This design comes from an exercise in tuning for small area, a short achievable clock period and few clock cycles on the open sky130 flow, not from production work.
Function was checked by simulation only, so behaviour that the tests miss may differ from the original.
The series may have gaps, and a smaller design here may also do less where the tests do not look.

`config.mk`:
```
export PLATFORM = sky130hd
export DESIGN_NAME = top
export DESIGN_NICKNAME = top
export VERILOG_FILES = /design/flow/design.v
export SDC_FILE = /design/flow/constraint.sdc
export NUM_CORES = 4
export LEC_CHECK = 0
export CAP_MARGIN = 20
export CORE_MARGIN = 2
export CORE_UTILIZATION = 40
export SLEW_MARGIN = 20
```
`constraint.sdc`:
```
create_clock -name core_clock -period 10.0 [get_ports {clk}]
set_input_delay 2.0000 -clock core_clock [delete_from_list [all_inputs] [get_ports {clk}]]
set_output_delay 2.0000 -clock core_clock [all_outputs]
set_load 0.01 [all_outputs]
```
`design.v`:
```
module adder(a, b, out);
input [8:0] a;
input [8:0] b;
output [8:0] out;
assign out = a + b;
endmodule
module cntr4(clk, rst, cnt, co);
input clk, rst;
output co;
output reg [1:0] cnt;
always@(posedge clk) begin
	if(rst) cnt <= 2'b0;
	else cnt <= cnt + 1;
end
assign co = &{cnt};
endmodule
module cntr13(clk, rst, cnt_en, cnt, co);
input clk, rst, cnt_en;
output co;
output reg [3:0] cnt;
always@(posedge clk) begin
	if(rst | cnt == 4'b1101) cnt <= 4'b0;
	else if(cnt_en) cnt <= cnt + 1;
end
assign co = (cnt == 4'b1101);
endmodule
module cntr16(clk, rst, cnt, co);
input clk, rst;
output co;
output reg [3:0] cnt;
always@(posedge clk) begin
	if(rst) cnt <= 4'b0;
	else cnt <= cnt + 1;
end
assign co = &{cnt};
endmodule
module buffer16(clk, rst, inp, addr, wen, out);
input clk, rst, wen;
input [31:0] inp;
input [6:0] addr;
output wire [0:127] out;
reg [0:127] buff;
always@(posedge clk) begin
	if(wen) buff[addr +: 32] <= inp;
end
assign out = buff[0:127];
endmodule
module buffer64(clk, rst, meminp, addr, wen, out);
input clk, rst, wen;
input [31:0] meminp;
input [8:0] addr;
output wire [31:0] out;
reg [0:511] buff;
always@(posedge clk) begin
	if(rst) buff <= 512'b0;
	else if(wen) buff[addr +: 32] <= meminp;
end
assign out = buff[addr +: 32];
endmodule
module MAC(rst, macrst, clk, buff16, filter, out);
input rst, macrst, clk;
input [127:0] buff16, filter;
output reg [7:0] out;
reg [3:0] cnt;
wire [15:0] mult16;
wire [11:0] sum_next;
reg [11:0] sum;
assign mult16 = buff16[8*cnt+:8]*filter[8*cnt+:8];
assign sum_next = sum + mult16[15:8];
always@(posedge clk) begin
	if(macrst | rst) cnt <= 0;
	else cnt <= cnt + 1;
end
always@(posedge clk) begin
	if(macrst | rst) sum <= 12'b0;
	else begin
		sum <= sum_next;
		out <= sum_next[11:4];
	end
end
endmodule
module datapath(clk, rst, mw_en, bw_en, w_en, fw_en, macrst, cntrst, cntrst2, cntrst3, cntrst4, 
		cnten3, cnten4, co, co2, co3, co4, sel, sel2, x, y, z, m_addr, m_out, macout);
input clk, rst, mw_en, bw_en, w_en, fw_en, macrst, cntrst, cntrst2, cntrst3, cntrst4, 
      cnten3, cnten4, sel;
input[1:0] sel2;
input [8:0] x, y, z;
output co, co2, co3, co4;
output [8:0] m_addr;
input [31:0] m_out;
output [7:0] macout;
wire [8:0] b64_addr;
wire [31:0] b64_out;
wire [6:0] b16_addr, fltr_addr;
wire[127:0] b16_out, fltr_out;
wire [3:0] cnt1, cnt4, cnt3;
wire [1:0] cnt2;
wire [8:0] adder_out1, adder_out2, adder_out3, adder_out4, adder_out5, adder_out6;
wire [8:0] mult13;
assign mult13 = cnt4 * 4'b1101;
assign m_addr = (sel2 == 2'b00) ? adder_out2 : (sel2 == 2'b01)? adder_out3 : adder_out5;
assign b64_addr = (sel == 0) ? {cnt1, 5'b0} : adder_out4;
assign fltr_addr = {cnt2, 5'b0};
assign b16_addr = {cnt2, 5'b0};
buffer64 Buffer64(clk, rst, m_out, b64_addr, bw_en, b64_out);
buffer16 Buffer16(clk, rst, b64_out, b16_addr, w_en, b16_out);
buffer16 Filter(clk, rst, m_out, fltr_addr, fw_en, fltr_out);
MAC mac(rst, macrst, clk, b16_out, fltr_out, macout);
cntr16 cntr1(clk, rst | cntrst, cnt1, co);
cntr4 cntr2(clk, rst | cntrst2, cnt2, co2);
cntr13 cntr3(clk, rst | cntrst3, cnten3, cnt3, co3);
cntr13 cntr4(clk, rst | cntrst4, cnten4, cnt4, co4);
adder Adder1({5'b0, cnt1}, {3'b0, cnt4, 2'b0}, adder_out1);
adder Adder2({adder_out1, 2'b0}, x, adder_out2);
adder Adder3({5'b0, cnt2, 2'b0}, y, adder_out3);
adder Adder4({2'b0, cnt3, 3'b0}, {cnt2, 7'b0}, adder_out4);
adder Adder5(adder_out6, z, adder_out5);
adder Adder6(mult13, {5'b0, cnt3}, adder_out6);
endmodule
module controller(clk, rst, start, co, co2, co3, co4, mw_en, bw_en, w_en, fw_en, macrst, 
		  cntrst, cntrst2, cntrst3, cntrst4, cnten3, cnten4, sel, sel2, conrst, done);
input clk, rst, start, co, co2, co3, co4;
output reg mw_en, bw_en, w_en, fw_en, macrst, cntrst, cntrst2, cntrst3, cntrst4, cnten3, cnten4, sel, 
       conrst, done;
output reg [1:0] sel2;
reg [3:0] ns, ps;
always@(posedge clk) begin
	if(rst) ps <= 4'b0;
	else ps <= ns;
end
always@(ps, start, co, co2, co3, co4) begin
	ns = 4'b0000;
	case(ps)
		4'b0000:  ns = start? 4'b0001: 4'b0000;
		4'b0001:  ns = start? 4'b0001: 4'b0010;
		4'b0010:  ns = co? 4'b0011: 4'b0010;
		4'b0011:  ns = co2? 4'b0100: 4'b0011;
		4'b0100:  ns = co2? 4'b0101: 4'b0100;
		4'b0101:  ns = co? 4'b0110: 4'b0101;
		4'b0110:  ns = 4'b0111;
		4'b0111:  ns = co3? 4'b1000: 4'b0100;
		4'b1000:  ns = 4'b1001;
		4'b1001:  ns = co4? 4'b1010: 4'b0010;
		4'b1010: ns = 4'b1010;
	endcase
end
always@(ps) begin
	{mw_en, bw_en, w_en, fw_en, macrst, cntrst, cntrst2, cntrst3, cntrst4, cnten3, cnten4, sel, 
        conrst, done, sel2} = 16'b0;
	case(ps)
		4'b0001: conrst = 1'b1;
		4'b0010: begin cntrst2 = 1'b1; bw_en = 1'b1; cntrst3 = 1'b1; end
		4'b0011: begin fw_en = 1'b1; sel2 = 2'b01; end
		4'b0100: begin sel = 1'b1; w_en = 1'b1; macrst = 1'b1; cntrst = 1'b1; end
		4'b0110: begin sel2 = 2'b10; mw_en = 1'b1; cnten3 = 1'b1; end
		4'b0111: cntrst2 = 1'b1;
		4'b1000: cnten4 = 1'b1;
		4'b1001: cntrst = 1'b1;
		4'b1010: done = 1'b1;
	endcase
end
endmodule
module top(clk, rst, start, x, y, z, mem_rdata, mem_addr, mem_wdata, mem_wen, done);
input clk, rst, start;
input [8:0] x, y, z;
input [31:0] mem_rdata;
output [8:0] mem_addr;
output [7:0] mem_wdata;
output mem_wen, done;
wire mw_en, bw_en, w_en, fw_en, macrst, cntrst, cntrst2, cntrst3, cntrst4, 
		cnten3, cnten4, co, co2, co3, co4, sel, conrst;
wire [1:0] sel2;
datapath Datapath(clk, rst | conrst, mw_en, bw_en, w_en, fw_en, macrst, cntrst, cntrst2, cntrst3, cntrst4, 
		cnten3, cnten4, co, co2, co3, co4, sel, sel2, x, y, z, mem_addr, mem_rdata, mem_wdata);
controller Controller(clk, rst, start, co, co2, co3, co4, mw_en, bw_en, w_en, fw_en, macrst, 
		  cntrst, cntrst2, cntrst3, cntrst4, cnten3, cnten4, sel, sel2, conrst, done);
assign mem_wen = mw_en;
endmodule
```
`run.sh`:
```
#!/bin/bash
# synth_recipe.tcl (not shown) runs the flow's synth.tcl, then flattens the netlist and writes it again
# the make line also repeats each setting of config.mk as NAME=value (left out here)
make -C /OpenROAD-flow-scripts/flow DESIGN_CONFIG=/design/flow/config.mk WORK_HOME=/design/flow/orfs CLKGATE_MAP_FILE= SYNTH_SCRIPT=/design/flow/synth_recipe.tcl finish
```
**Run 1: metal 1**

Scale: 1 px per um. Supply wires on this layer in grey.
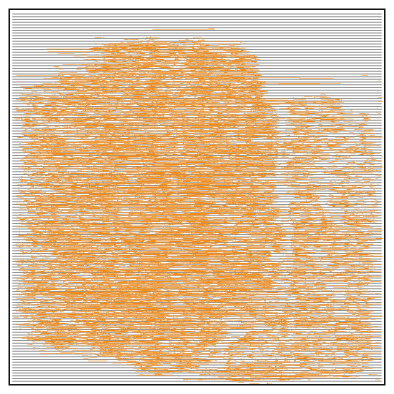
- longest straight run: 128 um
- share of all routed wire: 37%
- nets with wire on the layer: 5,661
number of vias after detailed routing: 53,800
GRT met1 Usage: 47.4%

**Run 1: M2 wires**

Scale: 1 px per um.
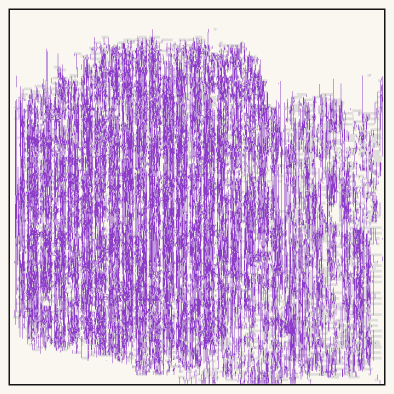
- longest straight run: 166 um
- share of all routed wire: 40%
- nets with wire on the layer: 4,798
Total Routed Length: 275,000 um
met2 routing resource usage after global routing: 51.8%

**Run 1: signal wires on met3**

Scale: 2 px per um.
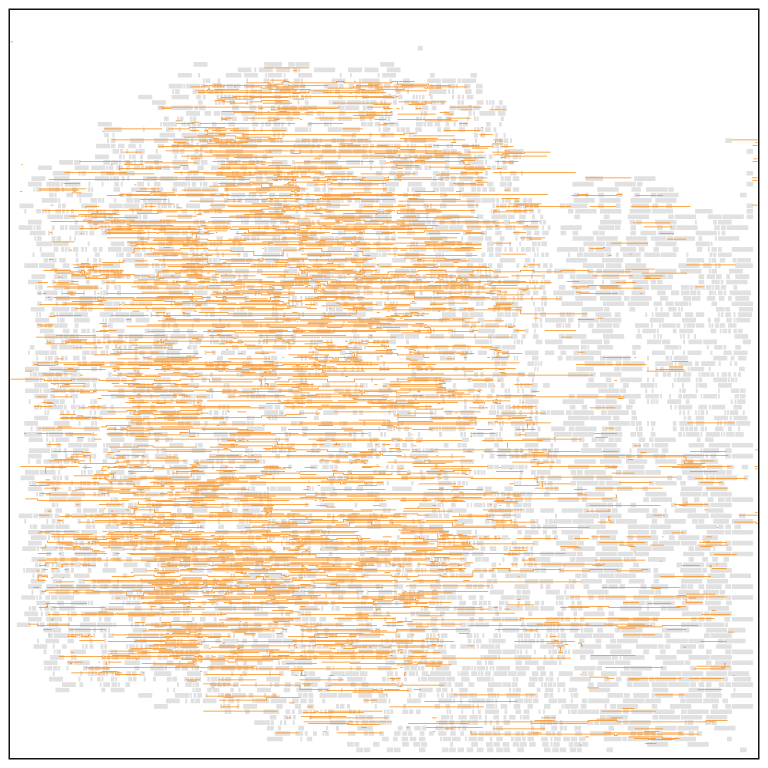
- share of all routed wire: 15%
- nets with wire on the layer: 887
- wire length on this layer: 40.4 mm
- main direction: horizontal
- longest straight run: 222 um
fraction of met3 tracks used by global routing: 16.6%

==> summary.json, run 1 <==
{
  "worst_setup_path": {
    "critical_path.endpoint": "Datapath.mac.out[7]$_DFFE_PN_",
    "critical_path.startpoint_type": "flip-flop",
    "end_kind": "flip-flop",
    "r2r_end": "Datapath.mac.out[7]$_DFFE_PN_",
    "rr_worst_depth": 26,
    "critPathBufInv": 3,
    "crit_path_top_delay_cell": "dfxtp_4",
    "worstSetupPathDepth": 26
  },
  "cells_and_area": {
    "clkbuf_count": 131,
    "layout.cells.most_common": "nand2_1",
    "clock_area_share_pct": 5.37,
    "seq_cells": 819,
    "non_clock_buffer_area_share_pct": 4.02,
    "finalCoreUtilization_pct": 44.7,
    "largest_registers": "Datapath.Buffer64.buff x512, Datapath.Buffer16.buff x128, Datapath.Filter.buff x128",
    "leading_cell_types_in_the_layout_fill_and_taps_excluded": "643 x nand2_1, 550 x dfxtp_1, 550 x nor2_1, 400 x mux2i_1, 341 x a22oi_1",
    "number_of_flip_flops_under_the_largest_register_name": 512
  },
  "placed_design": {
    "placed_cell_count": 7346,
    "placement.io_buffers": 80,
    "pre_cts_slack_ps": 1930
  },
  "clocking": {
    "clk-insertion-delay-late_ps": 780,
    "h-tree-depth": 3
  },
  "routing": {
    "drt-vias-per-instance": 7.12,
    "drt-initial-drc-count": 9629,
    "route.antenna.remaining_nets": 0,
    "detailedRoute.firstPassIterationCount": 12,
    "top_signal_layer_used": "met5",
    "dr_wl_met2_um": 110000
  },
  "sta": {
    "setup_ws_ps": 1970,
    "drv_slew": 0,
    "fin_worst_skew_ps": 48.4,
    "timing.max_slew.rel_slack_pct": 8.70
  },
  "global_routing": {
    "largest_net_degree_at_the_start_of_global_routing": 135
  },
  "synth": {
    "synth-main-ff-cell": "dfxtp_1",
    "synth-xor-area-share_pct": 1.06,
    "synth_edf_count": 264,
    "synth_top_cells_by_area": "dfxtp_1 20%, edfxtp_1 14%, mux4_2 9.6%",
    "synthSimpleGateAreaFrac_pct": 14.1,
    "synth_area_mm2": 0.0548,
    "synth_seq_cells": 819,
    "synth_top_area_share_pct": 20.3,
    "synth-seq-area-share_pct": 34.8
  },
  "worst_hold_path": {
    "min_delay_endpoint": "Datapath.cntr2.cnt[0]$_SDFF_PP0_"
  },
  "outcome": {
    "status": "no timing/DRC/antenna violations"
  },
  "floorplan": {
    "die_height_um": 374,
    "die_width_um": 374
  }
}
Testbench counts for the RTL of run 1, summed over its fixed seeds: cycles 96,144.
**Run 1: signal wires on met4**

Scale: 1 px per um. Supply wires on this layer in grey.
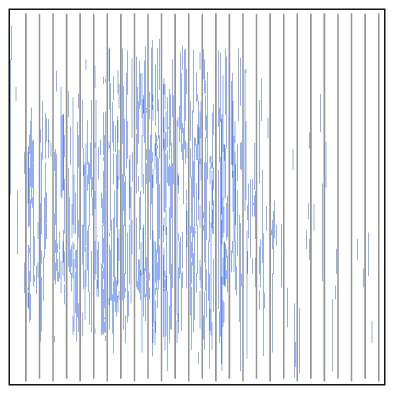

==> inputs of run 2 (changes only) <==
==> design.v (replaced) <==
module top(clk, rst, start, x, y, z, mem_rdata, mem_addr, mem_wdata, mem_wen, done);
input clk, rst, start;
input [8:0] x, y, z;
input [31:0] mem_rdata;
output reg [8:0] mem_addr;
output reg [7:0] mem_wdata;
output reg mem_wen;
output reg done;
reg running;
reg [4:0] s;         
reg [4:0] rho;       
reg [8:0] iaddr, faddr, waddr;
reg [7:0] wcnt;      
reg lastw;
wire s_end = (s == 5'd16);
wire ld_next  = running && ((s_end && rho <= 5'd14) ||
                ((s == 5'd3 || s == 5'd7 || s == 5'd11) && rho <= 5'd15));
wire ld_now   = running && rho <= 5'd15 && (s == 5'd0 || s == 5'd4 || s == 5'd8 || s == 5'd12);
wire fl_next  = running && rho == 5'd0 && (s == 5'd0 || s == 5'd1 || s == 5'd2 || s == 5'd4);
wire win_v = running && (((s >= 5'd5) && rho >= 5'd3 && rho <= 5'd15) ||
                         ((s == 5'd0) && rho >= 5'd4 && rho <= 5'd16));
reg [31:0] P;
reg [7:0] C [0:54];
integer n;
always @(posedge clk) begin
  P <= ld_now ? mem_rdata : {P[23:0], 8'h00};
  C[0] <= P[31:24];
  for (n = 1; n < 55; n = n + 1) C[n] <= C[n-1];
end
reg [31:0] F [0:3];
always @(posedge clk) begin
  if (running && rho == 5'd0 && s == 5'd1) F[0] <= mem_rdata;
  if (running && rho == 5'd0 && s == 5'd2) F[1] <= mem_rdata;
  if (running && rho == 5'd0 && s == 5'd3) F[2] <= mem_rdata;
  if (running && rho == 5'd0 && s == 5'd5) F[3] <= mem_rdata;
end
reg [7:0] pq [0:15];
reg v1;
integer i, j;
reg [15:0] pr;
always @(posedge clk) begin
  for (i = 0; i < 4; i = i + 1)
    for (j = 0; j < 4; j = j + 1) begin
      pr = C[(3-i)*17 + (3-j)] * F[i][(3-j)*8 +: 8];
      pq[i*4+j] <= pr[15:8];
    end
end
reg [11:0] sum;
always @(*) begin
  sum = 12'd0;
  for (i = 0; i < 16; i = i + 1) sum = sum + {4'd0, pq[i]};
end
reg [7:0] fq [0:3];
reg [1:0] wp, rp;
reg [2:0] cnt;
wire wr_next = running && !lastw && !ld_next && !fl_next && (cnt != 3'd0);
always @(posedge clk) begin
  if (v1) fq[wp] <= sum[11:4];
end
always @(posedge clk) begin
  if (rst) begin
    running <= 1'b0; done <= 1'b0; mem_wen <= 1'b0; v1 <= 1'b0;
    wp <= 2'd0; rp <= 2'd0; cnt <= 3'd0; lastw <= 1'b0;
    s <= 5'd0; rho <= 5'd0; wcnt <= 8'd0;
  end else begin
    v1 <= win_v;
    if (!running && !done && start) begin
      running <= 1'b1;
      s <= 5'd0; rho <= 5'd0;
      mem_addr <= x;
      iaddr <= x + 9'd4;
      faddr <= y;
      waddr <= z;
      wcnt <= 8'd0;
      mem_wen <= 1'b0;
    end else if (running) begin
      if (s_end) begin s <= 5'd0; rho <= rho + 5'd1; end
      else s <= s + 5'd1;
      mem_wen <= wr_next;
      if (ld_next) begin
        mem_addr <= iaddr; iaddr <= iaddr + 9'd4;
      end else if (fl_next) begin
        mem_addr <= faddr; faddr <= faddr + 9'd4;
      end else if (wr_next) begin
        mem_addr <= waddr; waddr <= waddr + 9'd1;
        mem_wdata <= fq[rp];
        rp <= rp + 2'd1;
        wcnt <= wcnt + 8'd1;
        if (wcnt == 8'd168) lastw <= 1'b1;
      end
      cnt <= cnt + {2'd0, v1} - {2'd0, wr_next};
      if (v1) wp <= wp + 2'd1;
      if (lastw) begin
        running <= 1'b0; done <= 1'b1;
      end
    end
  end
end
endmodule
**Run 2: signal wires on met4**

Scale: 1 px per um. Supply wires on this layer in grey.
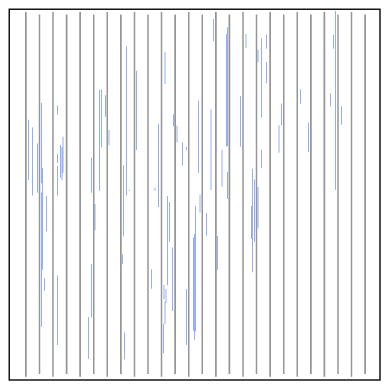
- wire length on this layer: 3,590 um
- main direction: vertical
- share of all routed wire: 2.9%
number of vias after detailed routing: 32,500
Total Routed Length: 123,000 um

==> run 2 against run 1 <==
  * Still clean
  * Critical path depth shrank 9
  * Final area fell by 2.0%
  * Setup slack improved by 2700 ps
  * Sequential cell count increased by 15
  * Utilization hardly changed
  * Global-route usage fell by 19 points
  * First-iteration DRC count down 80%
  * Wire length down 55%
  * Non-clock buffer count shrank 192
  * Highest routed layer unchanged
==> summary.json, run 2 <==
{
  "synth": {
    "synth_top_cells_by_area": "fa_1 25%, dfxtp_1 24%, ha_1 13%",
    "synth_edf_count": 204,
    "synthSimpleGateAreaFrac_pct": 13.0,
    "synth_seq_cells": 834,
    "synth-xor-area-share_pct": 2.54,
    "synth-main-ff-cell": "dfxtp_1",
    "synth_area_mm2": 0.0534,
    "synth-seq-area-share_pct": 35.1
  },
  "routing": {
    "detailedRoute.firstPassIterationCount": 6,
    "dr_wl_met2_um": 57000,
    "route.antenna.remaining_nets": 0,
    "top_signal_layer_used": "met5",
    "drt-initial-drc-count": 1967
  },
  "worst_hold_path": {
    "min_delay_endpoint": "C[22][3]$_DFF_P_"
  },
  "sta": {
    "setup_ws_ps": 4660,
    "fin_worst_skew_ps": 40.2,
    "timing.max_slew.rel_slack_pct": 27.9,
    "drv_slew": 0
  },
  "clocking": {
    "clk-insertion-delay-late_ps": 700,
    "h-tree-depth": 3
  },
  "cells_and_area": {
    "seq_cells": 834,
    "non_clock_buffer_area_share_pct": 1.44,
    "clkbuf_count": 114,
    "largest_registers": "C x440, F x128, pq x128",
    "leading_cell_types_in_the_layout_fill_and_taps_excluded": "885 x inv_1, 668 x fa_1, 630 x dfxtp_1, 565 x ha_1, 534 x and2_1",
    "clock_area_share_pct": 5.10
  },
  "worst_setup_path": {
    "crit_path_top_delay_cell": "fa_1",
    "worstSetupPathDepth": 17,
    "end_kind": "flip-flop",
    "critical_path.endpoint": "fq[1][7]$_DFFE_PP_",
    "rr_worst_depth": 17,
    "critPathBufInv": 4,
    "critical_path.startpoint_type": "flip-flop",
    "r2r_end": "fq[1][7]$_DFFE_PP_"
  },
  "outcome": {
    "status": "no timing/DRC/antenna violations"
  },
  "global_routing": {
    "met1_usage_pct": 24.9,
    "grt_util_met3_pct": 3.89,
    "largest_net_degree_at_the_start_of_global_routing": 42
  },
  "placed_design": {
    "pre_cts_slack_ps": 4680,
    "placement.io_buffers": 80
  },
  "floorplan": {
    "die_height_um": 369,
    "die_width_um": 369
  }
}
Testbench counts for the RTL of run 2, summed over its fixed seeds: cycles 6,696.
**Run 2: congestion heat map**

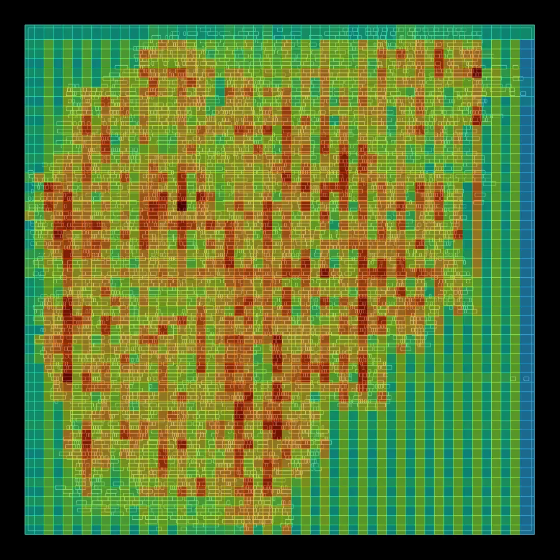
Avg WL per Cell: 18.1 um
met2 routing resource usage after global routing: 30.0%
most used routing layer: met2
share of the core filled with cells: 44.7%

**Run 2: metal 1**

Scale: 1 px per um. Supply wires on this layer in grey.
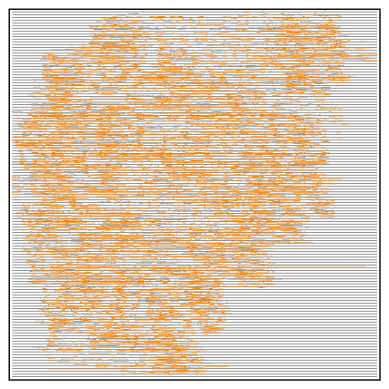

## Run 3: large edit since run 2, in outline
design.v: 99 -> 5076 lines; modules unchanged: 0
  fa: new, 5 lines
  ha: new, 5 lines
  top: edited, 99 -> 5066 lines
==> module ha as of run 3 <==
module ha(a, b, s, co);
input a, b;
output s, co;
assign {co, s} = {1'b0, a} + {1'b0, b};
endmodule
==> module fa as of run 3 <==
module fa(a, b, c, s, co);
input a, b, c;
output s, co;
assign {co, s} = {1'b0, a} + {1'b0, b} + {1'b0, c};
endmodule
--- a/config.mk
+++ b/config.mk
@@ -6,6 +6,8 @@
 export NUM_CORES = 4
 export LEC_CHECK = 0
+export ABC_CLOCK_PERIOD_IN_PS = 3000
 export CAP_MARGIN = 20
 export CORE_MARGIN = 2
 export CORE_UTILIZATION = 40
 export SLEW_MARGIN = 20
+export SYNTH_HIERARCHICAL = 1
**Run 3: metal 1**

Scale: 1.5 px per um. Supply wires on this layer in grey.
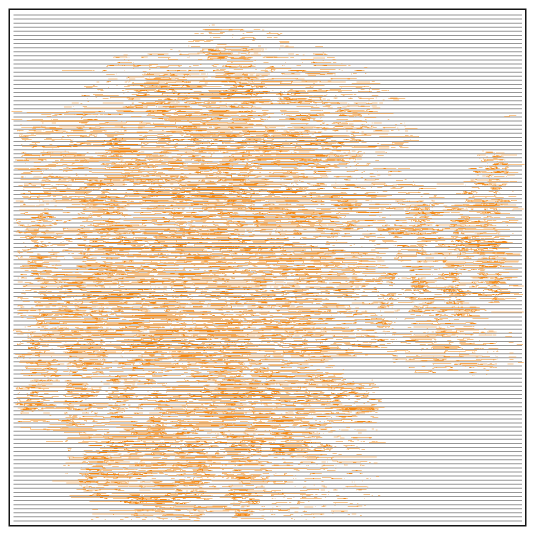
- nets with wire on the layer: 4,184
- share of all routed wire: 42%
Total Routed Length: 129,000 um
GRT met1 Usage: 30.6%
number of vias after detailed routing: 26,100

**Run 3: congestion heat map**

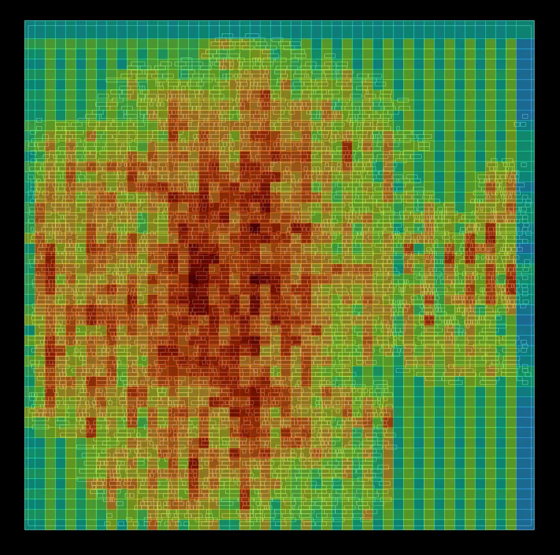
met2 routing resource usage after global routing: 35.1%
gr usage total: 22.6%
Avg WL per Cell: 25.5 um
fraction of met3 tracks used by global routing: 4.89%

==> run 3 against run 2 <==
  * Clock skew is 7.9 ps higher
  * Largest cell class unchanged
  * Critical path depth shrank 9
  * Die area is 14% lower
  * Highest routed layer is now met4
  * Utilization up 0.56 points
  * Final area is 13% lower
  * Clock-buffer cell count is 1 lower
  * Global-route usage is 4.0 points higher
  * Hold slack improved by 16 ps
  * Fmax grew 25%
  * Via count shrank 20%
==> summary.json, run 3 <==
{
  "cells_and_area": {
    "finalCoreUtilization_pct": 45.2,
    "largest_registers": "C x440, F x128",
    "non_clock_buffer_area_share_pct": 1.65,
    "clock_area_share_pct": 5.80,
    "number_of_flip_flops_under_the_largest_register_name": 440
  },
  "placed_design": {
    "placement.io_buffers": 80,
    "placed_cell_count": 4915,
    "pre_cts_slack_ps": 5610
  },
  "synth": {
    "synth_edf_count": 181,
    "synth-seq-area-share_pct": 38.6,
    "synth_seq_cells": 797,
    "synth_top_area_share_pct": 33.8,
    "synthSimpleGateAreaFrac_pct": 15.6,
    "synth_area_mm2": 0.0461,
    "synth-xor-area-share_pct": 0.361
  },
  "global_routing": {
    "top_usage_layer": "met2",
    "largest_net_degree_at_the_start_of_global_routing": 33
  },
  "worst_hold_path": {
    "min_delay_endpoint": "C[9][2]$_DFF_P_"
  },
  "clocking": {
    "clk-insertion-delay-late_ps": 680,
    "h-tree-depth": 3
  },
  "routing": {
    "drt-vias-per-instance": 5.13,
    "dr_wl_met2_um": 58100,
    "route.antenna.remaining_nets": 0,
    "top_signal_layer_used": "met4",
    "drt-initial-drc-count": 2230,
    "detailedRoute.firstPassIterationCount": 6
  },
  "floorplan": {
    "die_width_um": 343,
    "die_height_um": 343
  },
  "sta": {
    "timing.max_slew.rel_slack_pct": 41.5,
    "drv_slew": 0,
    "setup_ws_ps": 5720,
    "fin_worst_skew_ps": 48.2
  },
  "worst_setup_path": {
    "worstSetupPathDepth": 8,
    "rr_worst_depth": 8,
    "critPathBufInv": 0,
    "crit_path_top_delay_cell": "fa_1",
    "end_kind": "flip-flop"
  },
  "outcome": {
    "status": "no timing/DRC/antenna violations"
  }
}
Testbench counts for the RTL of run 3, summed over its fixed seeds: cycles 6,720.
==> inputs of run 4 (changes only) <==
--- a/config.mk
+++ b/config.mk
@@ -7,3 +7,2 @@
 export LEC_CHECK = 0
-export ABC_CLOCK_PERIOD_IN_PS = 3000
 export CAP_MARGIN = 20
**Run 4: signal wires on met4**

Scale: 1.5 px per um. Supply wires on this layer in grey.
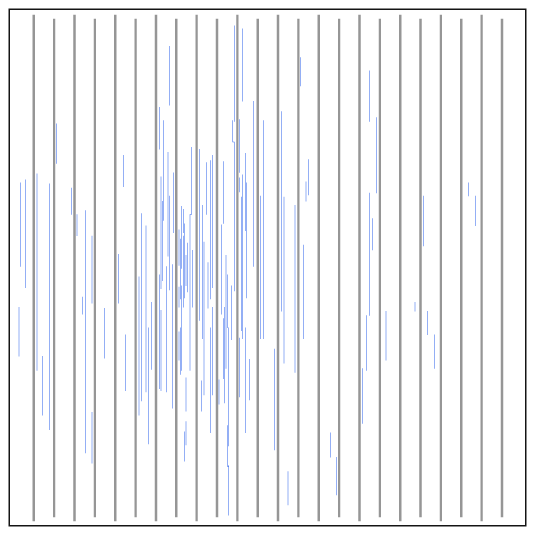
- nets with wire on the layer: 79
- wire length on this layer: 6,060 um

**Run 4: M2 wires**

Scale: 1.5 px per um.
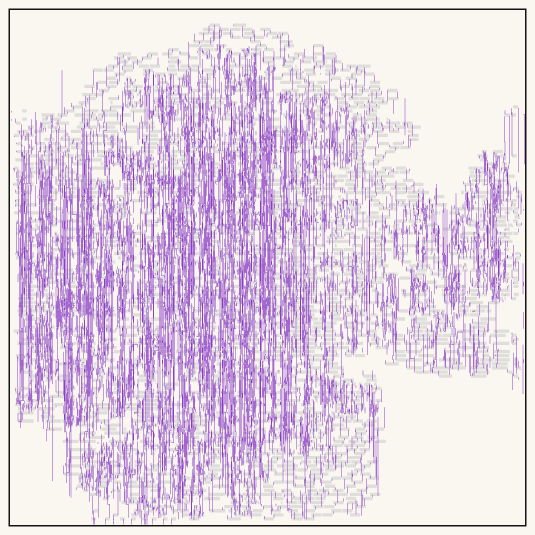
- wire length on this layer: 58.1 mm
- longest straight run: 126 um
- main direction: vertical

==> run 4 against run 3 <==
  * Still clean on timing, DRC and antenna
  * Final area unchanged
  * First-iteration DRC count unchanged
  * Critical path depth unchanged
  * Register-to-register slack about the same
  * Utilization unchanged
  * Wire length unchanged
  * Non-clock buffer count unchanged
  * Clock-buffer cell count unchanged
  * Sequential cell count unchanged
  * Largest cell class unchanged
  * Highest routed layer unchanged
==> summary.json, run 4 <==
{
  "worst_setup_path": {
    "rr_worst_depth": 8,
    "crit_path_top_delay_cell": "fa_1",
    "critical_path.startpoint_type": "flip-flop",
    "end_kind": "flip-flop",
    "critical_path.endpoint": "r2756$_DFF_P_",
    "r2r_end": "r2756$_DFF_P_",
    "critPathBufInv": 0
  },
  "synth": {
    "synth_top_area_share_pct": 33.8,
    "yosys.area_share.adder_pct": 40.5,
    "synthSimpleGateAreaFrac_pct": 15.6,
    "synth_edf_count": 181,
    "synth_seq_cells": 797,
    "synth-seq-area-share_pct": 38.6,
    "synth-xor-area-share_pct": 0.361,
    "synth_area_mm2": 0.0461
  },
  "sta": {
    "setup_ws_ps": 5720,
    "fin_worst_skew_ps": 48.2
  },
  "routing": {
    "totalWireLength_um": 129000,
    "drt-vias-per-instance": 5.13,
    "dr_total_vias": 26100,
    "top_signal_layer_used": "met4",
    "route.detailed.wl_per_inst_um": 25.5,
    "route.antenna.remaining_nets": 0,
    "dr_wl_met2_um": 58100,
    "detailedRoute.firstPassIterationCount": 6,
    "drt-initial-drc-count": 2230
  },
  "global_routing": {
    "met2_usage_pct": 35.1,
    "grt_util_met3_pct": 4.89,
    "global_route.usage.total_pct": 22.6,
    "met1_usage_pct": 30.6,
    "largest_net_degree_at_the_start_of_global_routing": 33,
    "grt_overflow": 0,
    "top_usage_layer": "met2"
  },
  "placed_design": {
    "placed_cell_count": 4915,
    "placement.io_buffers": 80
  },
  "outcome": {
    "status": "no timing/DRC/antenna violations"
  },
  "cells_and_area": {
    "leading_cell_types_in_the_layout_fill_and_taps_excluded": "995 x and2_1, 778 x fa_1, 616 x dfxtp_1, 248 x ha_1, 181 x edfxtp_1",
    "finalCoreUtilization_pct": 45.2,
    "seq_cells": 797,
    "clock_area_share_pct": 5.80,
    "largest_registers": "C x440, F x128",
    "non_clock_buffer_area_share_pct": 1.65,
    "layout.cells.most_common": "and2_1",
    "number_of_flip_flops_under_the_largest_register_name": 440
  },
  "floorplan": {
    "die_width_um": 343,
    "die_height_um": 343
  },
  "worst_hold_path": {
    "min_delay_endpoint": "C[9][2]$_DFF_P_"
  },
  "clocking": {
    "h-tree-depth": 3
  }
}
**Run 4: signal wires on met3**

Scale: 2 px per um.
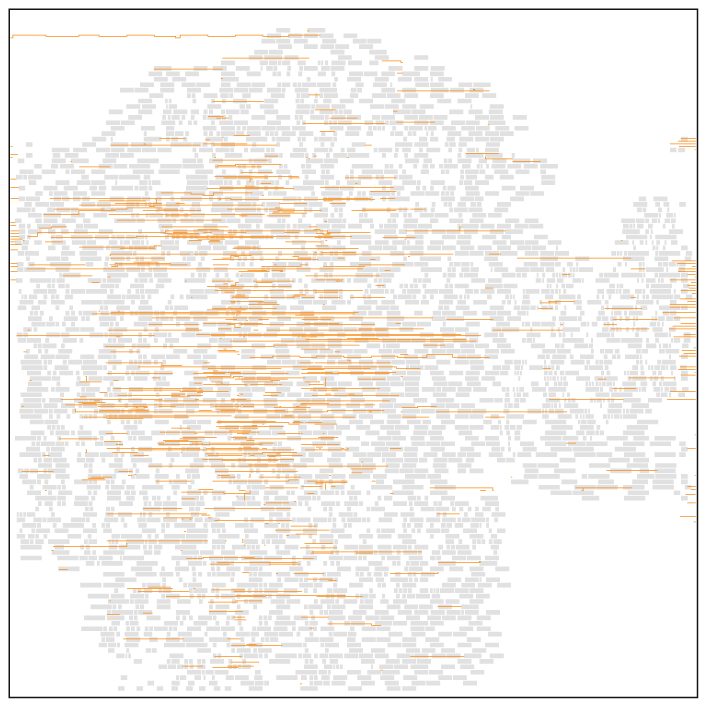

--- run 5: outline of the changes from run 4 ---
design.v: 5076 -> 5236 lines; modules unchanged: 2
  top: edited, 5066 -> 5226 lines
--- a/config.mk
+++ b/config.mk
@@ -9,4 +9,6 @@
 export CORE_MARGIN = 2
 export CORE_UTILIZATION = 40
+export CTS_CLUSTER_DIAMETER = 80
+export CTS_CLUSTER_SIZE = 30
 export SLEW_MARGIN = 20
 export SYNTH_HIERARCHICAL = 1
**Run 5: signal wires on met3**

Scale: 2 px per um.
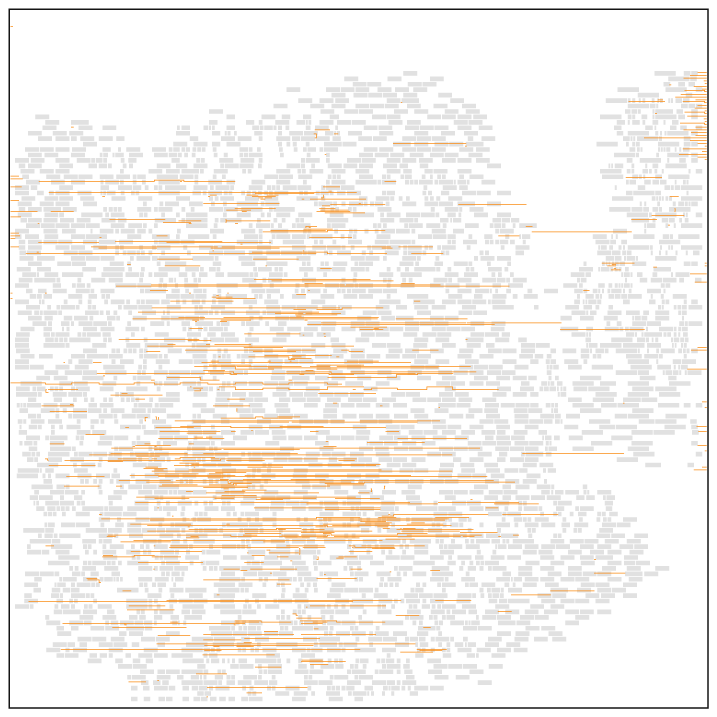
- share of all routed wire: 9.3%
- main direction: horizontal
- nets with wire on the layer: 380
number of vias after detailed routing: 25,600
fraction of met3 tracks used by global routing: 7.13%

**Run 5: signal wires on met4**

Scale: 1.5 px per um. Supply wires on this layer in grey.
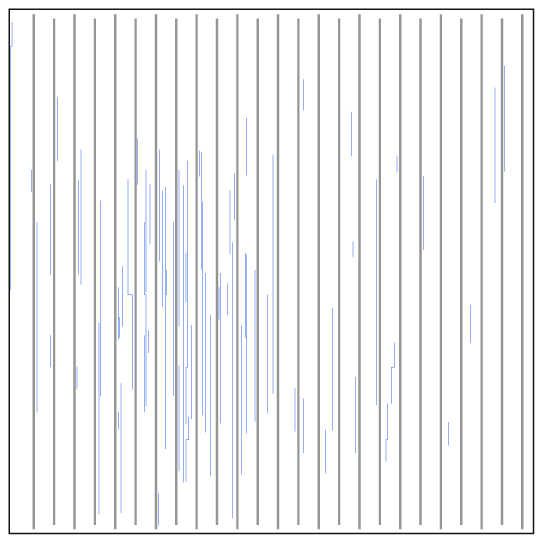
- nets with wire on the layer: 46
- longest straight run: 198 um
- main direction: vertical
- wire length on this layer: 4,970 um
Total Routed Length: 131,000 um

==> run 5 against run 4 <==
  * Final area is 0.34% higher
  * Synthesized area is 3.1% higher
  * Utilization is 1.2 points lower
  * Hold slack better by 4.5 ps
  * Clock-buffer cell count is 62 lower
  * Via count is 1.6% lower
  * Critical endpoint is now cnt[2]$_SDFF_PP0_
==> summary.json, run 5 <==
{
  "outcome": {
    "status": "no timing/DRC/antenna violations"
  },
  "worst_setup_path": {
    "critical_path.endpoint": "cnt[2]$_SDFF_PP0_",
    "worstSetupPathDepth": 14,
    "end_kind": "flip-flop",
    "rr_worst_depth": 14,
    "crit_path_top_delay_cell": "nand4bb_1",
    "r2r_end": "cnt[2]$_SDFF_PP0_",
    "critical_path.startpoint_type": "flip-flop",
    "critPathBufInv": 4,
    "critPathMaxFanout": 18
  },
  "sta": {
    "fin_worst_skew_ps": 41.6,
    "timing.max_slew.rel_slack_pct": 25.3,
    "setup_ws_ps": 5760
  },
  "cells_and_area": {
    "multi_input_area_share_pct": 53.3,
    "largest_registers": "C x440, F x128",
    "clkbuf_count": 51,
    "non_clock_buffer_area_share_pct": 1.67,
    "number_of_flip_flops_under_the_largest_register_name": 440,
    "fillers": 10600,
    "seq_cells": 879,
    "finalCoreUtilization_pct": 44.0,
    "clock_area_share_pct": 3.25,
    "leading_cell_types_in_the_layout_fill_and_taps_excluded": "995 x and2_1, 778 x fa_1, 674 x dfxtp_1, 249 x ha_1, 204 x edfxtp_1",
    "layout.cells.most_common": "and2_1"
  },
  "worst_hold_path": {
    "min_delay_endpoint": "C[46][0]$_DFF_P_",
    "hold_class": "reg -> reg"
  },
  "global_routing": {
    "met1_usage_pct": 29.0,
    "largest_net_degree_at_the_start_of_global_routing": 34,
    "global_route.usage.total_pct": 22.1,
    "met2_usage_pct": 34.6
  },
  "floorplan": {
    "die_width_um": 349,
    "die_height_um": 349
  },
  "routing": {
    "drt-vias-per-instance": 5.06,
    "route.antenna.remaining_nets": 0,
    "dr_wl_met2_um": 59200,
    "top_signal_layer_used": "met4",
    "drt-initial-drc-count": 1918,
    "route.detailed.wl_per_inst_um": 25.9
  },
  "synth": {
    "synth_area_mm2": 0.0475,
    "dominant_combinational_cell_family_by_area_after_synthesis": "adder cells",
    "synth_seq_cells": 879,
    "yosys.area_share.adder_pct": 39.4,
    "synth_top_area_share_pct": 32.8,
    "synthSimpleGateAreaFrac_pct": 14.8,
    "synth-xor-area-share_pct": 0.627,
    "synth_top_cells_by_area": "fa_1 33%, dfxtp_1 28%, and2_1 13%",
    "synth-seq-area-share_pct": 41.4
  },
  "placed_design": {
    "placement.io_buffers": 80,
    "globalplace.congestion": 0.967,
    "placed_cell_count": 4975,
    "pre_cts_slack_ps": 5750
  },
  "clocking": {
    "h-tree-depth": 2,
    "clk_pin_slew_ps": 110,
    "clk-insertion-delay-late_ps": 690
  }
}
Testbench counts for the RTL of run 5, summed over its fixed seeds: cycles 6,744.
**Run 5: metal 1**

Scale: 1.5 px per um. Supply wires on this layer in grey.
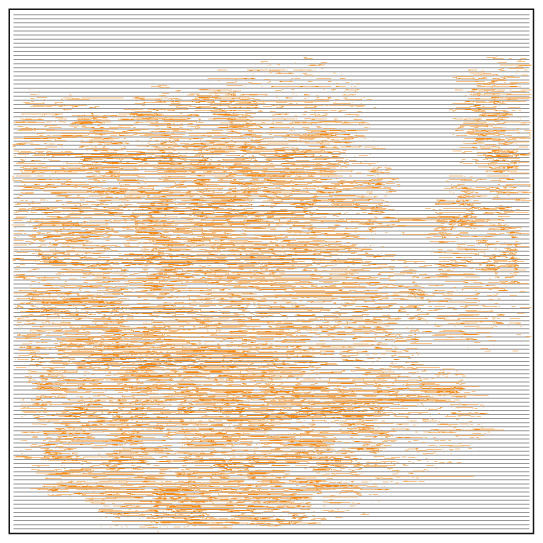

==> inputs of run 6 (changes only) <==
--- a/config.mk
+++ b/config.mk
@@ -10,4 +10,2 @@
 export CORE_UTILIZATION = 40
-export CTS_CLUSTER_DIAMETER = 80
-export CTS_CLUSTER_SIZE = 30
 export SLEW_MARGIN = 20
**Run 6: metal 1**

Scale: 1.5 px per um. Supply wires on this layer in grey.
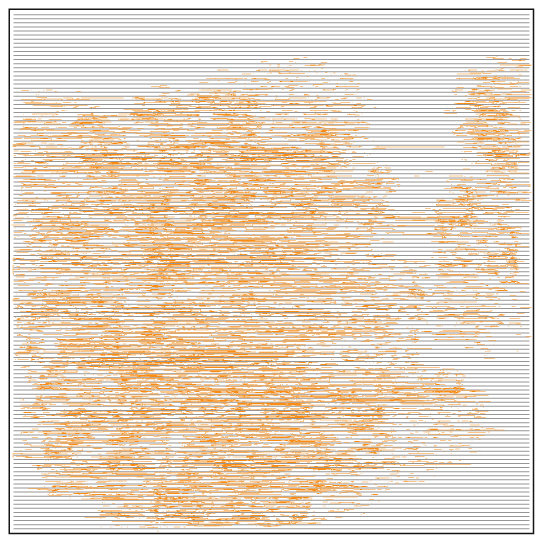
- share of all routed wire: 42%
- wire length on this layer: 55.4 mm
Total Routed Length: 133,000 um
GRT met1 Usage: 29.6%
number of vias after detailed routing: 26,200

**Run 6: M2 wires**

Scale: 1.5 px per um.
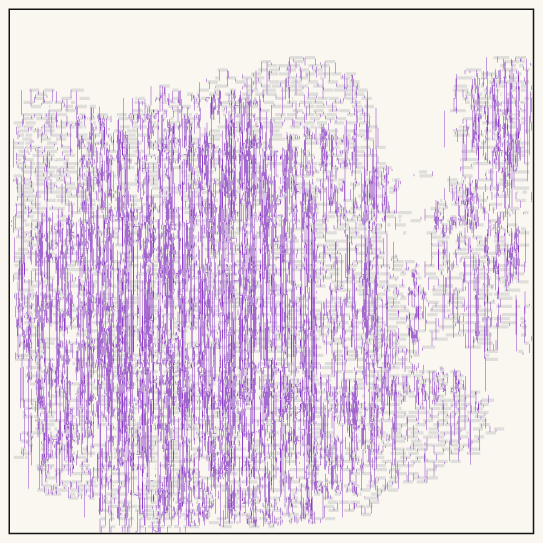
- share of all routed wire: 45%
- nets with wire on the layer: 4,034
- wire length on this layer: 59.2 mm
met2 routing resource usage after global routing: 34.7%

==> run 6 against run 5 <==
  * Synthesized cell count did not move
  * Hold slack got worse by 9.6 ps
  * Sequential cell count did not move
==> summary.json, run 6 <==
{
  "cells_and_area": {
    "non_filler_cell_area_final_mm2": 0.0535,
    "clock_area_share_pct": 6.14,
    "fillers": 10500,
    "largest_registers": "C x440, F x128",
    "multi_input_area_share_pct": 51.7,
    "non_clock_buffer_area_share_pct": 1.65,
    "clkbuf_count": 132,
    "layout.cells.most_common": "and2_1",
    "top_area_cell_class": "multi-input combinational cells",
    "finalCoreUtilization_pct": 45.4,
    "seq_cells": 879,
    "number_of_flip_flops_under_the_largest_register_name": 440,
    "layout_buffer_count_excluding_clock_buffers": 90,
    "leading_cell_types_in_the_layout_fill_and_taps_excluded": "995 x and2_1, 778 x fa_1, 674 x dfxtp_1, 249 x ha_1, 204 x edfxtp_1"
  },
  "clocking": {
    "max-clock-path-buffers": 3,
    "cts_repair_resize_count": 0,
    "clock_buffers_created_by_tritoncts": 95,
    "clk_pin_slew_ps": 60,
    "clk-insertion-delay-late_ps": 690,
    "h-tree-depth": 3
  },
  "worst_setup_path": {
    "worstSetupPathDepth": 14,
    "critical_path_arrival_ps": 4780,
    "end_kind": "flip-flop",
    "critPathBufInv": 4,
    "critPathMaxStageDelay_ps": 740,
    "rr_worst_depth": 14,
    "critical_path.endpoint": "cnt[2]$_SDFF_PP0_",
    "crit_path_top_delay_cell": "nand4bb_1",
    "critical_path.startpoint_type": "flip-flop",
    "r2r_end": "cnt[2]$_SDFF_PP0_",
    "critical_path_launch_point": "s[0]$_SDFFE_PP0P_",
    "critPathMaxFanout": 18
  },
  "routing": {
    "route.antenna.remaining_nets": 0,
    "drt-vias-per-instance": 5.08,
    "remaining_drc_errors": 0,
    "drt-initial-drc-count": 2190,
    "top_signal_layer_used": "met5",
    "route.detailed.wl_per_inst_um": 25.7,
    "wl_met1_um": 55400,
    "dr_wl_met2_um": 59200,
    "detailedRoute.firstPassIterationCount": 6
  },
  "global_routing": {
    "largest_net_degree_at_the_start_of_global_routing": 34,
    "grt_overflow": 0,
    "grt_util_met3_pct": 6.95,
    "global_route.usage.total_pct": 22.5,
    "top_usage_layer": "met2"
  },
  "placed_design": {
    "placed_cell_count": 4975,
    "detailed_place.area_mm2": 0.0502,
    "pre_cts_slack_ps": 5750,
    "placement.io_buffers": 80,
    "globalplace.congestion": 0.967
  },
  "synth": {
    "yosys.area_share.adder_pct": 39.4,
    "synth_top_area_share_pct": 32.8,
    "synth_edf_count": 204,
    "synth_area_mm2": 0.0475,
    "synth_top_cells_by_area": "fa_1 33%, dfxtp_1 28%, and2_1 13%",
    "dominant_combinational_cell_family_by_area_after_synthesis": "adder cells",
    "synth-xor-area-share_pct": 0.627,
    "synth-main-ff-cell": "dfxtp_1",
    "synth-seq-area-share_pct": 41.4,
    "post_synth_most_frequent_cells": "995 x and2_1, 778 x fa_1, 675 x dfxtp_1, 249 x ha_1, 204 x edfxtp_1",
    "synthSimpleGateAreaFrac_pct": 14.8,
    "synth_seq_cells": 879
  },
  "floorplan": {
    "die_height_um": 349,
    "core_area_mm2": 0.118,
    "die_width_um": 349,
    "std_cell_rows": 126
  },
  "sta": {
    "timing_worst_slew_pin_value_ps": 1020,
    "timing.max_slew.rel_slack_pct": 31.8,
    "drv_slew": 0,
    "fin_worst_skew_ps": 34.9,
    "maxClockFrequency_ghz": 0.236,
    "setup_ws_ps": 5760,
    "grt_setup_unrepaired": "false"
  },
  "worst_hold_path": {
    "min_delay_endpoint": "C[40][6]$_DFF_P_",
    "hold_class": "reg -> reg"
  },
  "outcome": {
    "status": "no timing/DRC/antenna violations"
  },
  "flow_run": {
    "max-cap-violations": 0
  }
}
**Run 6: congestion heat map**

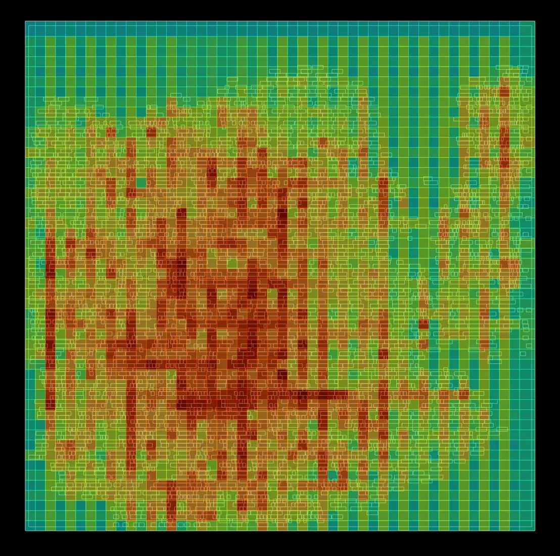

==> inputs of run 7 (changes only) <==
--- a/design.v
+++ b/design.v
@@ -10,2 +10,18 @@
 endmodule
+module hn(a, b, s, co);
+input a, b;
+output s, co;
+assign s = ~(a ^ b);
+assign co = a | b;
+endmodule
+module nd(a, b, y);
+input a, b;
+output y;
+assign y = ~(a & b);
+endmodule
+module an(a, b, y);
+input a, b;
+output y;
+assign y = a & b;
+endmodule
 module top(clk, rst, start, x, y, z, mem_rdata, mem_addr, mem_wdata, mem_wen, done);
@@ -27,6 +43,16 @@
 wire s_end = (s == 5'd16);
-wire ld_next  = running && ((s_end && rho <= 5'd14) ||
-                ((s == 5'd3 || s == 5'd7 || s == 5'd11) && rho <= 5'd15));
-wire ld_now   = running && rho <= 5'd15 && (s == 5'd0 || s == 5'd4 || s == 5'd8 || s == 5'd12);
-wire fl_next  = running && rho == 5'd0 && (s == 5'd0 || s == 5'd1 || s == 5'd2 || s == 5'd4);
+wire [4:0] sn = go ? 5'd0 : (s_end ? 5'd0 : s + 5'd1);
+wire [4:0] rn = go ? 5'd0 : (s_end ? rho + 5'd1 : rho);
+wire act = go || running;
+reg ld_now, ld_next, fl_next;
+always @(posedge clk) begin
+  if (rst) begin
+    ld_now <= 1'b0; ld_next <= 1'b0; fl_next <= 1'b0;
+  end else begin
+    ld_now  <= act && rn <= 5'd15 && (sn == 5'd0 || sn == 5'd4 || sn == 5'd8 || sn == 5'd12);
+    ld_next <= act && ((sn == 5'd16 && rn <= 5'd14) ||
+                       ((sn == 5'd3 || sn == 5'd7 || sn == 5'd11) && rn <= 5'd15));
+    fl_next <= act && rn == 5'd0 && (sn == 5'd0 || sn == 5'd1 || sn == 5'd2 || sn == 5'd4);
+  end
+end
 wire win_v = running && (((s >= 5'd5) && rho >= 5'd3 && rho <= 5'd15) ||
@@ -3154,4 +3180,3 @@
 fa u_s109(.a(s95), .b(c84), .c(c94), .s(s109), .co(c110));
-wire [8:0] cy111_s = {1'b0, c106, c104, c102, c100, c98, s97, pp2, pp1} + {1'b0, s107, s105, s103, s101, s99, pp17, pp9, 1'b0};
-assign cy111 = cy111_s[8];
+assign cy111 = ((c106 & s107) | ((c106 | s107) & ((c104 & s105) | ((c104 | s105) & ((c102 & s103) | ((c102 | s103) & ((c100 & s101) | ((c100 | s101) & ((c98 & s99) | ((c98 | s99) & ((s97 & pp17) | ((s97 | pp17) & ((pp2 & pp9))))))))))))));
 assign pp112 = (w[8] & f[8]);
@@ -3243,4 +3268,3 @@
 fa u_s220(.a(s206), .b(c195), .c(c205), .s(s220), .co(c221));
-wire [8:0] cy222_s = {1'b0, c217, c215, c213, c211, c209, s208, pp113, pp112} + {1'b0, s218, s216, s214, s212, s210, pp128, pp120, 1'b0};
-assign cy222 = cy222_s[8];
+assign cy222 = ((c217 & s218) | ((c217 | s218) & ((c215 & s216) | ((c215 | s216) & ((c213 & s214) | ((c213 | s214) & ((c211 & s212) | ((c211 | s212) & ((c209 & s210) | ((c209 | s210) & ((s208 & pp128) | ((s208 | pp128) & ((pp113 & pp120))))))))))))));
 assign pp223 = (w[16] & f[16]);
@@ -3332,4 +3356,3 @@
 fa u_s331(.a(s317), .b(c306), .c(c316), .s(s331), .co(c332));
-wire [8:0] cy333_s = {1'b0, c328, c326, c324, c322, c320, s319, pp224, pp223} + {1'b0, s329, s327, s325, s323, s321, pp239, pp231, 1'b0};
-assign cy333 = cy333_s[8];
+assign cy333 = ((c328 & s329) | ((c328 | s329) & ((c326 & s327) | ((c326 | s327) & ((c324 & s325) | ((c324 | s325) & ((c322 & s323) | ((c322 | s323) & ((c320 & s321) | ((c320 | s321) & ((s319 & pp239) | ((s319 | pp239) & ((pp224 & pp231))))))))))))));
 assign pp334 = (w[24] & f[24]);
@@ -3421,4 +3444,3 @@
 fa u_s442(.a(s428), .b(c417), .c(c427), .s(s442), .co(c443));
-wire [8:0] cy444_s = {1'b0, c439, c437, c435, c433, c431, s430, pp335, pp334} + {1'b0, s440, s438, s436, s434, s432, pp350, pp342, 1'b0};
-assign cy444 = cy444_s[8];
+assign cy444 = ((c439 & s440) | ((c439 | s440) & ((c437 & s438) | ((c437 | s438) & ((c435 & s436) | ((c435 | s436) & ((c433 & s434) | ((c433 | s434) & ((c431 & s432) | ((c431 | s432) & ((s430 & pp350) | ((s430 | pp350) & ((pp335 & pp342))))))))))))));
 assign pp445 = (w[32] & f[32]);
@@ -3510,4 +3532,3 @@
 fa u_s553(.a(s539), .b(c528), .c(c538), .s(s553), .co(c554));
-wire [8:0] cy555_s = {1'b0, c550, c548, c546, c544, c542, s541, pp446, pp445} + {1'b0, s551, s549, s547, s545, s543, pp461, pp453, 1'b0};
-assign cy555 = cy555_s[8];
+assign cy555 = ((c550 & s551) | ((c550 | s551) & ((c548 & s549) | ((c548 | s549) & ((c546 & s547) | ((c546 | s547) & ((c544 & s545) | ((c544 | s545) & ((c542 & s543) | ((c542 | s543) & ((s541 & pp461) | ((s541 | pp461) & ((pp446 & pp453))))))))))))));
 assign pp556 = (w[40] & f[40]);
@@ -3599,4 +3620,3 @@
 fa u_s664(.a(s650), .b(c639), .c(c649), .s(s664), .co(c665));
-wire [8:0] cy666_s = {1'b0, c661, c659, c657, c655, c653, s652, pp557, pp556} + {1'b0, s662, s660, s658, s656, s654, pp572, pp564, 1'b0};
-assign cy666 = cy666_s[8];
+assign cy666 = ((c661 & s662) | ((c661 | s662) & ((c659 & s660) | ((c659 | s660) & ((c657 & s658) | ((c657 | s658) & ((c655 & s656) | ((c655 | s656) & ((c653 & s654) | ((c653 | s654) & ((s652 & pp572) | ((s652 | pp572) & ((pp557 & pp564))))))))))))));
 assign pp667 = (w[48] & f[48]);
@@ -3688,4 +3708,3 @@
 fa u_s775(.a(s761), .b(c750), .c(c760), .s(s775), .co(c776));
-wire [8:0] cy777_s = {1'b0, c772, c770, c768, c766, c764, s763, pp668, pp667} + {1'b0, s773, s771, s769, s767, s765, pp683, pp675, 1'b0};
-assign cy777 = cy777_s[8];
+assign cy777 = ((c772 & s773) | ((c772 | s773) & ((c770 & s771) | ((c770 | s771) & ((c768 & s769) | ((c768 | s769) & ((c766 & s767) | ((c766 | s767) & ((c764 & s765) | ((c764 | s765) & ((s763 & pp683) | ((s763 | pp683) & ((pp668 & pp675))))))))))))));
 assign pp778 = (w[56] & f[56]);
@@ -3777,4 +3796,3 @@
 fa u_s886(.a(s872), .b(c861), .c(c871), .s(s886), .co(c887));
-wire [8:0] cy888_s = {1'b0, c883, c881, c879, c877, c875, s874, pp779, pp778} + {1'b0, s884, s882, s880, s878, s876, pp794, pp786, 1'b0};
-assign cy888 = cy888_s[8];
+assign cy888 = ((c883 & s884) | ((c883 | s884) & ((c881 & s882) | ((c881 | s882) & ((c879 & s880) | ((c879 | s880) & ((c877 & s878) | ((c877 | s878) & ((c875 & s876) | ((c875 | s876) & ((s874 & pp794) | ((s874 | pp794) & ((pp779 & pp786))))))))))))));
 assign pp889 = (w[64] & f[64]);
@@ -3866,4 +3884,3 @@
 fa u_s997(.a(s983), .b(c972), .c(c982), .s(s997), .co(c998));
-wire [8:0] cy999_s = {1'b0, c994, c992, c990, c988, c986, s985, pp890, pp889} + {1'b0, s995, s993, s991, s989, s987, pp905, pp897, 1'b0};
-assign cy999 = cy999_s[8];
+assign cy999 = ((c994 & s995) | ((c994 | s995) & ((c992 & s993) | ((c992 | s993) & ((c990 & s991) | ((c990 | s991) & ((c988 & s989) | ((c988 | s989) & ((c986 & s987) | ((c986 | s987) & ((s985 & pp905) | ((s985 | pp905) & ((pp890 & pp897))))))))))))));
 assign pp1000 = (w[72] & f[72]);
@@ -3955,4 +3972,3 @@
 fa u_s1108(.a(s1094), .b(c1083), .c(c1093), .s(s1108), .co(c1109));
-wire [8:0] cy1110_s = {1'b0, c1105, c1103, c1101, c1099, c1097, s1096, pp1001, pp1000} + {1'b0, s1106, s1104, s1102, s1100, s1098, pp1016, pp1008, 1'b0};
-assign cy1110 = cy1110_s[8];
+assign cy1110 = ((c1105 & s1106) | ((c1105 | s1106) & ((c1103 & s1104) | ((c1103 | s1104) & ((c1101 & s1102) | ((c1101 | s1102) & ((c1099 & s1100) | ((c1099 | s1100) & ((c1097 & s1098) | ((c1097 | s1098) & ((s1096 & pp1016) | ((s1096 | pp1016) & ((pp1001 & pp1008))))))))))))));
 assign pp1111 = (w[80] & f[80]);
@@ -4044,4 +4060,3 @@
 fa u_s1219(.a(s1205), .b(c1194), .c(c1204), .s(s1219), .co(c1220));
-wire [8:0] cy1221_s = {1'b0, c1216, c1214, c1212, c1210, c1208, s1207, pp1112, pp1111} + {1'b0, s1217, s1215, s1213, s1211, s1209, pp1127, pp1119, 1'b0};
-assign cy1221 = cy1221_s[8];
+assign cy1221 = ((c1216 & s1217) | ((c1216 | s1217) & ((c1214 & s1215) | ((c1214 | s1215) & ((c1212 & s1213) | ((c1212 | s1213) & ((c1210 & s1211) | ((c1210 | s1211) & ((c1208 & s1209) | ((c1208 | s1209) & ((s1207 & pp1127) | ((s1207 | pp1127) & ((pp1112 & pp1119))))))))))))));
 assign pp1222 = (w[88] & f[88]);
@@ -4133,4 +4148,3 @@
 fa u_s1330(.a(s1316), .b(c1305), .c(c1315), .s(s1330), .co(c1331));
-wire [8:0] cy1332_s = {1'b0, c1327, c1325, c1323, c1321, c1319, s1318, pp1223, pp1222} + {1'b0, s1328, s1326, s1324, s1322, s1320, pp1238, pp1230, 1'b0};
-assign cy1332 = cy1332_s[8];
+assign cy1332 = ((c1327 & s1328) | ((c1327 | s1328) & ((c1325 & s1326) | ((c1325 | s1326) & ((c1323 & s1324) | ((c1323 | s1324) & ((c1321 & s1322) | ((c1321 | s1322) & ((c1319 & s1320) | ((c1319 | s1320) & ((s1318 & pp1238) | ((s1318 | pp1238) & ((pp1223 & pp1230))))))))))))));
 assign pp1333 = (w[96] & f[96]);
@@ -4222,4 +4236,3 @@
 fa u_s1441(.a(s1427), .b(c1416), .c(c1426), .s(s1441), .co(c1442));
-wire [8:0] cy1443_s = {1'b0, c1438, c1436, c1434, c1432, c1430, s1429, pp1334, pp1333} + {1'b0, s1439, s1437, s1435, s1433, s1431, pp1349, pp1341, 1'b0};
-assign cy1443 = cy1443_s[8];
+assign cy1443 = ((c1438 & s1439) | ((c1438 | s1439) & ((c1436 & s1437) | ((c1436 | s1437) & ((c1434 & s1435) | ((c1434 | s1435) & ((c1432 & s1433) | ((c1432 | s1433) & ((c1430 & s1431) | ((c1430 | s1431) & ((s1429 & pp1349) | ((s1429 | pp1349) & ((pp1334 & pp1341))))))))))))));
 assign pp1444 = (w[104] & f[104]);
@@ -4311,4 +4324,3 @@
 fa u_s1552(.a(s1538), .b(c1527), .c(c1537), .s(s1552), .co(c1553));
-wire [8:0] cy1554_s = {1'b0, c1549, c1547, c1545, c1543, c1541, s1540, pp1445, pp1444} + {1'b0, s1550, s1548, s1546, s1544, s1542, pp1460, pp1452, 1'b0};
-assign cy1554 = cy1554_s[8];
+assign cy1554 = ((c1549 & s1550) | ((c1549 | s1550) & ((c1547 & s1548) | ((c1547 | s1548) & ((c1545 & s1546) | ((c1545 | s1546) & ((c1543 & s1544) | ((c1543 | s1544) & ((c1541 & s1542) | ((c1541 | s1542) & ((s1540 & pp1460) | ((s1540 | pp1460) & ((pp1445 & pp1452))))))))))))));
 assign pp1555 = (w[112] & f[112]);
@@ -4400,4 +4412,3 @@
 fa u_s1663(.a(s1649), .b(c1638), .c(c1648), .s(s1663), .co(c1664));
-wire [8:0] cy1665_s = {1'b0, c1660, c1658, c1656, c1654, c1652, s1651, pp1556, pp1555} + {1'b0, s1661, s1659, s1657, s1655, s1653, pp1571, pp1563, 1'b0};
-assign cy1665 = cy1665_s[8];
+assign cy1665 = ((c1660 & s1661) | ((c1660 | s1661) & ((c1658 & s1659) | ((c1658 | s1659) & ((c1656 & s1657) | ((c1656 | s1657) & ((c1654 & s1655) | ((c1654 | s1655) & ((c1652 & s1653) | ((c1652 | s1653) & ((s1651 & pp1571) | ((s1651 | pp1571) & ((pp1556 & pp1563))))))))))))));
 assign pp1666 = (w[120] & f[120]);
@@ -4489,4 +4500,3 @@
 fa u_s1774(.a(s1760), .b(c1749), .c(c1759), .s(s1774), .co(c1775));
-wire [8:0] cy1776_s = {1'b0, c1771, c1769, c1767, c1765, c1763, s1762, pp1667, pp1666} + {1'b0, s1772, s1770, s1768, s1766, s1764, pp1682, pp1674, 1'b0};
-assign cy1776 = cy1776_s[8];
+assign cy1776 = ((c1771 & s1772) | ((c1771 | s1772) & ((c1769 & s1770) | ((c1769 | s1770) & ((c1767 & s1768) | ((c1767 | s1768) & ((c1765 & s1766) | ((c1765 | s1766) & ((c1763 & s1764) | ((c1763 | s1764) & ((s1762 & pp1682) | ((s1762 | pp1682) & ((pp1667 & pp1674))))))))))))));
 fa u_s1777(.a(pp16), .b(pp23), .c(pp30), .s(s1777), .co(c1778));
--- a/config.mk
+++ b/config.mk
@@ -10,2 +10,4 @@
 export CORE_UTILIZATION = 40
+export CTS_CLUSTER_DIAMETER = 80
+export CTS_CLUSTER_SIZE = 30
 export SLEW_MARGIN = 20
**Run 7: congestion heat map**

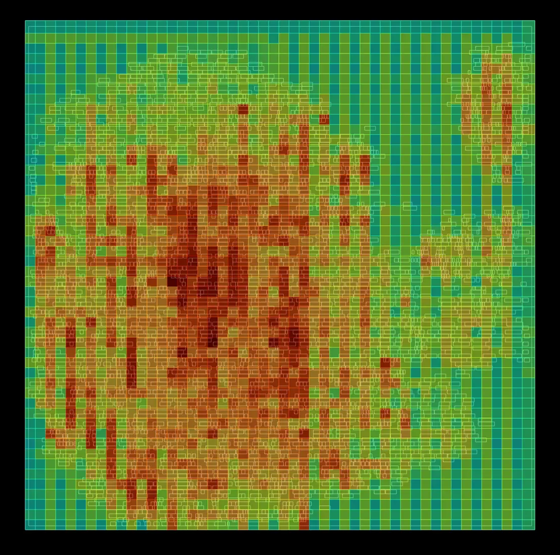
GRT met1 Usage: 30.5%
Avg WL per Cell: 25.6 um
gr usage total: 22.0%
share of the core filled with cells: 44.3%
fraction of met3 tracks used by global routing: 5.12%

==> run 7 against run 6 <==
  * Still clean
  * Setup slack improved by 530 ps
  * Non-clock buffer count grew 1
  * Synthesized cell count decreased by 0.12%
  * Critical endpoint is now done
==> summary.json, run 7 <==
{
  "routing": {
    "top_signal_layer_used": "met5",
    "dr_wl_met2_um": 56800,
    "wl_met1_um": 56000,
    "drt-initial-drc-count": 2245,
    "remaining_drc_errors": 0,
    "dr_total_vias": 25900,
    "detailedRoute.firstPassIterationCount": 5,
    "drt-vias-per-instance": 5.12,
    "route.antenna.remaining_nets": 0,
    "totalWireLength_um": 129000
  },
  "cells_and_area": {
    "final_cells": 5053,
    "multi_input_area_share_pct": 52.5,
    "largest_registers": "C x440, F x128",
    "non_clock_buffer_area_share_pct": 1.71,
    "drive_above_1_share_pct": 4.35,
    "number_of_flip_flops_under_the_largest_register_name": 440,
    "non_filler_cell_area_final_mm2": 0.0515,
    "top_register": "C",
    "seq_cells": 882,
    "clock_area_share_pct": 3.54,
    "layout_buffer_count_excluding_clock_buffers": 91,
    "clkbuf_count": 54,
    "layout.cells.most_common": "and2_1",
    "fillers": 10500,
    "leading_cell_types_in_the_layout_fill_and_taps_excluded": "977 x and2_1, 778 x fa_1, 677 x dfxtp_1, 204 x edfxtp_1, 152 x ha_1",
    "top_area_cell_class": "multi-input combinational cells"
  },
  "synth": {
    "dominant_combinational_cell_family_by_area_after_synthesis": "adder cells",
    "synthSimpleGateAreaFrac_pct": 15.3,
    "post_synth_most_frequent_cells": "977 x and2_1, 778 x fa_1, 678 x dfxtp_1, 204 x edfxtp_1, 152 x ha_1",
    "synth_seq_cells": 882,
    "synth-seq-area-share_pct": 41.9,
    "synth_edf_count": 204,
    "synth-xor-area-share_pct": 0.820,
    "synth-main-ff-cell": "dfxtp_1",
    "synth_top_area_share_pct": 33.2,
    "synth_area_mm2": 0.0470,
    "synth_top_cells_by_area": "fa_1 33%, dfxtp_1 29%, edfxtp_1 13%",
    "yosys.area_share.adder_pct": 37.4
  },
  "placed_design": {
    "placed_cell_count": 4958,
    "globalplace.congestion": 0.975,
    "pre_cts_slack_ps": 6440,
    "placement.io_buffers": 80,
    "detailed_place.area_mm2": 0.0497
  },
  "sta": {
    "grt_setup_unrepaired": "false",
    "fin_worst_skew_ps": 68.0,
    "drv_slew": 0,
    "timing.max_slew.rel_slack_pct": 29.8,
    "setup_ws_ps": 6290,
    "setup-tns-final_ps": 0,
    "timing_worst_slew_pin_value_ps": 1050,
    "maxClockFrequency_ghz": 0.269
  },
  "worst_setup_path": {
    "crit_required_ps": 8000,
    "end_kind": "output pin",
    "critical_path_arrival_ps": 1710,
    "r2r_end": "r2624$_DFF_P_",
    "critPathBufInv": 1,
    "worstSetupPathDepth": 1,
    "critical_path_launch_point": "done$_SDFFE_PP0P_",
    "critical_path.endpoint": "done",
    "critical_path.startpoint_type": "flip-flop",
    "critPathMaxFanout": 6,
    "rr_worst_depth": 6,
    "critPathMaxStageDelay_ps": 590,
    "crit_path_top_delay_cell": "clkdlybuf4s50_1"
  },
  "worst_hold_path": {
    "hold_class": "reg -> reg",
    "min_delay_endpoint": "C[49][1]$_DFF_P_"
  },
  "clocking": {
    "clk_pin_slew_ps": 100,
    "h-tree-depth": 2,
    "clk-insertion-delay-late_ps": 700,
    "cts_repair_resize_count": 0,
    "max-clock-path-buffers": 3,
    "cts_tree": "built",
    "clock_buffers_created_by_tritoncts": 50
  },
  "global_routing": {
    "grt_overflow": 0,
    "met2_usage_pct": 33.3,
    "first_global_vias": 27800,
    "top_usage_layer": "met2",
    "largest_net_degree_at_the_start_of_global_routing": 37
  },
  "floorplan": {
    "die_height_um": 347,
    "start_util_pct": 40.4,
    "std_cell_rows": 125,
    "die-area_mm2": 0.120,
    "die_width_um": 347
  },
  "outcome": {
    "status": "no timing/DRC/antenna violations"
  },
  "flow_run": {
    "max-cap-violations": 0
  }
}
Testbench counts for the RTL of run 7, summed over its fixed seeds: cycles 6,744.
**Run 7: signal wires on met3**

Scale: 2 px per um.
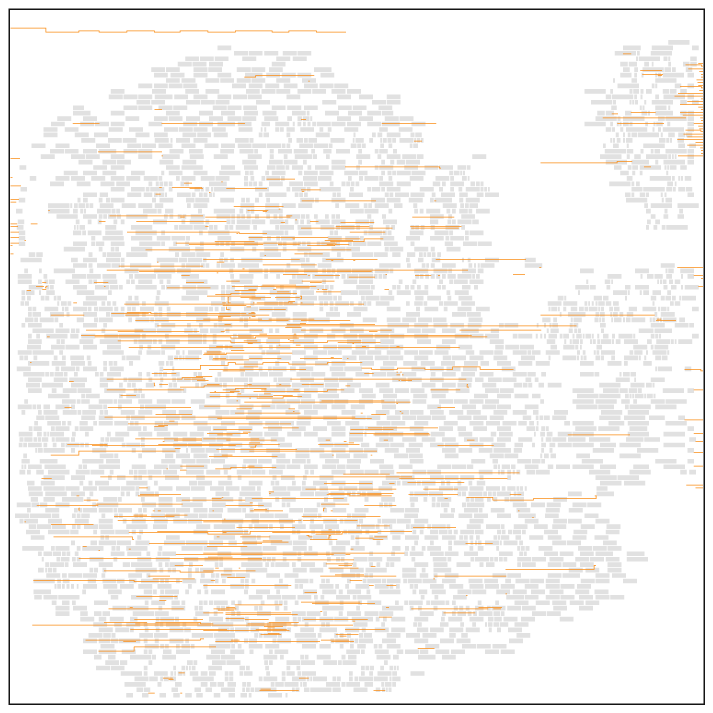
- longest straight run: 209 um
- main direction: horizontal

**Run 7: M2 wires**

Scale: 1.5 px per um.
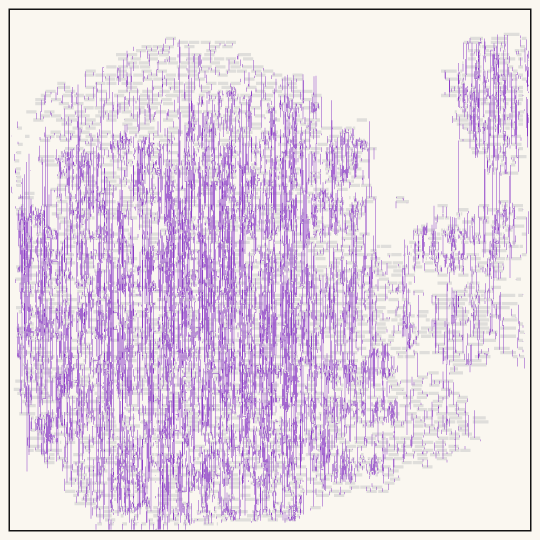

## Run 8: large edit since run 7, in outline
design.v: 5246 -> 5266 lines; modules unchanged: 5
  top: edited, 5220 -> 5240 lines
**Run 8: M2 wires**

Scale: 1.5 px per um.
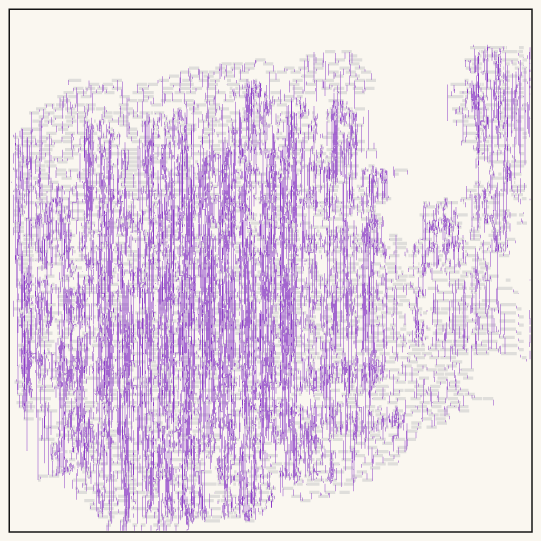
- longest straight run: 127 um
- nets with wire on the layer: 3,892
- share of all routed wire: 45%
- wire length on this layer: 56.6 mm
- main direction: vertical
number of vias after detailed routing: 26,200
Total Routed Length: 126,000 um

**Run 8: congestion heat map**

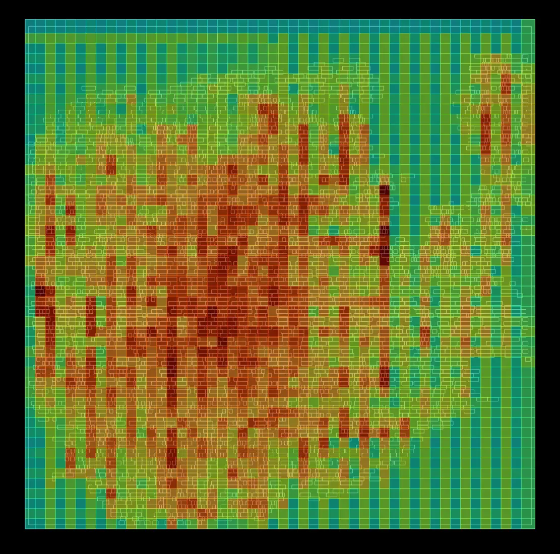
Avg WL per Cell: 24.9 um
share of the core filled with cells: 44.2%

==> run 8 against run 7 <==
  * Still clean
  * Via count is 1.1% higher
  * Critical path depth stayed put
  * Global-route usage is 0.70 points lower
  * Sequential cell count is 10 higher
  * Clock-buffer cell count is 3 higher
  * Fmax is 3.0% higher
  * Utilization is 0.081 points lower
  * Final area hardly changed
==> summary.json, run 8 <==
{
  "cells_and_area": {
    "drive_above_1_share_pct": 3.94,
    "final_cells": 5053,
    "leading_cell_types_in_the_layout_fill_and_taps_excluded": "977 x and2_1, 778 x fa_1, 688 x dfxtp_1, 204 x edfxtp_1, 152 x ha_1",
    "multi_input_area_share_pct": 52.6,
    "non_clock_buffer_area_share_pct": 1.72,
    "largest_registers": "C x440, F x128",
    "clkbuf_count": 57,
    "fillers": 10600
  },
  "placed_design": {
    "pre_cts_slack_ps": 6450,
    "placement.io_buffers": 80,
    "globalplace.congestion": 0.926,
    "detailed_place.area_mm2": 0.0499
  },
  "worst_setup_path": {
    "critPathMaxFanout": 1,
    "end_kind": "output pin",
    "critPathBufInv": 1,
    "critical_path_launch_point": "mem_addr[0]$_DFFE_PP_",
    "rr_worst_depth": 6,
    "crit_required_ps": 8000
  },
  "sta": {
    "timing.max_slew.rel_slack_pct": 39.9,
    "setup_ws_ps": 6400,
    "timing_worst_slew_pin_value_ps": 899,
    "grt_setup_unrepaired": "false",
    "maxClockFrequency_ghz": 0.278
  },
  "floorplan": {
    "core_area_mm2": 0.117,
    "die-area_mm2": 0.121,
    "std_cell_rows": 125
  },
  "synth": {
    "synth-main-ff-cell": "dfxtp_1",
    "synthSimpleGateAreaFrac_pct": 15.3,
    "synth_top_area_share_pct": 33.0,
    "synth_seq_cells": 892,
    "synth-seq-area-share_pct": 42.2
  },
  "worst_hold_path": {
    "min_delay_endpoint": "C[0][3]$_DFF_P_"
  },
  "outcome": {
    "status": "no timing/DRC/antenna violations"
  },
  "global_routing": {
    "met2_usage_pct": 33.2,
    "top_usage_layer": "met2",
    "global_route.usage.total_pct": 21.3,
    "largest_net_degree_at_the_start_of_global_routing": 37,
    "met1_usage_pct": 29.3
  },
  "clocking": {
    "clk-insertion-delay-late_ps": 680,
    "clock_buffers_created_by_tritoncts": 45,
    "cts_tree": "built"
  },
  "routing": {
    "top_signal_layer_used": "met4",
    "drt-vias-per-instance": 5.18,
    "wl_met1_um": 54600,
    "remaining_drc_errors": 0,
    "drt-initial-drc-count": 2292,
    "route.antenna.remaining_nets": 0,
    "dr_wl_met2_um": 56600
  }
}
Testbench counts for the RTL of run 8, summed over its fixed seeds: cycles 6,744.
**Run 8: signal wires on met4**

Scale: 1.5 px per um. Supply wires on this layer in grey.
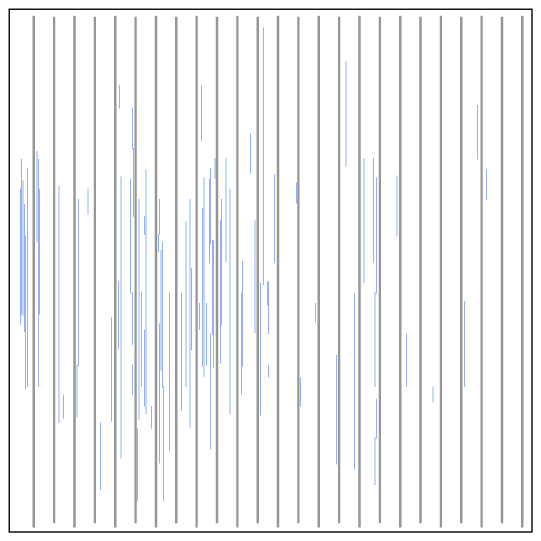

==> inputs of run 9 (changes only) <==
--- a/design.v
+++ b/design.v
@@ -5216,5 +5216,3 @@
 end
-reg [3:1] vp;     
-reg [7:0] rq;
-always @(posedge clk) rq <= res;
+reg [2:1] vp;     
 reg [7:0] fq [0:3];
@@ -5224,8 +5222,8 @@
 always @(posedge clk) begin
-  if (vp[3]) fq[wp] <= rq;
+  if (vp[2]) fq[wp] <= res;
 end
-wire push = vp[3];
+wire push = vp[2];
 always @(posedge clk) begin
   if (rst) begin
-    running <= 1'b0; done <= 1'b0; mem_wen <= 1'b0; vp <= {3{1'b0}};
+    running <= 1'b0; done <= 1'b0; mem_wen <= 1'b0; vp <= {2{1'b0}};
     wp <= 2'd0; rp <= 2'd0; cnt <= 3'd0; lastw <= 1'b0; go <= 1'b0;
@@ -5260,6 +5258,4 @@
   else if (wr_next) waddr <= waddr + 9'd1;
-  if (go || ld_next) mem_addr <= iaddr;
-  else if (fl_next) mem_addr <= faddr;
-  else if (wr_next) mem_addr <= waddr;
-  if (wr_next) mem_wdata <= fq[rp];
+  mem_addr <= (go || ld_next) ? iaddr : (fl_next ? faddr : waddr);
+  mem_wdata <= fq[rp];
 end
**Run 9: signal wires on met4**

Scale: 1.5 px per um. Supply wires on this layer in grey.
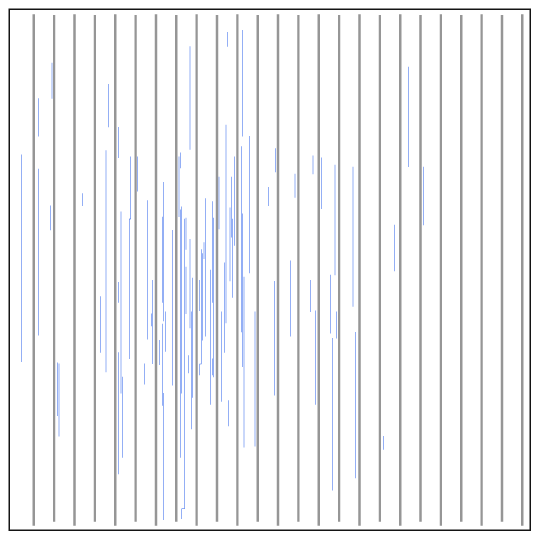
- share of all routed wire: 3.9%
- main direction: vertical
- nets with wire on the layer: 59

**Run 9: signal wires on met3**

Scale: 2 px per um.
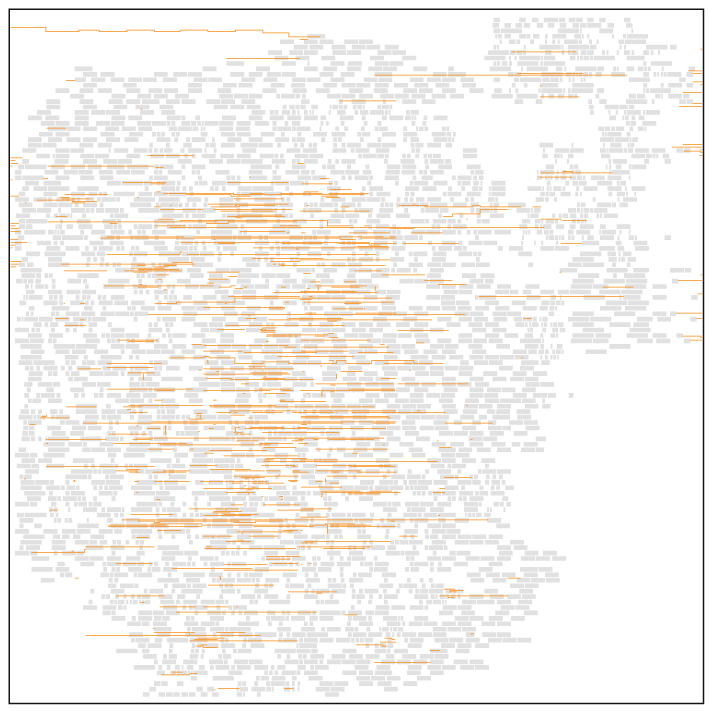
- wire length on this layer: 9,340 um
- main direction: horizontal
- longest straight run: 187 um
- share of all routed wire: 7.2%
fraction of met3 tracks used by global routing: 3.81%
Total Routed Length: 129,000 um
number of vias after detailed routing: 25,900

==> run 9 against run 8 <==
  * Final cell count fell by 0.38%
  * Die area down 0.62%
  * Fmax up 0.36%
  * First-iteration DRC count rose by 3.3%
  * Non-clock buffer count fell by 6
  * Global-route usage increased by 0.51 points
  * Utilization decreased by 0.12 points
  * Register-to-register slack worse by 50 ps
  * Clock-buffer cell count decreased by 4
==> summary.json, run 9 <==
{
  "worst_setup_path": {
    "rr_worst_depth": 6,
    "critical_path.endpoint": "r2656$_DFF_P_",
    "end_kind": "flip-flop",
    "critical_path_arrival_ps": 4130,
    "crit_path_top_delay_cell": "edfxtp_1",
    "critPathMaxFanout": 8,
    "critical_path.startpoint_type": "flip-flop",
    "worstSetupPathDepth": 6,
    "critical_path_launch_point": "F[2][25]$_DFFE_PP_",
    "crit_required_ps": 10540,
    "critPathMaxStageDelay_ps": 660,
    "critPathBufInv": 0
  },
  "floorplan": {
    "die_height_um": 346,
    "die-area_mm2": 0.120,
    "die_width_um": 346,
    "start_util_pct": 40.3,
    "core_area_mm2": 0.116,
    "top_level_ports": 81,
    "std_cell_rows": 125
  },
  "synth": {
    "synth_top_cell_by_area": "fa_1",
    "synth_area_mm2": 0.0469,
    "postSynthCellCount": 3365,
    "synth_edf_count": 187,
    "synth-main-ff-cell": "dfxtp_1",
    "synth_top_area_share_pct": 33.2,
    "synthSimpleGateAreaFrac_pct": 15.6,
    "yosysMostFrequentCell": "and2_1",
    "synth_seq_cells": 883,
    "synth_top_cells_by_area": "fa_1 33%, dfxtp_1 30%, and2_1 13%",
    "synth_compound_area_share_pct": 2.52,
    "dominant_combinational_cell_family_by_area_after_synthesis": "adder cells",
    "yosys.area_share.adder_pct": 37.6,
    "post_synth_most_frequent_cells": "965 x and2_1, 778 x fa_1, 696 x dfxtp_1, 187 x edfxtp_1, 152 x ha_1",
    "synth-xor-area-share_pct": 0.747
  },
  "clocking": {
    "clock_buffers_created_by_tritoncts": 46,
    "max-clock-path-buffers": 3,
    "cts_hold_buf": 0,
    "cts_repair_resize_count": 0,
    "cts_tree": "built",
    "h-tree-depth": 2,
    "clk-insertion-delay-late_ps": 680,
    "clk_pin_slew_ps": 110
  },
  "sta": {
    "drv_slew": 0,
    "maxClockFrequency_ghz": 0.279,
    "fin_worst_skew_ps": 39.3,
    "timing_worst_slew_pin_value_ps": 997,
    "grt_setup_unrepaired": "false",
    "timing.max_slew.rel_slack_pct": 32.9,
    "setup-tns-final_ps": 0,
    "setup_ws_ps": 6410
  },
  "global_routing": {
    "top_usage_layer": "met2",
    "first_global_vias": 27400,
    "grt_overflow": 0,
    "met2_usage_pct": 33.6,
    "largest_net_degree_at_the_start_of_global_routing": 37,
    "global_route.usage.total_pct": 21.8,
    "antenna_found_initial": 13
  },
  "routing": {
    "drt-initial-drc-count": 2367,
    "top_signal_layer_used": "met4",
    "dr_wl_met2_um": 57600,
    "wl_met1_um": 56800,
    "detailedRoute.firstPassIterationCount": 5,
    "route.detailed.wl_per_inst_um": 25.6,
    "route.antenna.remaining_nets": 0,
    "remaining_drc_errors": 0,
    "drt-vias-per-instance": 5.14
  },
  "outcome": {
    "status": "no timing/DRC/antenna violations"
  },
  "cells_and_area": {
    "top_area_cell_class": "multi-input combinational cells",
    "fillers": 10500,
    "non_filler_cell_area_final_mm2": 0.0512,
    "non_clock_buffer_area_share_pct": 1.64,
    "seq_cells": 883,
    "multi_input_area_share_pct": 53.0,
    "final_cells": 5034,
    "layout.cells.most_common": "and2_1",
    "clkbuf_count": 53,
    "clock_area_share_pct": 3.31,
    "drive_above_1_share_pct": 4.36,
    "non_clock_inverter_count": 21,
    "leading_cell_types_in_the_layout_fill_and_taps_excluded": "965 x and2_1, 778 x fa_1, 694 x dfxtp_1, 187 x edfxtp_1, 152 x ha_1",
    "largest_registers": "C x440, F x128",
    "layout_buffer_count_excluding_clock_buffers": 85,
    "antenna_cells_inserted": 3,
    "number_of_flip_flops_under_the_largest_register_name": 440,
    "finalCoreUtilization_pct": 44.1,
    "top_register": "C"
  },
  "placed_design": {
    "placement.io_buffers": 80,
    "placed_cell_count": 4949,
    "pre_cts_slack_ps": 6460,
    "detailed_place.area_mm2": 0.0495,
    "globalplace.congestion": 0.978
  },
  "worst_hold_path": {
    "hold_class": "reg -> reg",
    "min_delay_endpoint": "C[43][7]$_DFF_P_"
  },
  "flow_run": {
    "max-cap-violations": 0
  }
}
Testbench counts for the RTL of run 9, summed over its fixed seeds: cycles 6,720.
**Run 9: congestion heat map**

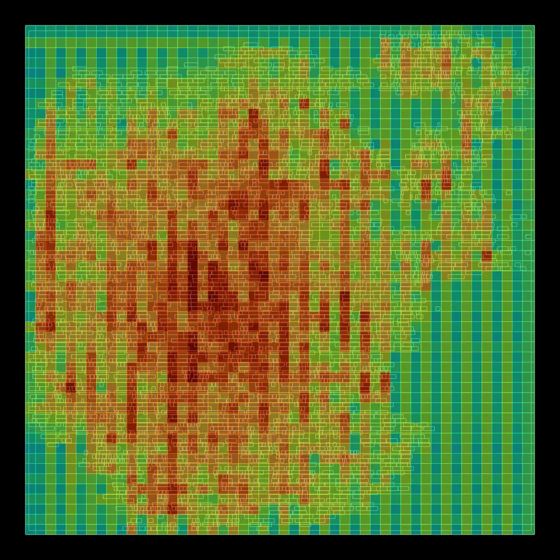

==> inputs of run 10 (changes only) <==
--- a/config.mk
+++ b/config.mk
@@ -9,3 +9,3 @@
 export CORE_MARGIN = 2
-export CORE_UTILIZATION = 40
+export CORE_UTILIZATION = 65
 export CTS_CLUSTER_DIAMETER = 80
**Run 10: congestion heat map**

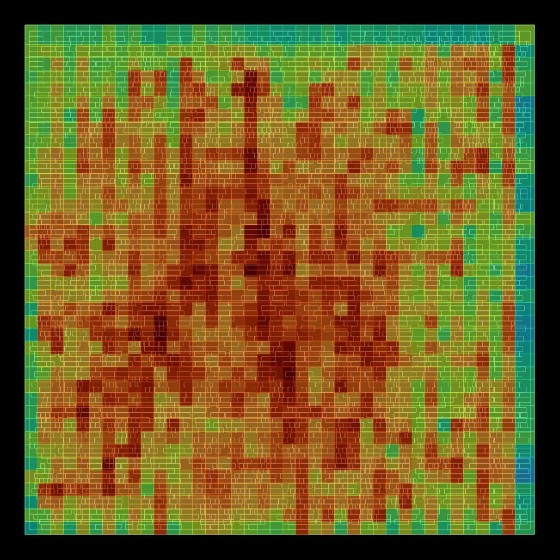
met2 routing resource usage after global routing: 56.9%
gr usage total: 35.9%
fraction of met3 tracks used by global routing: 7.07%
share of the core filled with cells: 70.6%

==> run 10 against run 9 <==
  * Still clean
  * Sequential cell count is the same
  * First-iteration DRC count grew 19%
  * Clock-buffer cell count grew 2
  * Global-route usage grew 14 points
  * Die area shrank 38%
  * Non-clock buffer count grew 2
  * Utilization grew 27 points
  * Critical path depth is the same
  * Final area shrank 1.5%
  * Via count grew 4.5%
  * Fmax shrank 3.1%
  * Critical endpoint is now r2637$_DFF_P_
==> summary.json, run 10 <==
{
  "clocking": {
    "clk-insertion-delay-late_ps": 650,
    "cts_repair_resize_count": 0,
    "clk_pin_slew_ps": 110,
    "cts_hold_buf": 0,
    "cts_tree": "built",
    "max-clock-path-buffers": 3
  },
  "synth": {
    "synthSimpleGateAreaFrac_pct": 15.6,
    "synth-xor-area-share_pct": 0.747,
    "post_synth_most_frequent_cells": "965 x and2_1, 778 x fa_1, 696 x dfxtp_1, 187 x edfxtp_1, 152 x ha_1",
    "synth-main-ff-cell": "dfxtp_1",
    "synth_edf_count": 187,
    "dominant_combinational_cell_family_by_area_after_synthesis": "adder cells",
    "synth_area_mm2": 0.0469,
    "synth_seq_cells": 883
  },
  "sta": {
    "setup_ws_ps": 6300,
    "timing.max_slew.rel_slack_pct": 35.4,
    "fin_worst_skew_ps": 28.6
  },
  "cells_and_area": {
    "top_register": "C",
    "clkbuf_count": 55,
    "fillers": 4813,
    "layout.cells.most_common": "and2_1",
    "number_of_flip_flops_under_the_largest_register_name": 440,
    "multi_input_area_share_pct": 53.8
  },
  "worst_setup_path": {
    "critPathMaxStageDelay_ps": 690,
    "rr_worst_depth": 6,
    "crit_path_top_delay_cell": "edfxtp_1",
    "critical_path_arrival_ps": 4230,
    "end_kind": "flip-flop",
    "r2r_end": "r2637$_DFF_P_",
    "crit_required_ps": 10530,
    "critical_path.endpoint": "r2637$_DFF_P_"
  },
  "placed_design": {
    "globalplace.congestion": 1.05,
    "pre_cts_slack_ps": 6390
  },
  "routing": {
    "dr_wl_met2_um": 60500,
    "drt-initial-drc-count": 2809,
    "route.detailed.wl_per_inst_um": 28.9,
    "wl_met1_um": 49800
  },
  "floorplan": {
    "start_util_pct": 65.6,
    "core_area_mm2": 0.0715,
    "die_height_um": 273
  },
  "global_routing": {
    "antenna_found_initial": 7,
    "first_global_vias": 29400,
    "grt_overflow": 0
  },
  "flow_run": {
    "max-cap-violations": 0
  },
  "outcome": {
    "status": "no timing/DRC/antenna violations"
  }
}
**Run 10: metal 1**

Scale: 1.5 px per um. Supply wires on this layer in grey.
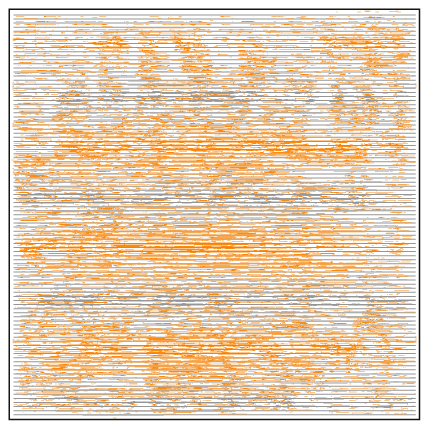
- main direction: horizontal
- wire length on this layer: 49.8 mm
- share of all routed wire: 39%
GRT met1 Usage: 48.3%
number of vias after detailed routing: 27,100
Total Routed Length: 129,000 um

**Run 10: signal wires on met4**

Scale: 1.5 px per um. Supply wires on this layer in grey.
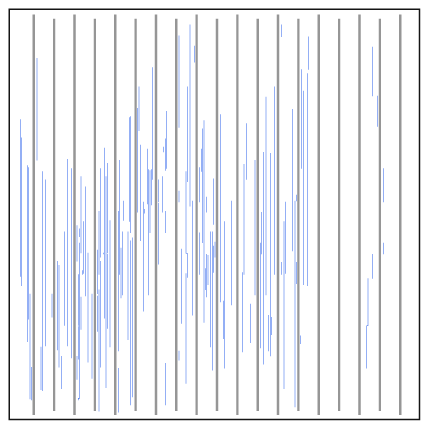

==> inputs of run 11 (changes only) <==
==> flow/run.sh (new file) <==
#!/bin/bash
set -euo pipefail
export BUFFER_PORTS_ARGS="-buffer_cell sky130_fd_sc_hd__buf_4"
bash standard.sh > standard.log 2>&1
==> standard.sh (new file) <==
#!/bin/bash
# synth_recipe.tcl (not shown) runs the flow's synth.tcl, then flattens the netlist and writes it again
# the make line also repeats each setting of config.mk as NAME=value (left out here)
make -C /OpenROAD-flow-scripts/flow DESIGN_CONFIG=/design/flow/config.mk WORK_HOME=/design/flow/orfs CLKGATE_MAP_FILE= SYNTH_SCRIPT=/design/flow/synth_recipe.tcl "${@:-finish}"
--- a/config.mk
+++ b/config.mk
@@ -9,3 +9,3 @@
 export CORE_MARGIN = 2
-export CORE_UTILIZATION = 65
+export CORE_UTILIZATION = 40
 export CTS_CLUSTER_DIAMETER = 80
removed: run.sh
**Run 11: signal wires on met4**

Scale: 1.5 px per um. Supply wires on this layer in grey.
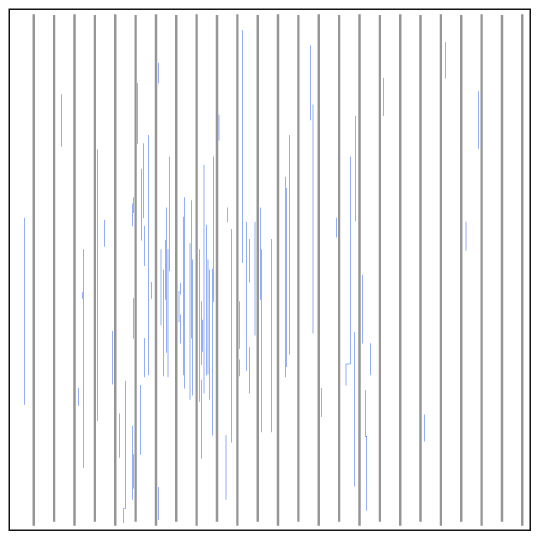
- wire length on this layer: 5,250 um
- main direction: vertical

**Run 11: signal wires on met3**

Scale: 2 px per um.
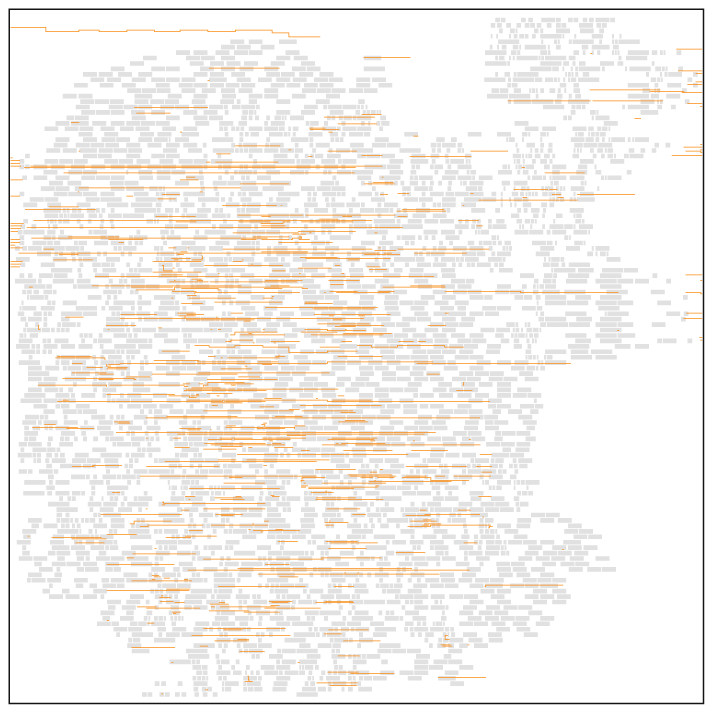
- longest straight run: 188 um
- share of all routed wire: 7.9%

==> run 11 against run 10 <==
  * Synthesized area did not move
  * Critical path type unchanged
  * Sequential cell count is the same
  * Still clean on timing, DRC and antenna
  * Largest cell class unchanged
  * Final area up 1.3%
==> summary.json, run 11 <==
{
  "outcome": {
    "status": "no timing/DRC/antenna violations"
  },
  "clocking": {
    "max-clock-path-buffers": 3,
    "clk_pin_slew_ps": 100,
    "clk-insertion-delay-late_ps": 710
  },
  "routing": {
    "detailedRoute.firstPassIterationCount": 5,
    "top_signal_layer_used": "met5",
    "dr_wl_met2_um": 57700,
    "drt-initial-drc-count": 2043,
    "remaining_drc_errors": 0,
    "wl_met1_um": 56000
  },
  "synth": {
    "synth_top_cell_by_area": "fa_1",
    "synthSimpleGateAreaFrac_pct": 15.6,
    "synth_top_area_share_pct": 33.2,
    "postSynthCellCount": 3365,
    "synth-main-ff-cell": "dfxtp_1",
    "synth_top_cells_by_area": "fa_1 33%, dfxtp_1 30%, and2_1 13%",
    "synth_edf_count": 187,
    "synth_seq_cells": 883,
    "dominant_combinational_cell_family_by_area_after_synthesis": "adder cells"
  },
  "global_routing": {
    "global_route.usage.total_pct": 21.9,
    "grt_overflow": 0,
    "met2_usage_pct": 33.7
  },
  "cells_and_area": {
    "fillers": 10500,
    "clkbuf_count": 53,
    "top_area_cell_class": "multi-input combinational cells",
    "drive_above_1_share_pct": 6.86,
    "non_clock_inverter_count": 21,
    "layout.cells.most_common": "and2_1",
    "finalCoreUtilization_pct": 44.0,
    "final_cells": 5042
  },
  "floorplan": {
    "core_area_mm2": 0.116,
    "die_width_um": 346,
    "top_level_ports": 81,
    "std_cell_rows": 125
  },
  "sta": {
    "setup_ws_ps": 6480,
    "timing.max_slew.rel_slack_pct": 27.2,
    "fin_worst_skew_ps": 42.0,
    "maxClockFrequency_ghz": 0.284,
    "grt_setup_unrepaired": "false"
  },
  "worst_setup_path": {
    "worstSetupPathDepth": 6,
    "end_kind": "flip-flop",
    "critical_path_arrival_ps": 4070,
    "critical_path_launch_point": "F[2][14]$_DFFE_PP_"
  },
  "worst_hold_path": {
    "min_delay_endpoint": "C[30][5]$_DFF_P_",
    "hold_class": "reg -> reg"
  },
  "placed_design": {
    "pre_cts_slack_ps": 6510
  }
}
**Run 11: congestion heat map**

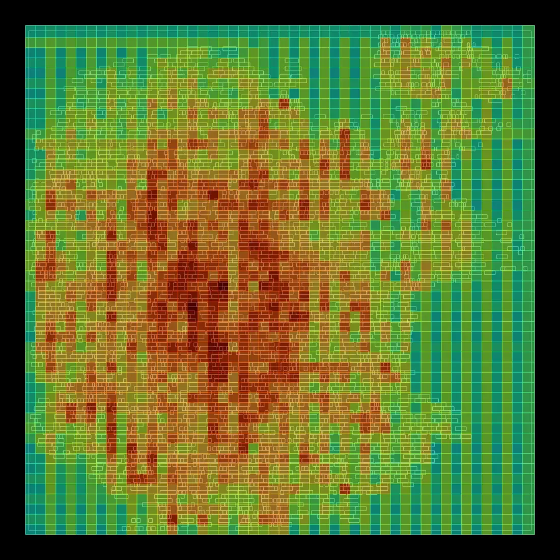

## Run 12: large edit since run 11, in outline
design.v: 5262 -> 5246 lines; modules unchanged: 5
  top: edited, 5236 -> 5220 lines
==> run.sh (new file) <==
#!/bin/bash
# synth_recipe.tcl (not shown) runs the flow's synth.tcl, then flattens the netlist and writes it again
# the make line also repeats each setting of config.mk as NAME=value (left out here)
make -C /OpenROAD-flow-scripts/flow DESIGN_CONFIG=/design/flow/config.mk WORK_HOME=/design/flow/orfs CLKGATE_MAP_FILE= SYNTH_SCRIPT=/design/flow/synth_recipe.tcl finish
removed: flow/run.sh
removed: standard.sh
**Run 12: congestion heat map**

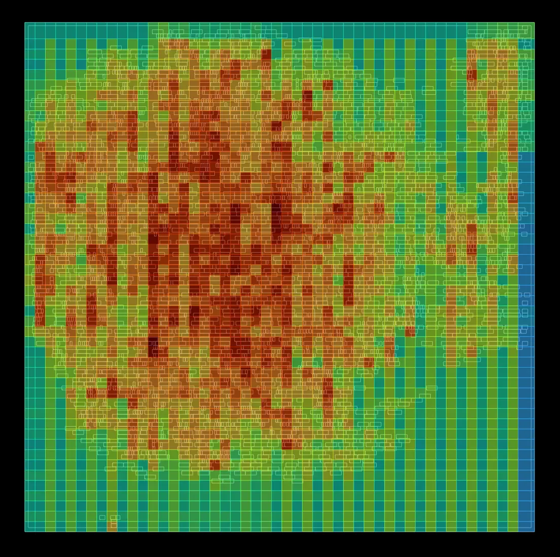
Avg WL per Cell: 24.8 um
fraction of met3 tracks used by global routing: 3.73%
gr usage total: 22.4%
GRT met1 Usage: 31.2%
met2 routing resource usage after global routing: 34.8%

**Run 12: M2 wires**

Scale: 1.5 px per um.
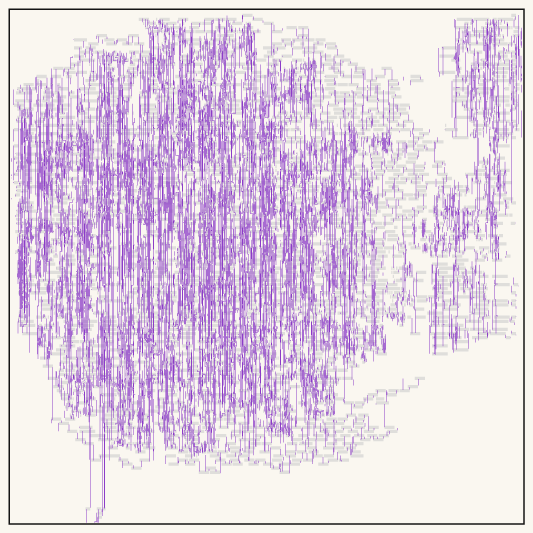
- main direction: vertical
- longest straight run: 207 um
- share of all routed wire: 46%
- wire length on this layer: 58.7 mm
Total Routed Length: 128,000 um
number of vias after detailed routing: 26,800

==> run 12 against run 11 <==
  * Utilization up 0.30 points
  * Register-to-register slack lost 150 ps
  * Sequential cell count decreased by 1
  * Largest cell class unchanged
  * Global-route usage is 0.48 points higher
  * Final area down 1.3%
  * Non-clock buffer count increased by 2
  * Synthesized area shrank 2.4%
  * Fmax fell by 7.9%
==> summary.json, run 12 <==
{
  "outcome": {
    "status": "no timing/DRC/antenna violations"
  },
  "cells_and_area": {
    "drive_above_1_share_pct": 4.37,
    "layout_buffer_count_excluding_clock_buffers": 89,
    "fillers": 10400,
    "seq_cells": 882,
    "top_area_cell_class": "multi-input combinational cells",
    "largest_registers": "C x440, F x128",
    "non_clock_inverter_count": 37,
    "leading_cell_types_in_the_layout_fill_and_taps_excluded": "1,050 x nand2_1, 902 x fa_1, 677 x dfxtp_1, 204 x edfxtp_1, 124 x conb_1",
    "non_filler_cell_area_final_mm2": 0.0505
  },
  "synth": {
    "yosysMostFrequentCell": "nand2_1",
    "synthSimpleGateAreaFrac_pct": 10.6,
    "synth_seq_cells": 882,
    "synth_top_cells_by_area": "fa_1 39%, dfxtp_1 30%, edfxtp_1 13%",
    "yosys.area_share.adder_pct": 40.9
  },
  "clocking": {
    "cts_repair_resize_count": 0,
    "h-tree-depth": 2,
    "clk-insertion-delay-late_ps": 670,
    "cts_tree": "built"
  },
  "worst_setup_path": {
    "critical_path_launch_point": "done$_SDFFE_PP0P_",
    "crit_path_top_delay_cell": "clkdlybuf4s50_1",
    "worstSetupPathDepth": 1,
    "critical_path.endpoint": "done",
    "critPathMaxFanout": 7,
    "crit_required_ps": 8000,
    "critPathBufInv": 1
  },
  "placed_design": {
    "pre_cts_slack_ps": 6320,
    "placement.io_buffers": 80,
    "detailed_place.area_mm2": 0.0488,
    "placed_cell_count": 5089
  },
  "sta": {
    "fin_worst_skew_ps": 41.2,
    "drv_slew": 0,
    "maxClockFrequency_ghz": 0.262
  },
  "floorplan": {
    "die_height_um": 342,
    "core_area_mm2": 0.114,
    "die_width_um": 342
  },
  "global_routing": {
    "antenna_found_initial": 14
  },
  "routing": {
    "route.antenna.remaining_nets": 0
  },
  "flow_run": {
    "max-cap-violations": 0
  }
}
Testbench counts for the RTL of run 12, summed over its fixed seeds: cycles 6,744.
**Run 12: signal wires on met4**

Scale: 1.5 px per um. Supply wires on this layer in grey.
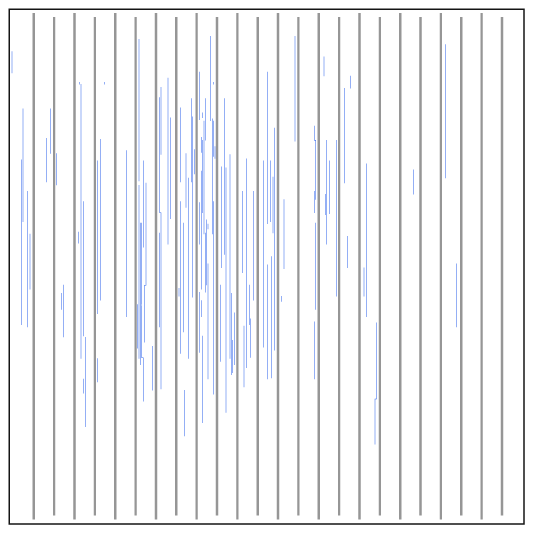

==> inputs of run 13 (changes only) <==
--- a/design.v
+++ b/design.v
@@ -41,3 +41,3 @@
 reg lastw;
-wire idle = !running && !done;
+wire idle = !running && !lastw;
 wire s_end = (s == 5'd16);
@@ -2899,38 +2899,38 @@
 wire c2936;
-wire s2937;
-wire c2938;
-wire s2939;
-wire c2940;
-wire s2941;
-wire c2942;
-wire s2943;
-wire c2944;
+wire s2940;
+wire c2941;
 wire s2945;
 wire c2946;
-wire s2947;
-wire c2948;
-wire s2949;
-wire c2950;
-wire s2951;
-wire c2952;
-wire s2953;
-wire c2954;
+wire s2950;
+wire c2951;
+wire s2952;
+wire c2953;
+wire s2954;
+wire c2955;
+wire s2956;
+wire c2957;
 wire s2958;
 wire c2959;
-wire s2963;
-wire c2964;
-wire s2968;
-wire c2969;
-wire s2973;
-wire c2974;
-wire s2978;
-wire c2979;
-wire s2980;
-wire c2981;
-wire s2982;
-wire c2983;
-wire s2984;
-wire c2985;
+wire s2960;
+wire c2961;
+wire s2962;
+wire c2963;
+wire s2967;
+wire c2968;
+wire s2971;
+wire c2972;
+wire s2974;
+wire c2975;
+wire s2977;
+wire c2978;
+wire s2981;
+wire c2982;
 wire s2986;
 wire c2987;
+wire s2991;
+wire c2992;
+wire s2993;
+wire c2994;
+wire s2995;
+wire c2996;
 reg r2315;
@@ -3065,17 +3065,23 @@
 reg r2928;
-reg r2955;
-reg r2956;
-reg r2957;
-reg r2960;
-reg r2961;
-reg r2962;
+reg r2937;
+reg r2938;
+reg r2939;
+reg r2942;
+reg r2943;
+reg r2944;
+reg r2947;
+reg r2948;
+reg r2949;
+reg r2964;
 reg r2965;
 reg r2966;
-reg r2967;
+reg r2969;
 reg r2970;
-reg r2971;
-reg r2972;
-reg r2975;
+reg r2973;
 reg r2976;
-reg r2977;
+reg r2979;
+reg r2980;
+reg r2983;
+reg r2984;
+reg r2985;
 reg r2988;
@@ -3083,8 +3089,2 @@
 reg r2990;
-reg r2991;
-reg r2992;
-reg r2993;
-reg r2994;
-reg r2995;
-reg r2996;
 reg r2997;
@@ -3093,2 +3093,7 @@
 reg r3000;
+reg r3001;
+reg r3002;
+reg r3003;
+reg r3004;
+reg r3005;
 nd u_pp1(.a(w[0]), .b(f[0]), .y(pp1));
@@ -5016,21 +5021,21 @@
 fa u_s2935(.a(c2894), .b(c2896), .c(s2897), .s(s2935), .co(c2936));
-fa u_s2937(.a(c2898), .b(s2901), .c(c2900), .s(s2937), .co(c2938));
-fa u_s2939(.a(c2902), .b(s2905), .c(c2904), .s(s2939), .co(c2940));
-fa u_s2941(.a(s2909), .b(c2906), .c(s2911), .s(s2941), .co(c2942));
-fa u_s2943(.a(c2910), .b(s2913), .c(s2915), .s(s2943), .co(c2944));
-fa u_s2945(.a(c2914), .b(s2917), .c(c2916), .s(s2945), .co(c2946));
-fa u_s2947(.a(s2923), .b(c2918), .c(s2925), .s(s2947), .co(c2948));
-fa u_s2949(.a(s2929), .b(c2924), .c(c2890), .s(s2949), .co(c2950));
-fa u_s2951(.a(s2832), .b(s2746), .c(1'b1), .s(s2951), .co(c2952));
-fa u_s2953(.a(c2932), .b(s2895), .c(s2933), .s(s2953), .co(c2954));
-fa u_s2958(.a(r2955), .b(r2956), .c(r2957), .s(s2958), .co(c2959));
-fa u_s2963(.a(r2960), .b(r2961), .c(r2962), .s(s2963), .co(c2964));
-fa u_s2968(.a(r2965), .b(r2966), .c(r2967), .s(s2968), .co(c2969));
-fa u_s2973(.a(r2970), .b(r2971), .c(r2972), .s(s2973), .co(c2974));
-fa u_s2978(.a(r2975), .b(r2976), .c(r2977), .s(s2978), .co(c2979));
-fa u_s2980(.a(s2919), .b(s2945), .c(c2944), .s(s2980), .co(c2981));
-fa u_s2982(.a(c2920), .b(s2947), .c(c2946), .s(s2982), .co(c2983));
-fa u_s2984(.a(c2926), .b(s2949), .c(c2948), .s(s2984), .co(c2985));
-fa u_s2986(.a(c2930), .b(c2950), .c(1'b1), .s(s2986), .co(c2987));
-wire [11:0] fsum = {~r3000, ~r2998, ~r2996, ~r2994, ~c2979, ~c2974, ~c2969, ~c2964, ~c2959, ~r2992, ~r2990, ~r2988} + {1'b0, ~r2999, ~r2997, ~r2995, ~r2993, ~s2978, ~s2973, ~s2968, ~s2963, ~s2958, ~r2991, ~r2989};
+fa u_s2940(.a(r2937), .b(r2938), .c(r2939), .s(s2940), .co(c2941));
+fa u_s2945(.a(r2942), .b(r2943), .c(r2944), .s(s2945), .co(c2946));
+fa u_s2950(.a(r2947), .b(r2948), .c(r2949), .s(s2950), .co(c2951));
+fa u_s2952(.a(c2910), .b(s2913), .c(s2915), .s(s2952), .co(c2953));
+fa u_s2954(.a(c2914), .b(s2917), .c(c2916), .s(s2954), .co(c2955));
+fa u_s2956(.a(s2923), .b(c2918), .c(s2925), .s(s2956), .co(c2957));
+fa u_s2958(.a(s2929), .b(c2924), .c(c2890), .s(s2958), .co(c2959));
+fa u_s2960(.a(s2832), .b(s2746), .c(1'b1), .s(s2960), .co(c2961));
+fa u_s2962(.a(c2932), .b(s2895), .c(s2933), .s(s2962), .co(c2963));
+fa u_s2967(.a(r2964), .b(r2965), .c(r2966), .s(s2967), .co(c2968));
+fa u_s2971(.a(r2969), .b(r2970), .c(s2940), .s(s2971), .co(c2972));
+fa u_s2974(.a(r2973), .b(c2941), .c(s2945), .s(s2974), .co(c2975));
+fa u_s2977(.a(r2976), .b(c2946), .c(s2950), .s(s2977), .co(c2978));
+fa u_s2981(.a(r2979), .b(r2980), .c(c2951), .s(s2981), .co(c2982));
+fa u_s2986(.a(r2983), .b(r2984), .c(r2985), .s(s2986), .co(c2987));
+fa u_s2991(.a(r2988), .b(r2989), .c(r2990), .s(s2991), .co(c2992));
+fa u_s2993(.a(c2926), .b(s2958), .c(c2957), .s(s2993), .co(c2994));
+fa u_s2995(.a(c2930), .b(c2959), .c(1'b1), .s(s2995), .co(c2996));
+wire [11:0] fsum = {~r3005, ~r3003, ~c2992, ~c2987, ~c2982, ~c2978, ~c2975, ~c2972, ~c2968, ~r3001, ~r2999, ~r2997} + {1'b0, ~r3004, ~r3002, ~s2991, ~s2986, ~s2981, ~s2977, ~s2974, ~s2971, ~s2967, ~r3000, ~r2998};
 assign o = fsum[11:4];
@@ -5167,30 +5172,35 @@
   r2928 <= c2887;
-  r2955 <= c2934;
-  r2956 <= s2935;
-  r2957 <= s2899;
-  r2960 <= c2936;
-  r2961 <= s2903;
-  r2962 <= s2937;
-  r2965 <= s2907;
-  r2966 <= c2938;
-  r2967 <= s2939;
-  r2970 <= c2908;
-  r2971 <= s2941;
-  r2972 <= c2940;
-  r2975 <= c2912;
-  r2976 <= s2943;
-  r2977 <= c2942;
-  r2988 <= s2951;
-  r2989 <= s2931;
-  r2990 <= c2952;
-  r2991 <= s2953;
-  r2992 <= c2954;
-  r2993 <= s2980;
-  r2994 <= c2981;
-  r2995 <= s2982;
-  r2996 <= c2983;
-  r2997 <= s2984;
-  r2998 <= c2985;
-  r2999 <= s2986;
-  r3000 <= c2987;
+  r2937 <= c2898;
+  r2938 <= s2901;
+  r2939 <= c2900;
+  r2942 <= c2902;
+  r2943 <= s2905;
+  r2944 <= c2904;
+  r2947 <= s2909;
+  r2948 <= c2906;
+  r2949 <= s2911;
+  r2964 <= c2934;
+  r2965 <= s2935;
+  r2966 <= s2899;
+  r2969 <= c2936;
+  r2970 <= s2903;
+  r2973 <= s2907;
+  r2976 <= c2908;
+  r2979 <= c2912;
+  r2980 <= s2952;
+  r2983 <= s2919;
+  r2984 <= s2954;
+  r2985 <= c2953;
+  r2988 <= c2920;
+  r2989 <= s2956;
+  r2990 <= c2955;
+  r2997 <= s2960;
+  r2998 <= s2931;
+  r2999 <= c2961;
+  r3000 <= s2962;
+  r3001 <= c2963;
+  r3002 <= s2993;
+  r3003 <= c2994;
+  r3004 <= s2995;
+  r3005 <= c2996;
 end
**Run 13: signal wires on met4**

Scale: 1.5 px per um. Supply wires on this layer in grey.
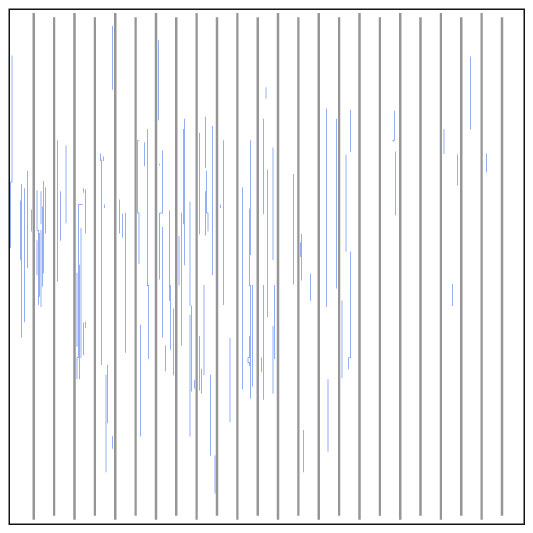
- share of all routed wire: 4.3%
- nets with wire on the layer: 73
- longest straight run: 137 um
- main direction: vertical

==> run 13 against run 12 <==
  * Synthesized area about the same
  * Register-to-register slack worse by 130 ps
  * Final cell count up 0.14%
  * Setup slack better by 21 ps
  * Critical path type is now reg -> reg
==> summary.json, run 13 <==
{
  "synth": {
    "synth_seq_cells": 887,
    "synth-main-ff-cell": "dfxtp_1",
    "synth-xor-area-share_pct": 0.765,
    "synth_top_cells_by_area": "fa_1 39%, dfxtp_1 30%, edfxtp_1 13%",
    "dominant_combinational_cell_family_by_area_after_synthesis": "adder cells",
    "post_synth_most_frequent_cells": "1,051 x nand2_1, 902 x fa_1, 683 x dfxtp_1, 204 x edfxtp_1, 64 x nor2_1",
    "postSynthCellCount": 3387,
    "yosysMostFrequentCell": "nand2_1",
    "synth_edf_count": 204
  },
  "cells_and_area": {
    "layout.cells.most_common": "nand2_1",
    "drive_above_1_share_pct": 3.75,
    "non_filler_cell_area_final_mm2": 0.0506,
    "largest_registers": "C x440, F x128",
    "leading_cell_types_in_the_layout_fill_and_taps_excluded": "1,051 x nand2_1, 902 x fa_1, 683 x dfxtp_1, 204 x edfxtp_1, 124 x conb_1",
    "top_register": "C",
    "clock_area_share_pct": 3.29,
    "finalCoreUtilization_pct": 44.4,
    "non_clock_buffer_area_share_pct": 1.70,
    "layout_buffer_count_excluding_clock_buffers": 88
  },
  "global_routing": {
    "first_global_vias": 28100,
    "antenna_found_initial": 11,
    "largest_net_degree_at_the_start_of_global_routing": 36,
    "grt_util_met3_pct": 5.90,
    "met2_usage_pct": 33.1,
    "grt_overflow": 0
  },
  "worst_setup_path": {
    "critPathMaxFanout": 8,
    "end_kind": "flip-flop",
    "critical_path.endpoint": "r2605$_DFF_P_",
    "crit_required_ps": 10540,
    "critical_path_arrival_ps": 4330
  },
  "floorplan": {
    "die_height_um": 342,
    "std_cell_rows": 124,
    "top_level_ports": 81,
    "die_width_um": 342
  },
  "sta": {
    "drv_slew": 0,
    "setup_ws_ps": 6200,
    "setup-tns-final_ps": 0,
    "maxClockFrequency_ghz": 0.263
  },
  "placed_design": {
    "detailed_place.area_mm2": 0.0489,
    "globalplace.congestion": 1.01,
    "placed_cell_count": 5085,
    "placement.io_buffers": 80
  },
  "routing": {
    "wl_met1_um": 50100,
    "detailedRoute.firstPassIterationCount": 8,
    "route.antenna.remaining_nets": 0,
    "drt-initial-drc-count": 2313
  },
  "clocking": {
    "cts_repair_resize_count": 0,
    "cts_tree": "built",
    "h-tree-depth": 2
  },
  "outcome": {
    "status": "no timing/DRC/antenna violations"
  },
  "flow_run": {
    "max-cap-violations": 0
  },
  "worst_hold_path": {
    "min_delay_endpoint": "C[29][4]$_DFF_P_",
    "hold_class": "reg -> reg"
  }
}
Testbench counts for the RTL of run 13, summed over its fixed seeds: cycles 6,744.
**Run 13: metal 1**

Scale: 1.5 px per um. Supply wires on this layer in grey.
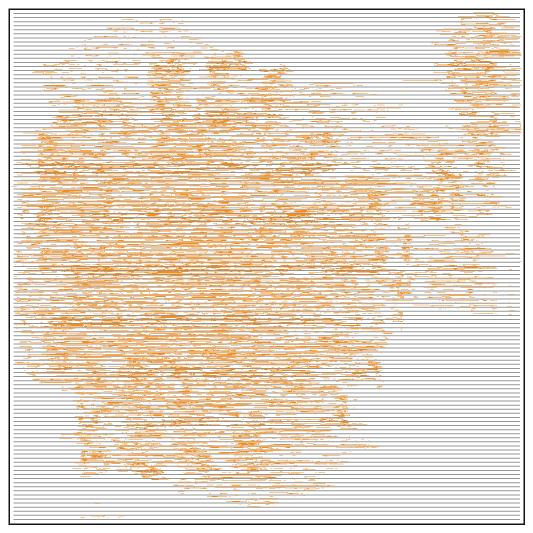
- longest straight run: 100 um
- nets with wire on the layer: 4,146
- share of all routed wire: 40%
- main direction: horizontal
- wire length on this layer: 50.1 mm
Total Routed Length: 124,000 um
number of vias after detailed routing: 26,700
GRT met1 Usage: 29.1%

**Run 13: congestion heat map**

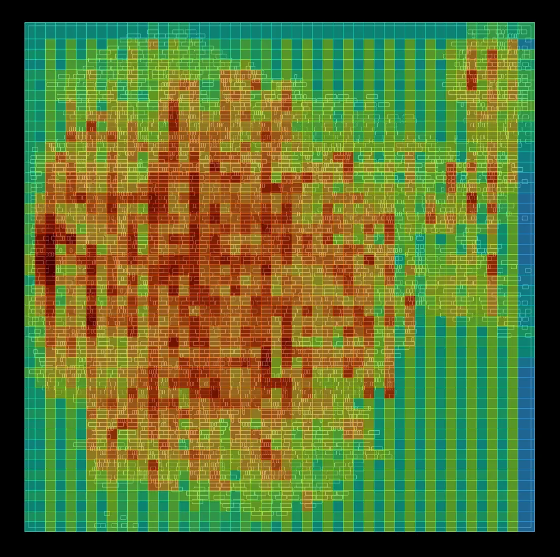

## Run 14: large edit since run 13, in outline
design.v: 5256 -> 5470 lines; modules unchanged: 5
  top: edited, 5230 -> 5444 lines
**Run 14: congestion heat map**

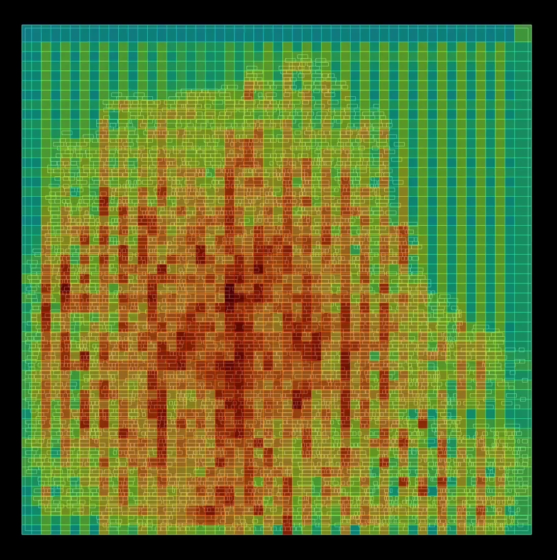
Avg WL per Cell: 25.9 um
GRT met1 Usage: 31.2%
fraction of met3 tracks used by global routing: 3.79%

**Run 14: M2 wires**

Scale: 1 px per um.
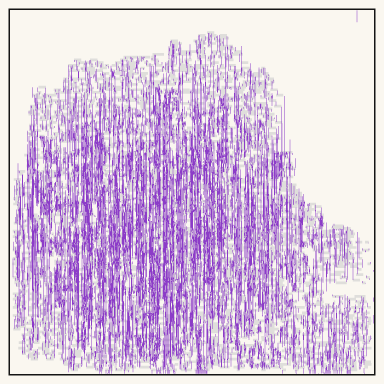
- longest straight run: 240 um
- wire length on this layer: 68.7 mm
- nets with wire on the layer: 4,316
- main direction: vertical
- share of all routed wire: 47%
Total Routed Length: 147,000 um
met2 routing resource usage after global routing: 36.3%
number of vias after detailed routing: 29,800

==> run 14 against run 13 <==
  * Setup slack better by 210 ps
  * Non-clock buffer count is 4 higher
  * Clock-buffer cell count is 10 higher
  * Still clean
  * Via count is 11% higher
  * Utilization is 0.49 points lower
  * Global-route usage is 1.1 points higher
  * Critical path type unchanged
  * Sequential cell count is 2 higher
==> summary.json, run 14 <==
{
  "clocking": {
    "clock_buffers_created_by_tritoncts": 51,
    "clk-insertion-delay-late_ps": 710,
    "cts_repair_resize_count": 0,
    "cts_hold_buf": 0,
    "cts_tree": "built",
    "clk_pin_slew_ps": 120,
    "h-tree-depth": 2,
    "max-clock-path-buffers": 3
  },
  "sta": {
    "setup-tns-final_ps": 0,
    "maxClockFrequency_ghz": 0.279,
    "setup_ws_ps": 6420,
    "drv_slew": 0,
    "timing_worst_slew_pin_value_ps": 1040,
    "grt_setup_unrepaired": "false",
    "timing.max_slew.rel_slack_pct": 30.8,
    "fin_worst_skew_ps": 62.3,
    "crit_path_time_final_ps": 3580
  },
  "worst_setup_path": {
    "critPathBufInv": 0,
    "critPathMaxStageDelay_ps": 600,
    "rr_worst_depth": 6,
    "crit_required_ps": 10660,
    "critical_path_launch_point": "F[3][18]$_DFFE_PP_",
    "worstSetupPathDepth": 6,
    "r2r_end": "r2851$_DFF_P_",
    "path_class": "reg -> reg",
    "critical_path.endpoint": "r2851$_DFF_P_",
    "end_kind": "flip-flop",
    "critical_path_arrival_ps": 4250,
    "critPathMaxFanout": 8,
    "critical_path.startpoint_type": "flip-flop",
    "crit_path_top_delay_cell": "fa_1"
  },
  "floorplan": {
    "die-area_mm2": 0.132,
    "start_util_pct": 40.2,
    "die_width_um": 364,
    "top_level_ports": 81,
    "die_height_um": 364,
    "core_area_mm2": 0.129,
    "std_cell_rows": 132
  },
  "cells_and_area": {
    "non_clock_buffer_area_share_pct": 1.59,
    "layout_buffer_count_excluding_clock_buffers": 92,
    "leading_cell_types_in_the_layout_fill_and_taps_excluded": "973 x and2_1, 778 x fa_1, 686 x dfxtp_1, 435 x mux2_2, 202 x edfxtp_1",
    "antenna_cells_inserted": 8,
    "largest_registers": "C x440, F x128",
    "top_area_cell_class": "multi-input combinational cells",
    "drive_above_1_share_pct": 14.3,
    "multi_input_area_share_pct": 55.9,
    "clkbuf_count": 61,
    "clock_area_share_pct": 3.48,
    "non_filler_cell_area_final_mm2": 0.0567,
    "number_of_flip_flops_under_the_largest_register_name": 440,
    "layout.cells.most_common": "and2_1",
    "top_register": "C",
    "fillers": 11800,
    "finalCoreUtilization_pct": 43.9,
    "non_clock_inverter_count": 23,
    "seq_cells": 889,
    "final_cells": 5680
  },
  "routing": {
    "drt-initial-drc-count": 2562,
    "drt-vias-per-instance": 5.24,
    "dr_wl_met2_um": 68700,
    "top_signal_layer_used": "met4",
    "remaining_drc_errors": 0,
    "route.antenna.remaining_nets": 0,
    "detailedRoute.firstPassIterationCount": 5,
    "wl_met1_um": 63600
  },
  "global_routing": {
    "global_route.usage.total_pct": 22.6,
    "top_usage_layer": "met2",
    "largest_net_degree_at_the_start_of_global_routing": 163,
    "grt_overflow": 0,
    "antenna_found_initial": 14,
    "first_global_vias": 31500
  },
  "synth": {
    "postSynth.asyncResetShare_pct": 0,
    "synth_top_cell_by_area": "fa_1",
    "synth-main-ff-cell": "dfxtp_1",
    "yosysMostFrequentCell": "and2_1",
    "synth_compound_area_share_pct": 2.30,
    "synth_top_area_share_pct": 30.0,
    "yosys.area_share.adder_pct": 34.3,
    "synth-seq-area-share_pct": 38.2,
    "synth_seq_cells": 889,
    "synth_top_cells_by_area": "fa_1 30%, dfxtp_1 27%, and2_1 12%",
    "synthSimpleGateAreaFrac_pct": 13.8,
    "synth_edf_count": 202,
    "dominant_combinational_cell_family_by_area_after_synthesis": "adder cells",
    "post_synth_most_frequent_cells": "973 x and2_1, 778 x fa_1, 687 x dfxtp_1, 435 x mux2_2, 202 x edfxtp_1",
    "synth.lib_cells_used.distinct": 57,
    "synth_area_mm2": 0.0518,
    "postSynthCellCount": 3816,
    "synth-xor-area-share_pct": 0.727
  },
  "placed_design": {
    "placement.io_buffers": 80,
    "pre_cts_slack_ps": 6350,
    "placed_cell_count": 5578,
    "globalplace.congestion": 0.998,
    "detailed_place.area_mm2": 0.0547
  },
  "worst_hold_path": {
    "min_delay_endpoint": "C[51][4]$_DFF_P_",
    "hold_class": "reg -> reg"
  },
  "outcome": {
    "status": "no timing/DRC/antenna violations"
  },
  "flow_run": {
    "max-cap-violations": 0
  }
}
Testbench counts for the RTL of run 14, summed over its fixed seeds: cycles 5,832.

## afterwards: timing with drivers on the ports
How much do the figures lean on ideal ports? The routed layouts below were timed once more, with nothing changed but the port constraints.
Step 1 sets driving cells, clkbuf_16 on the clock port and buf_2 on the other inputs (assumed; they add their load-dependent delay and slew).
Step 2 times the ports against the registers' clock, not the clock port: input delays grow and output delays shrink by t, the midpoint of the rising clock arrivals with the driver on.
Three values: ideal, step 1, step 2; two values: the first two.
run | t (ns) | setup slack, ns | clock arrival spread, ns | worst slew at a driven data input, ns
run 1 | 0.828 | 1.966 / 1.966 / 1.966 | 0.070 / 0.070 | 0.06
run 2 | 0.758 | 4.656 / 4.656 / 4.656 | 0.043 / 0.043 | 0.04
run 3 | 0.731 | 5.716 / 5.716 / 5.601 | 0.049 / 0.050 | 0.05
run 4 | 0.731 | 5.716 / 5.716 / 5.601 | 0.049 / 0.050 | 0.05
run 5 | 0.742 | 5.763 / 5.763 / 5.763 | 0.048 / 0.049 | 0.06
run 6 | 0.748 | 5.762 / 5.762 / 5.762 | 0.039 / 0.038 | 0.06
run 7 | 0.734 | 6.287 / 6.217 / 6.358 | 0.072 / 0.072 | 0.07
run 8 | 0.731 | 6.397 / 6.323 / 6.457 | 0.055 / 0.054 | 0.07
run 9 | 0.732 | 6.409 / 6.358 / 6.409 | 0.042 / 0.043 | 0.05
run 10 | 0.696 | 6.296 / 6.296 / 6.296 | 0.034 / 0.035 | 0.04
run 11 | 0.749 | 6.482 / 6.482 / 6.482 | 0.063 / 0.062 | 0.05
run 12 | 0.716 | 6.182 / 6.109 / 6.327 | 0.045 / 0.044 | 0.06
run 13 | 0.739 | 6.202 / 6.202 / 6.202 | 0.070 / 0.070 | 0.08
run 14 | 0.754 | 6.416 / 6.341 / 6.392 | 0.063 / 0.063 | 0.06
After both steps setup and hold are still met in every run listed.
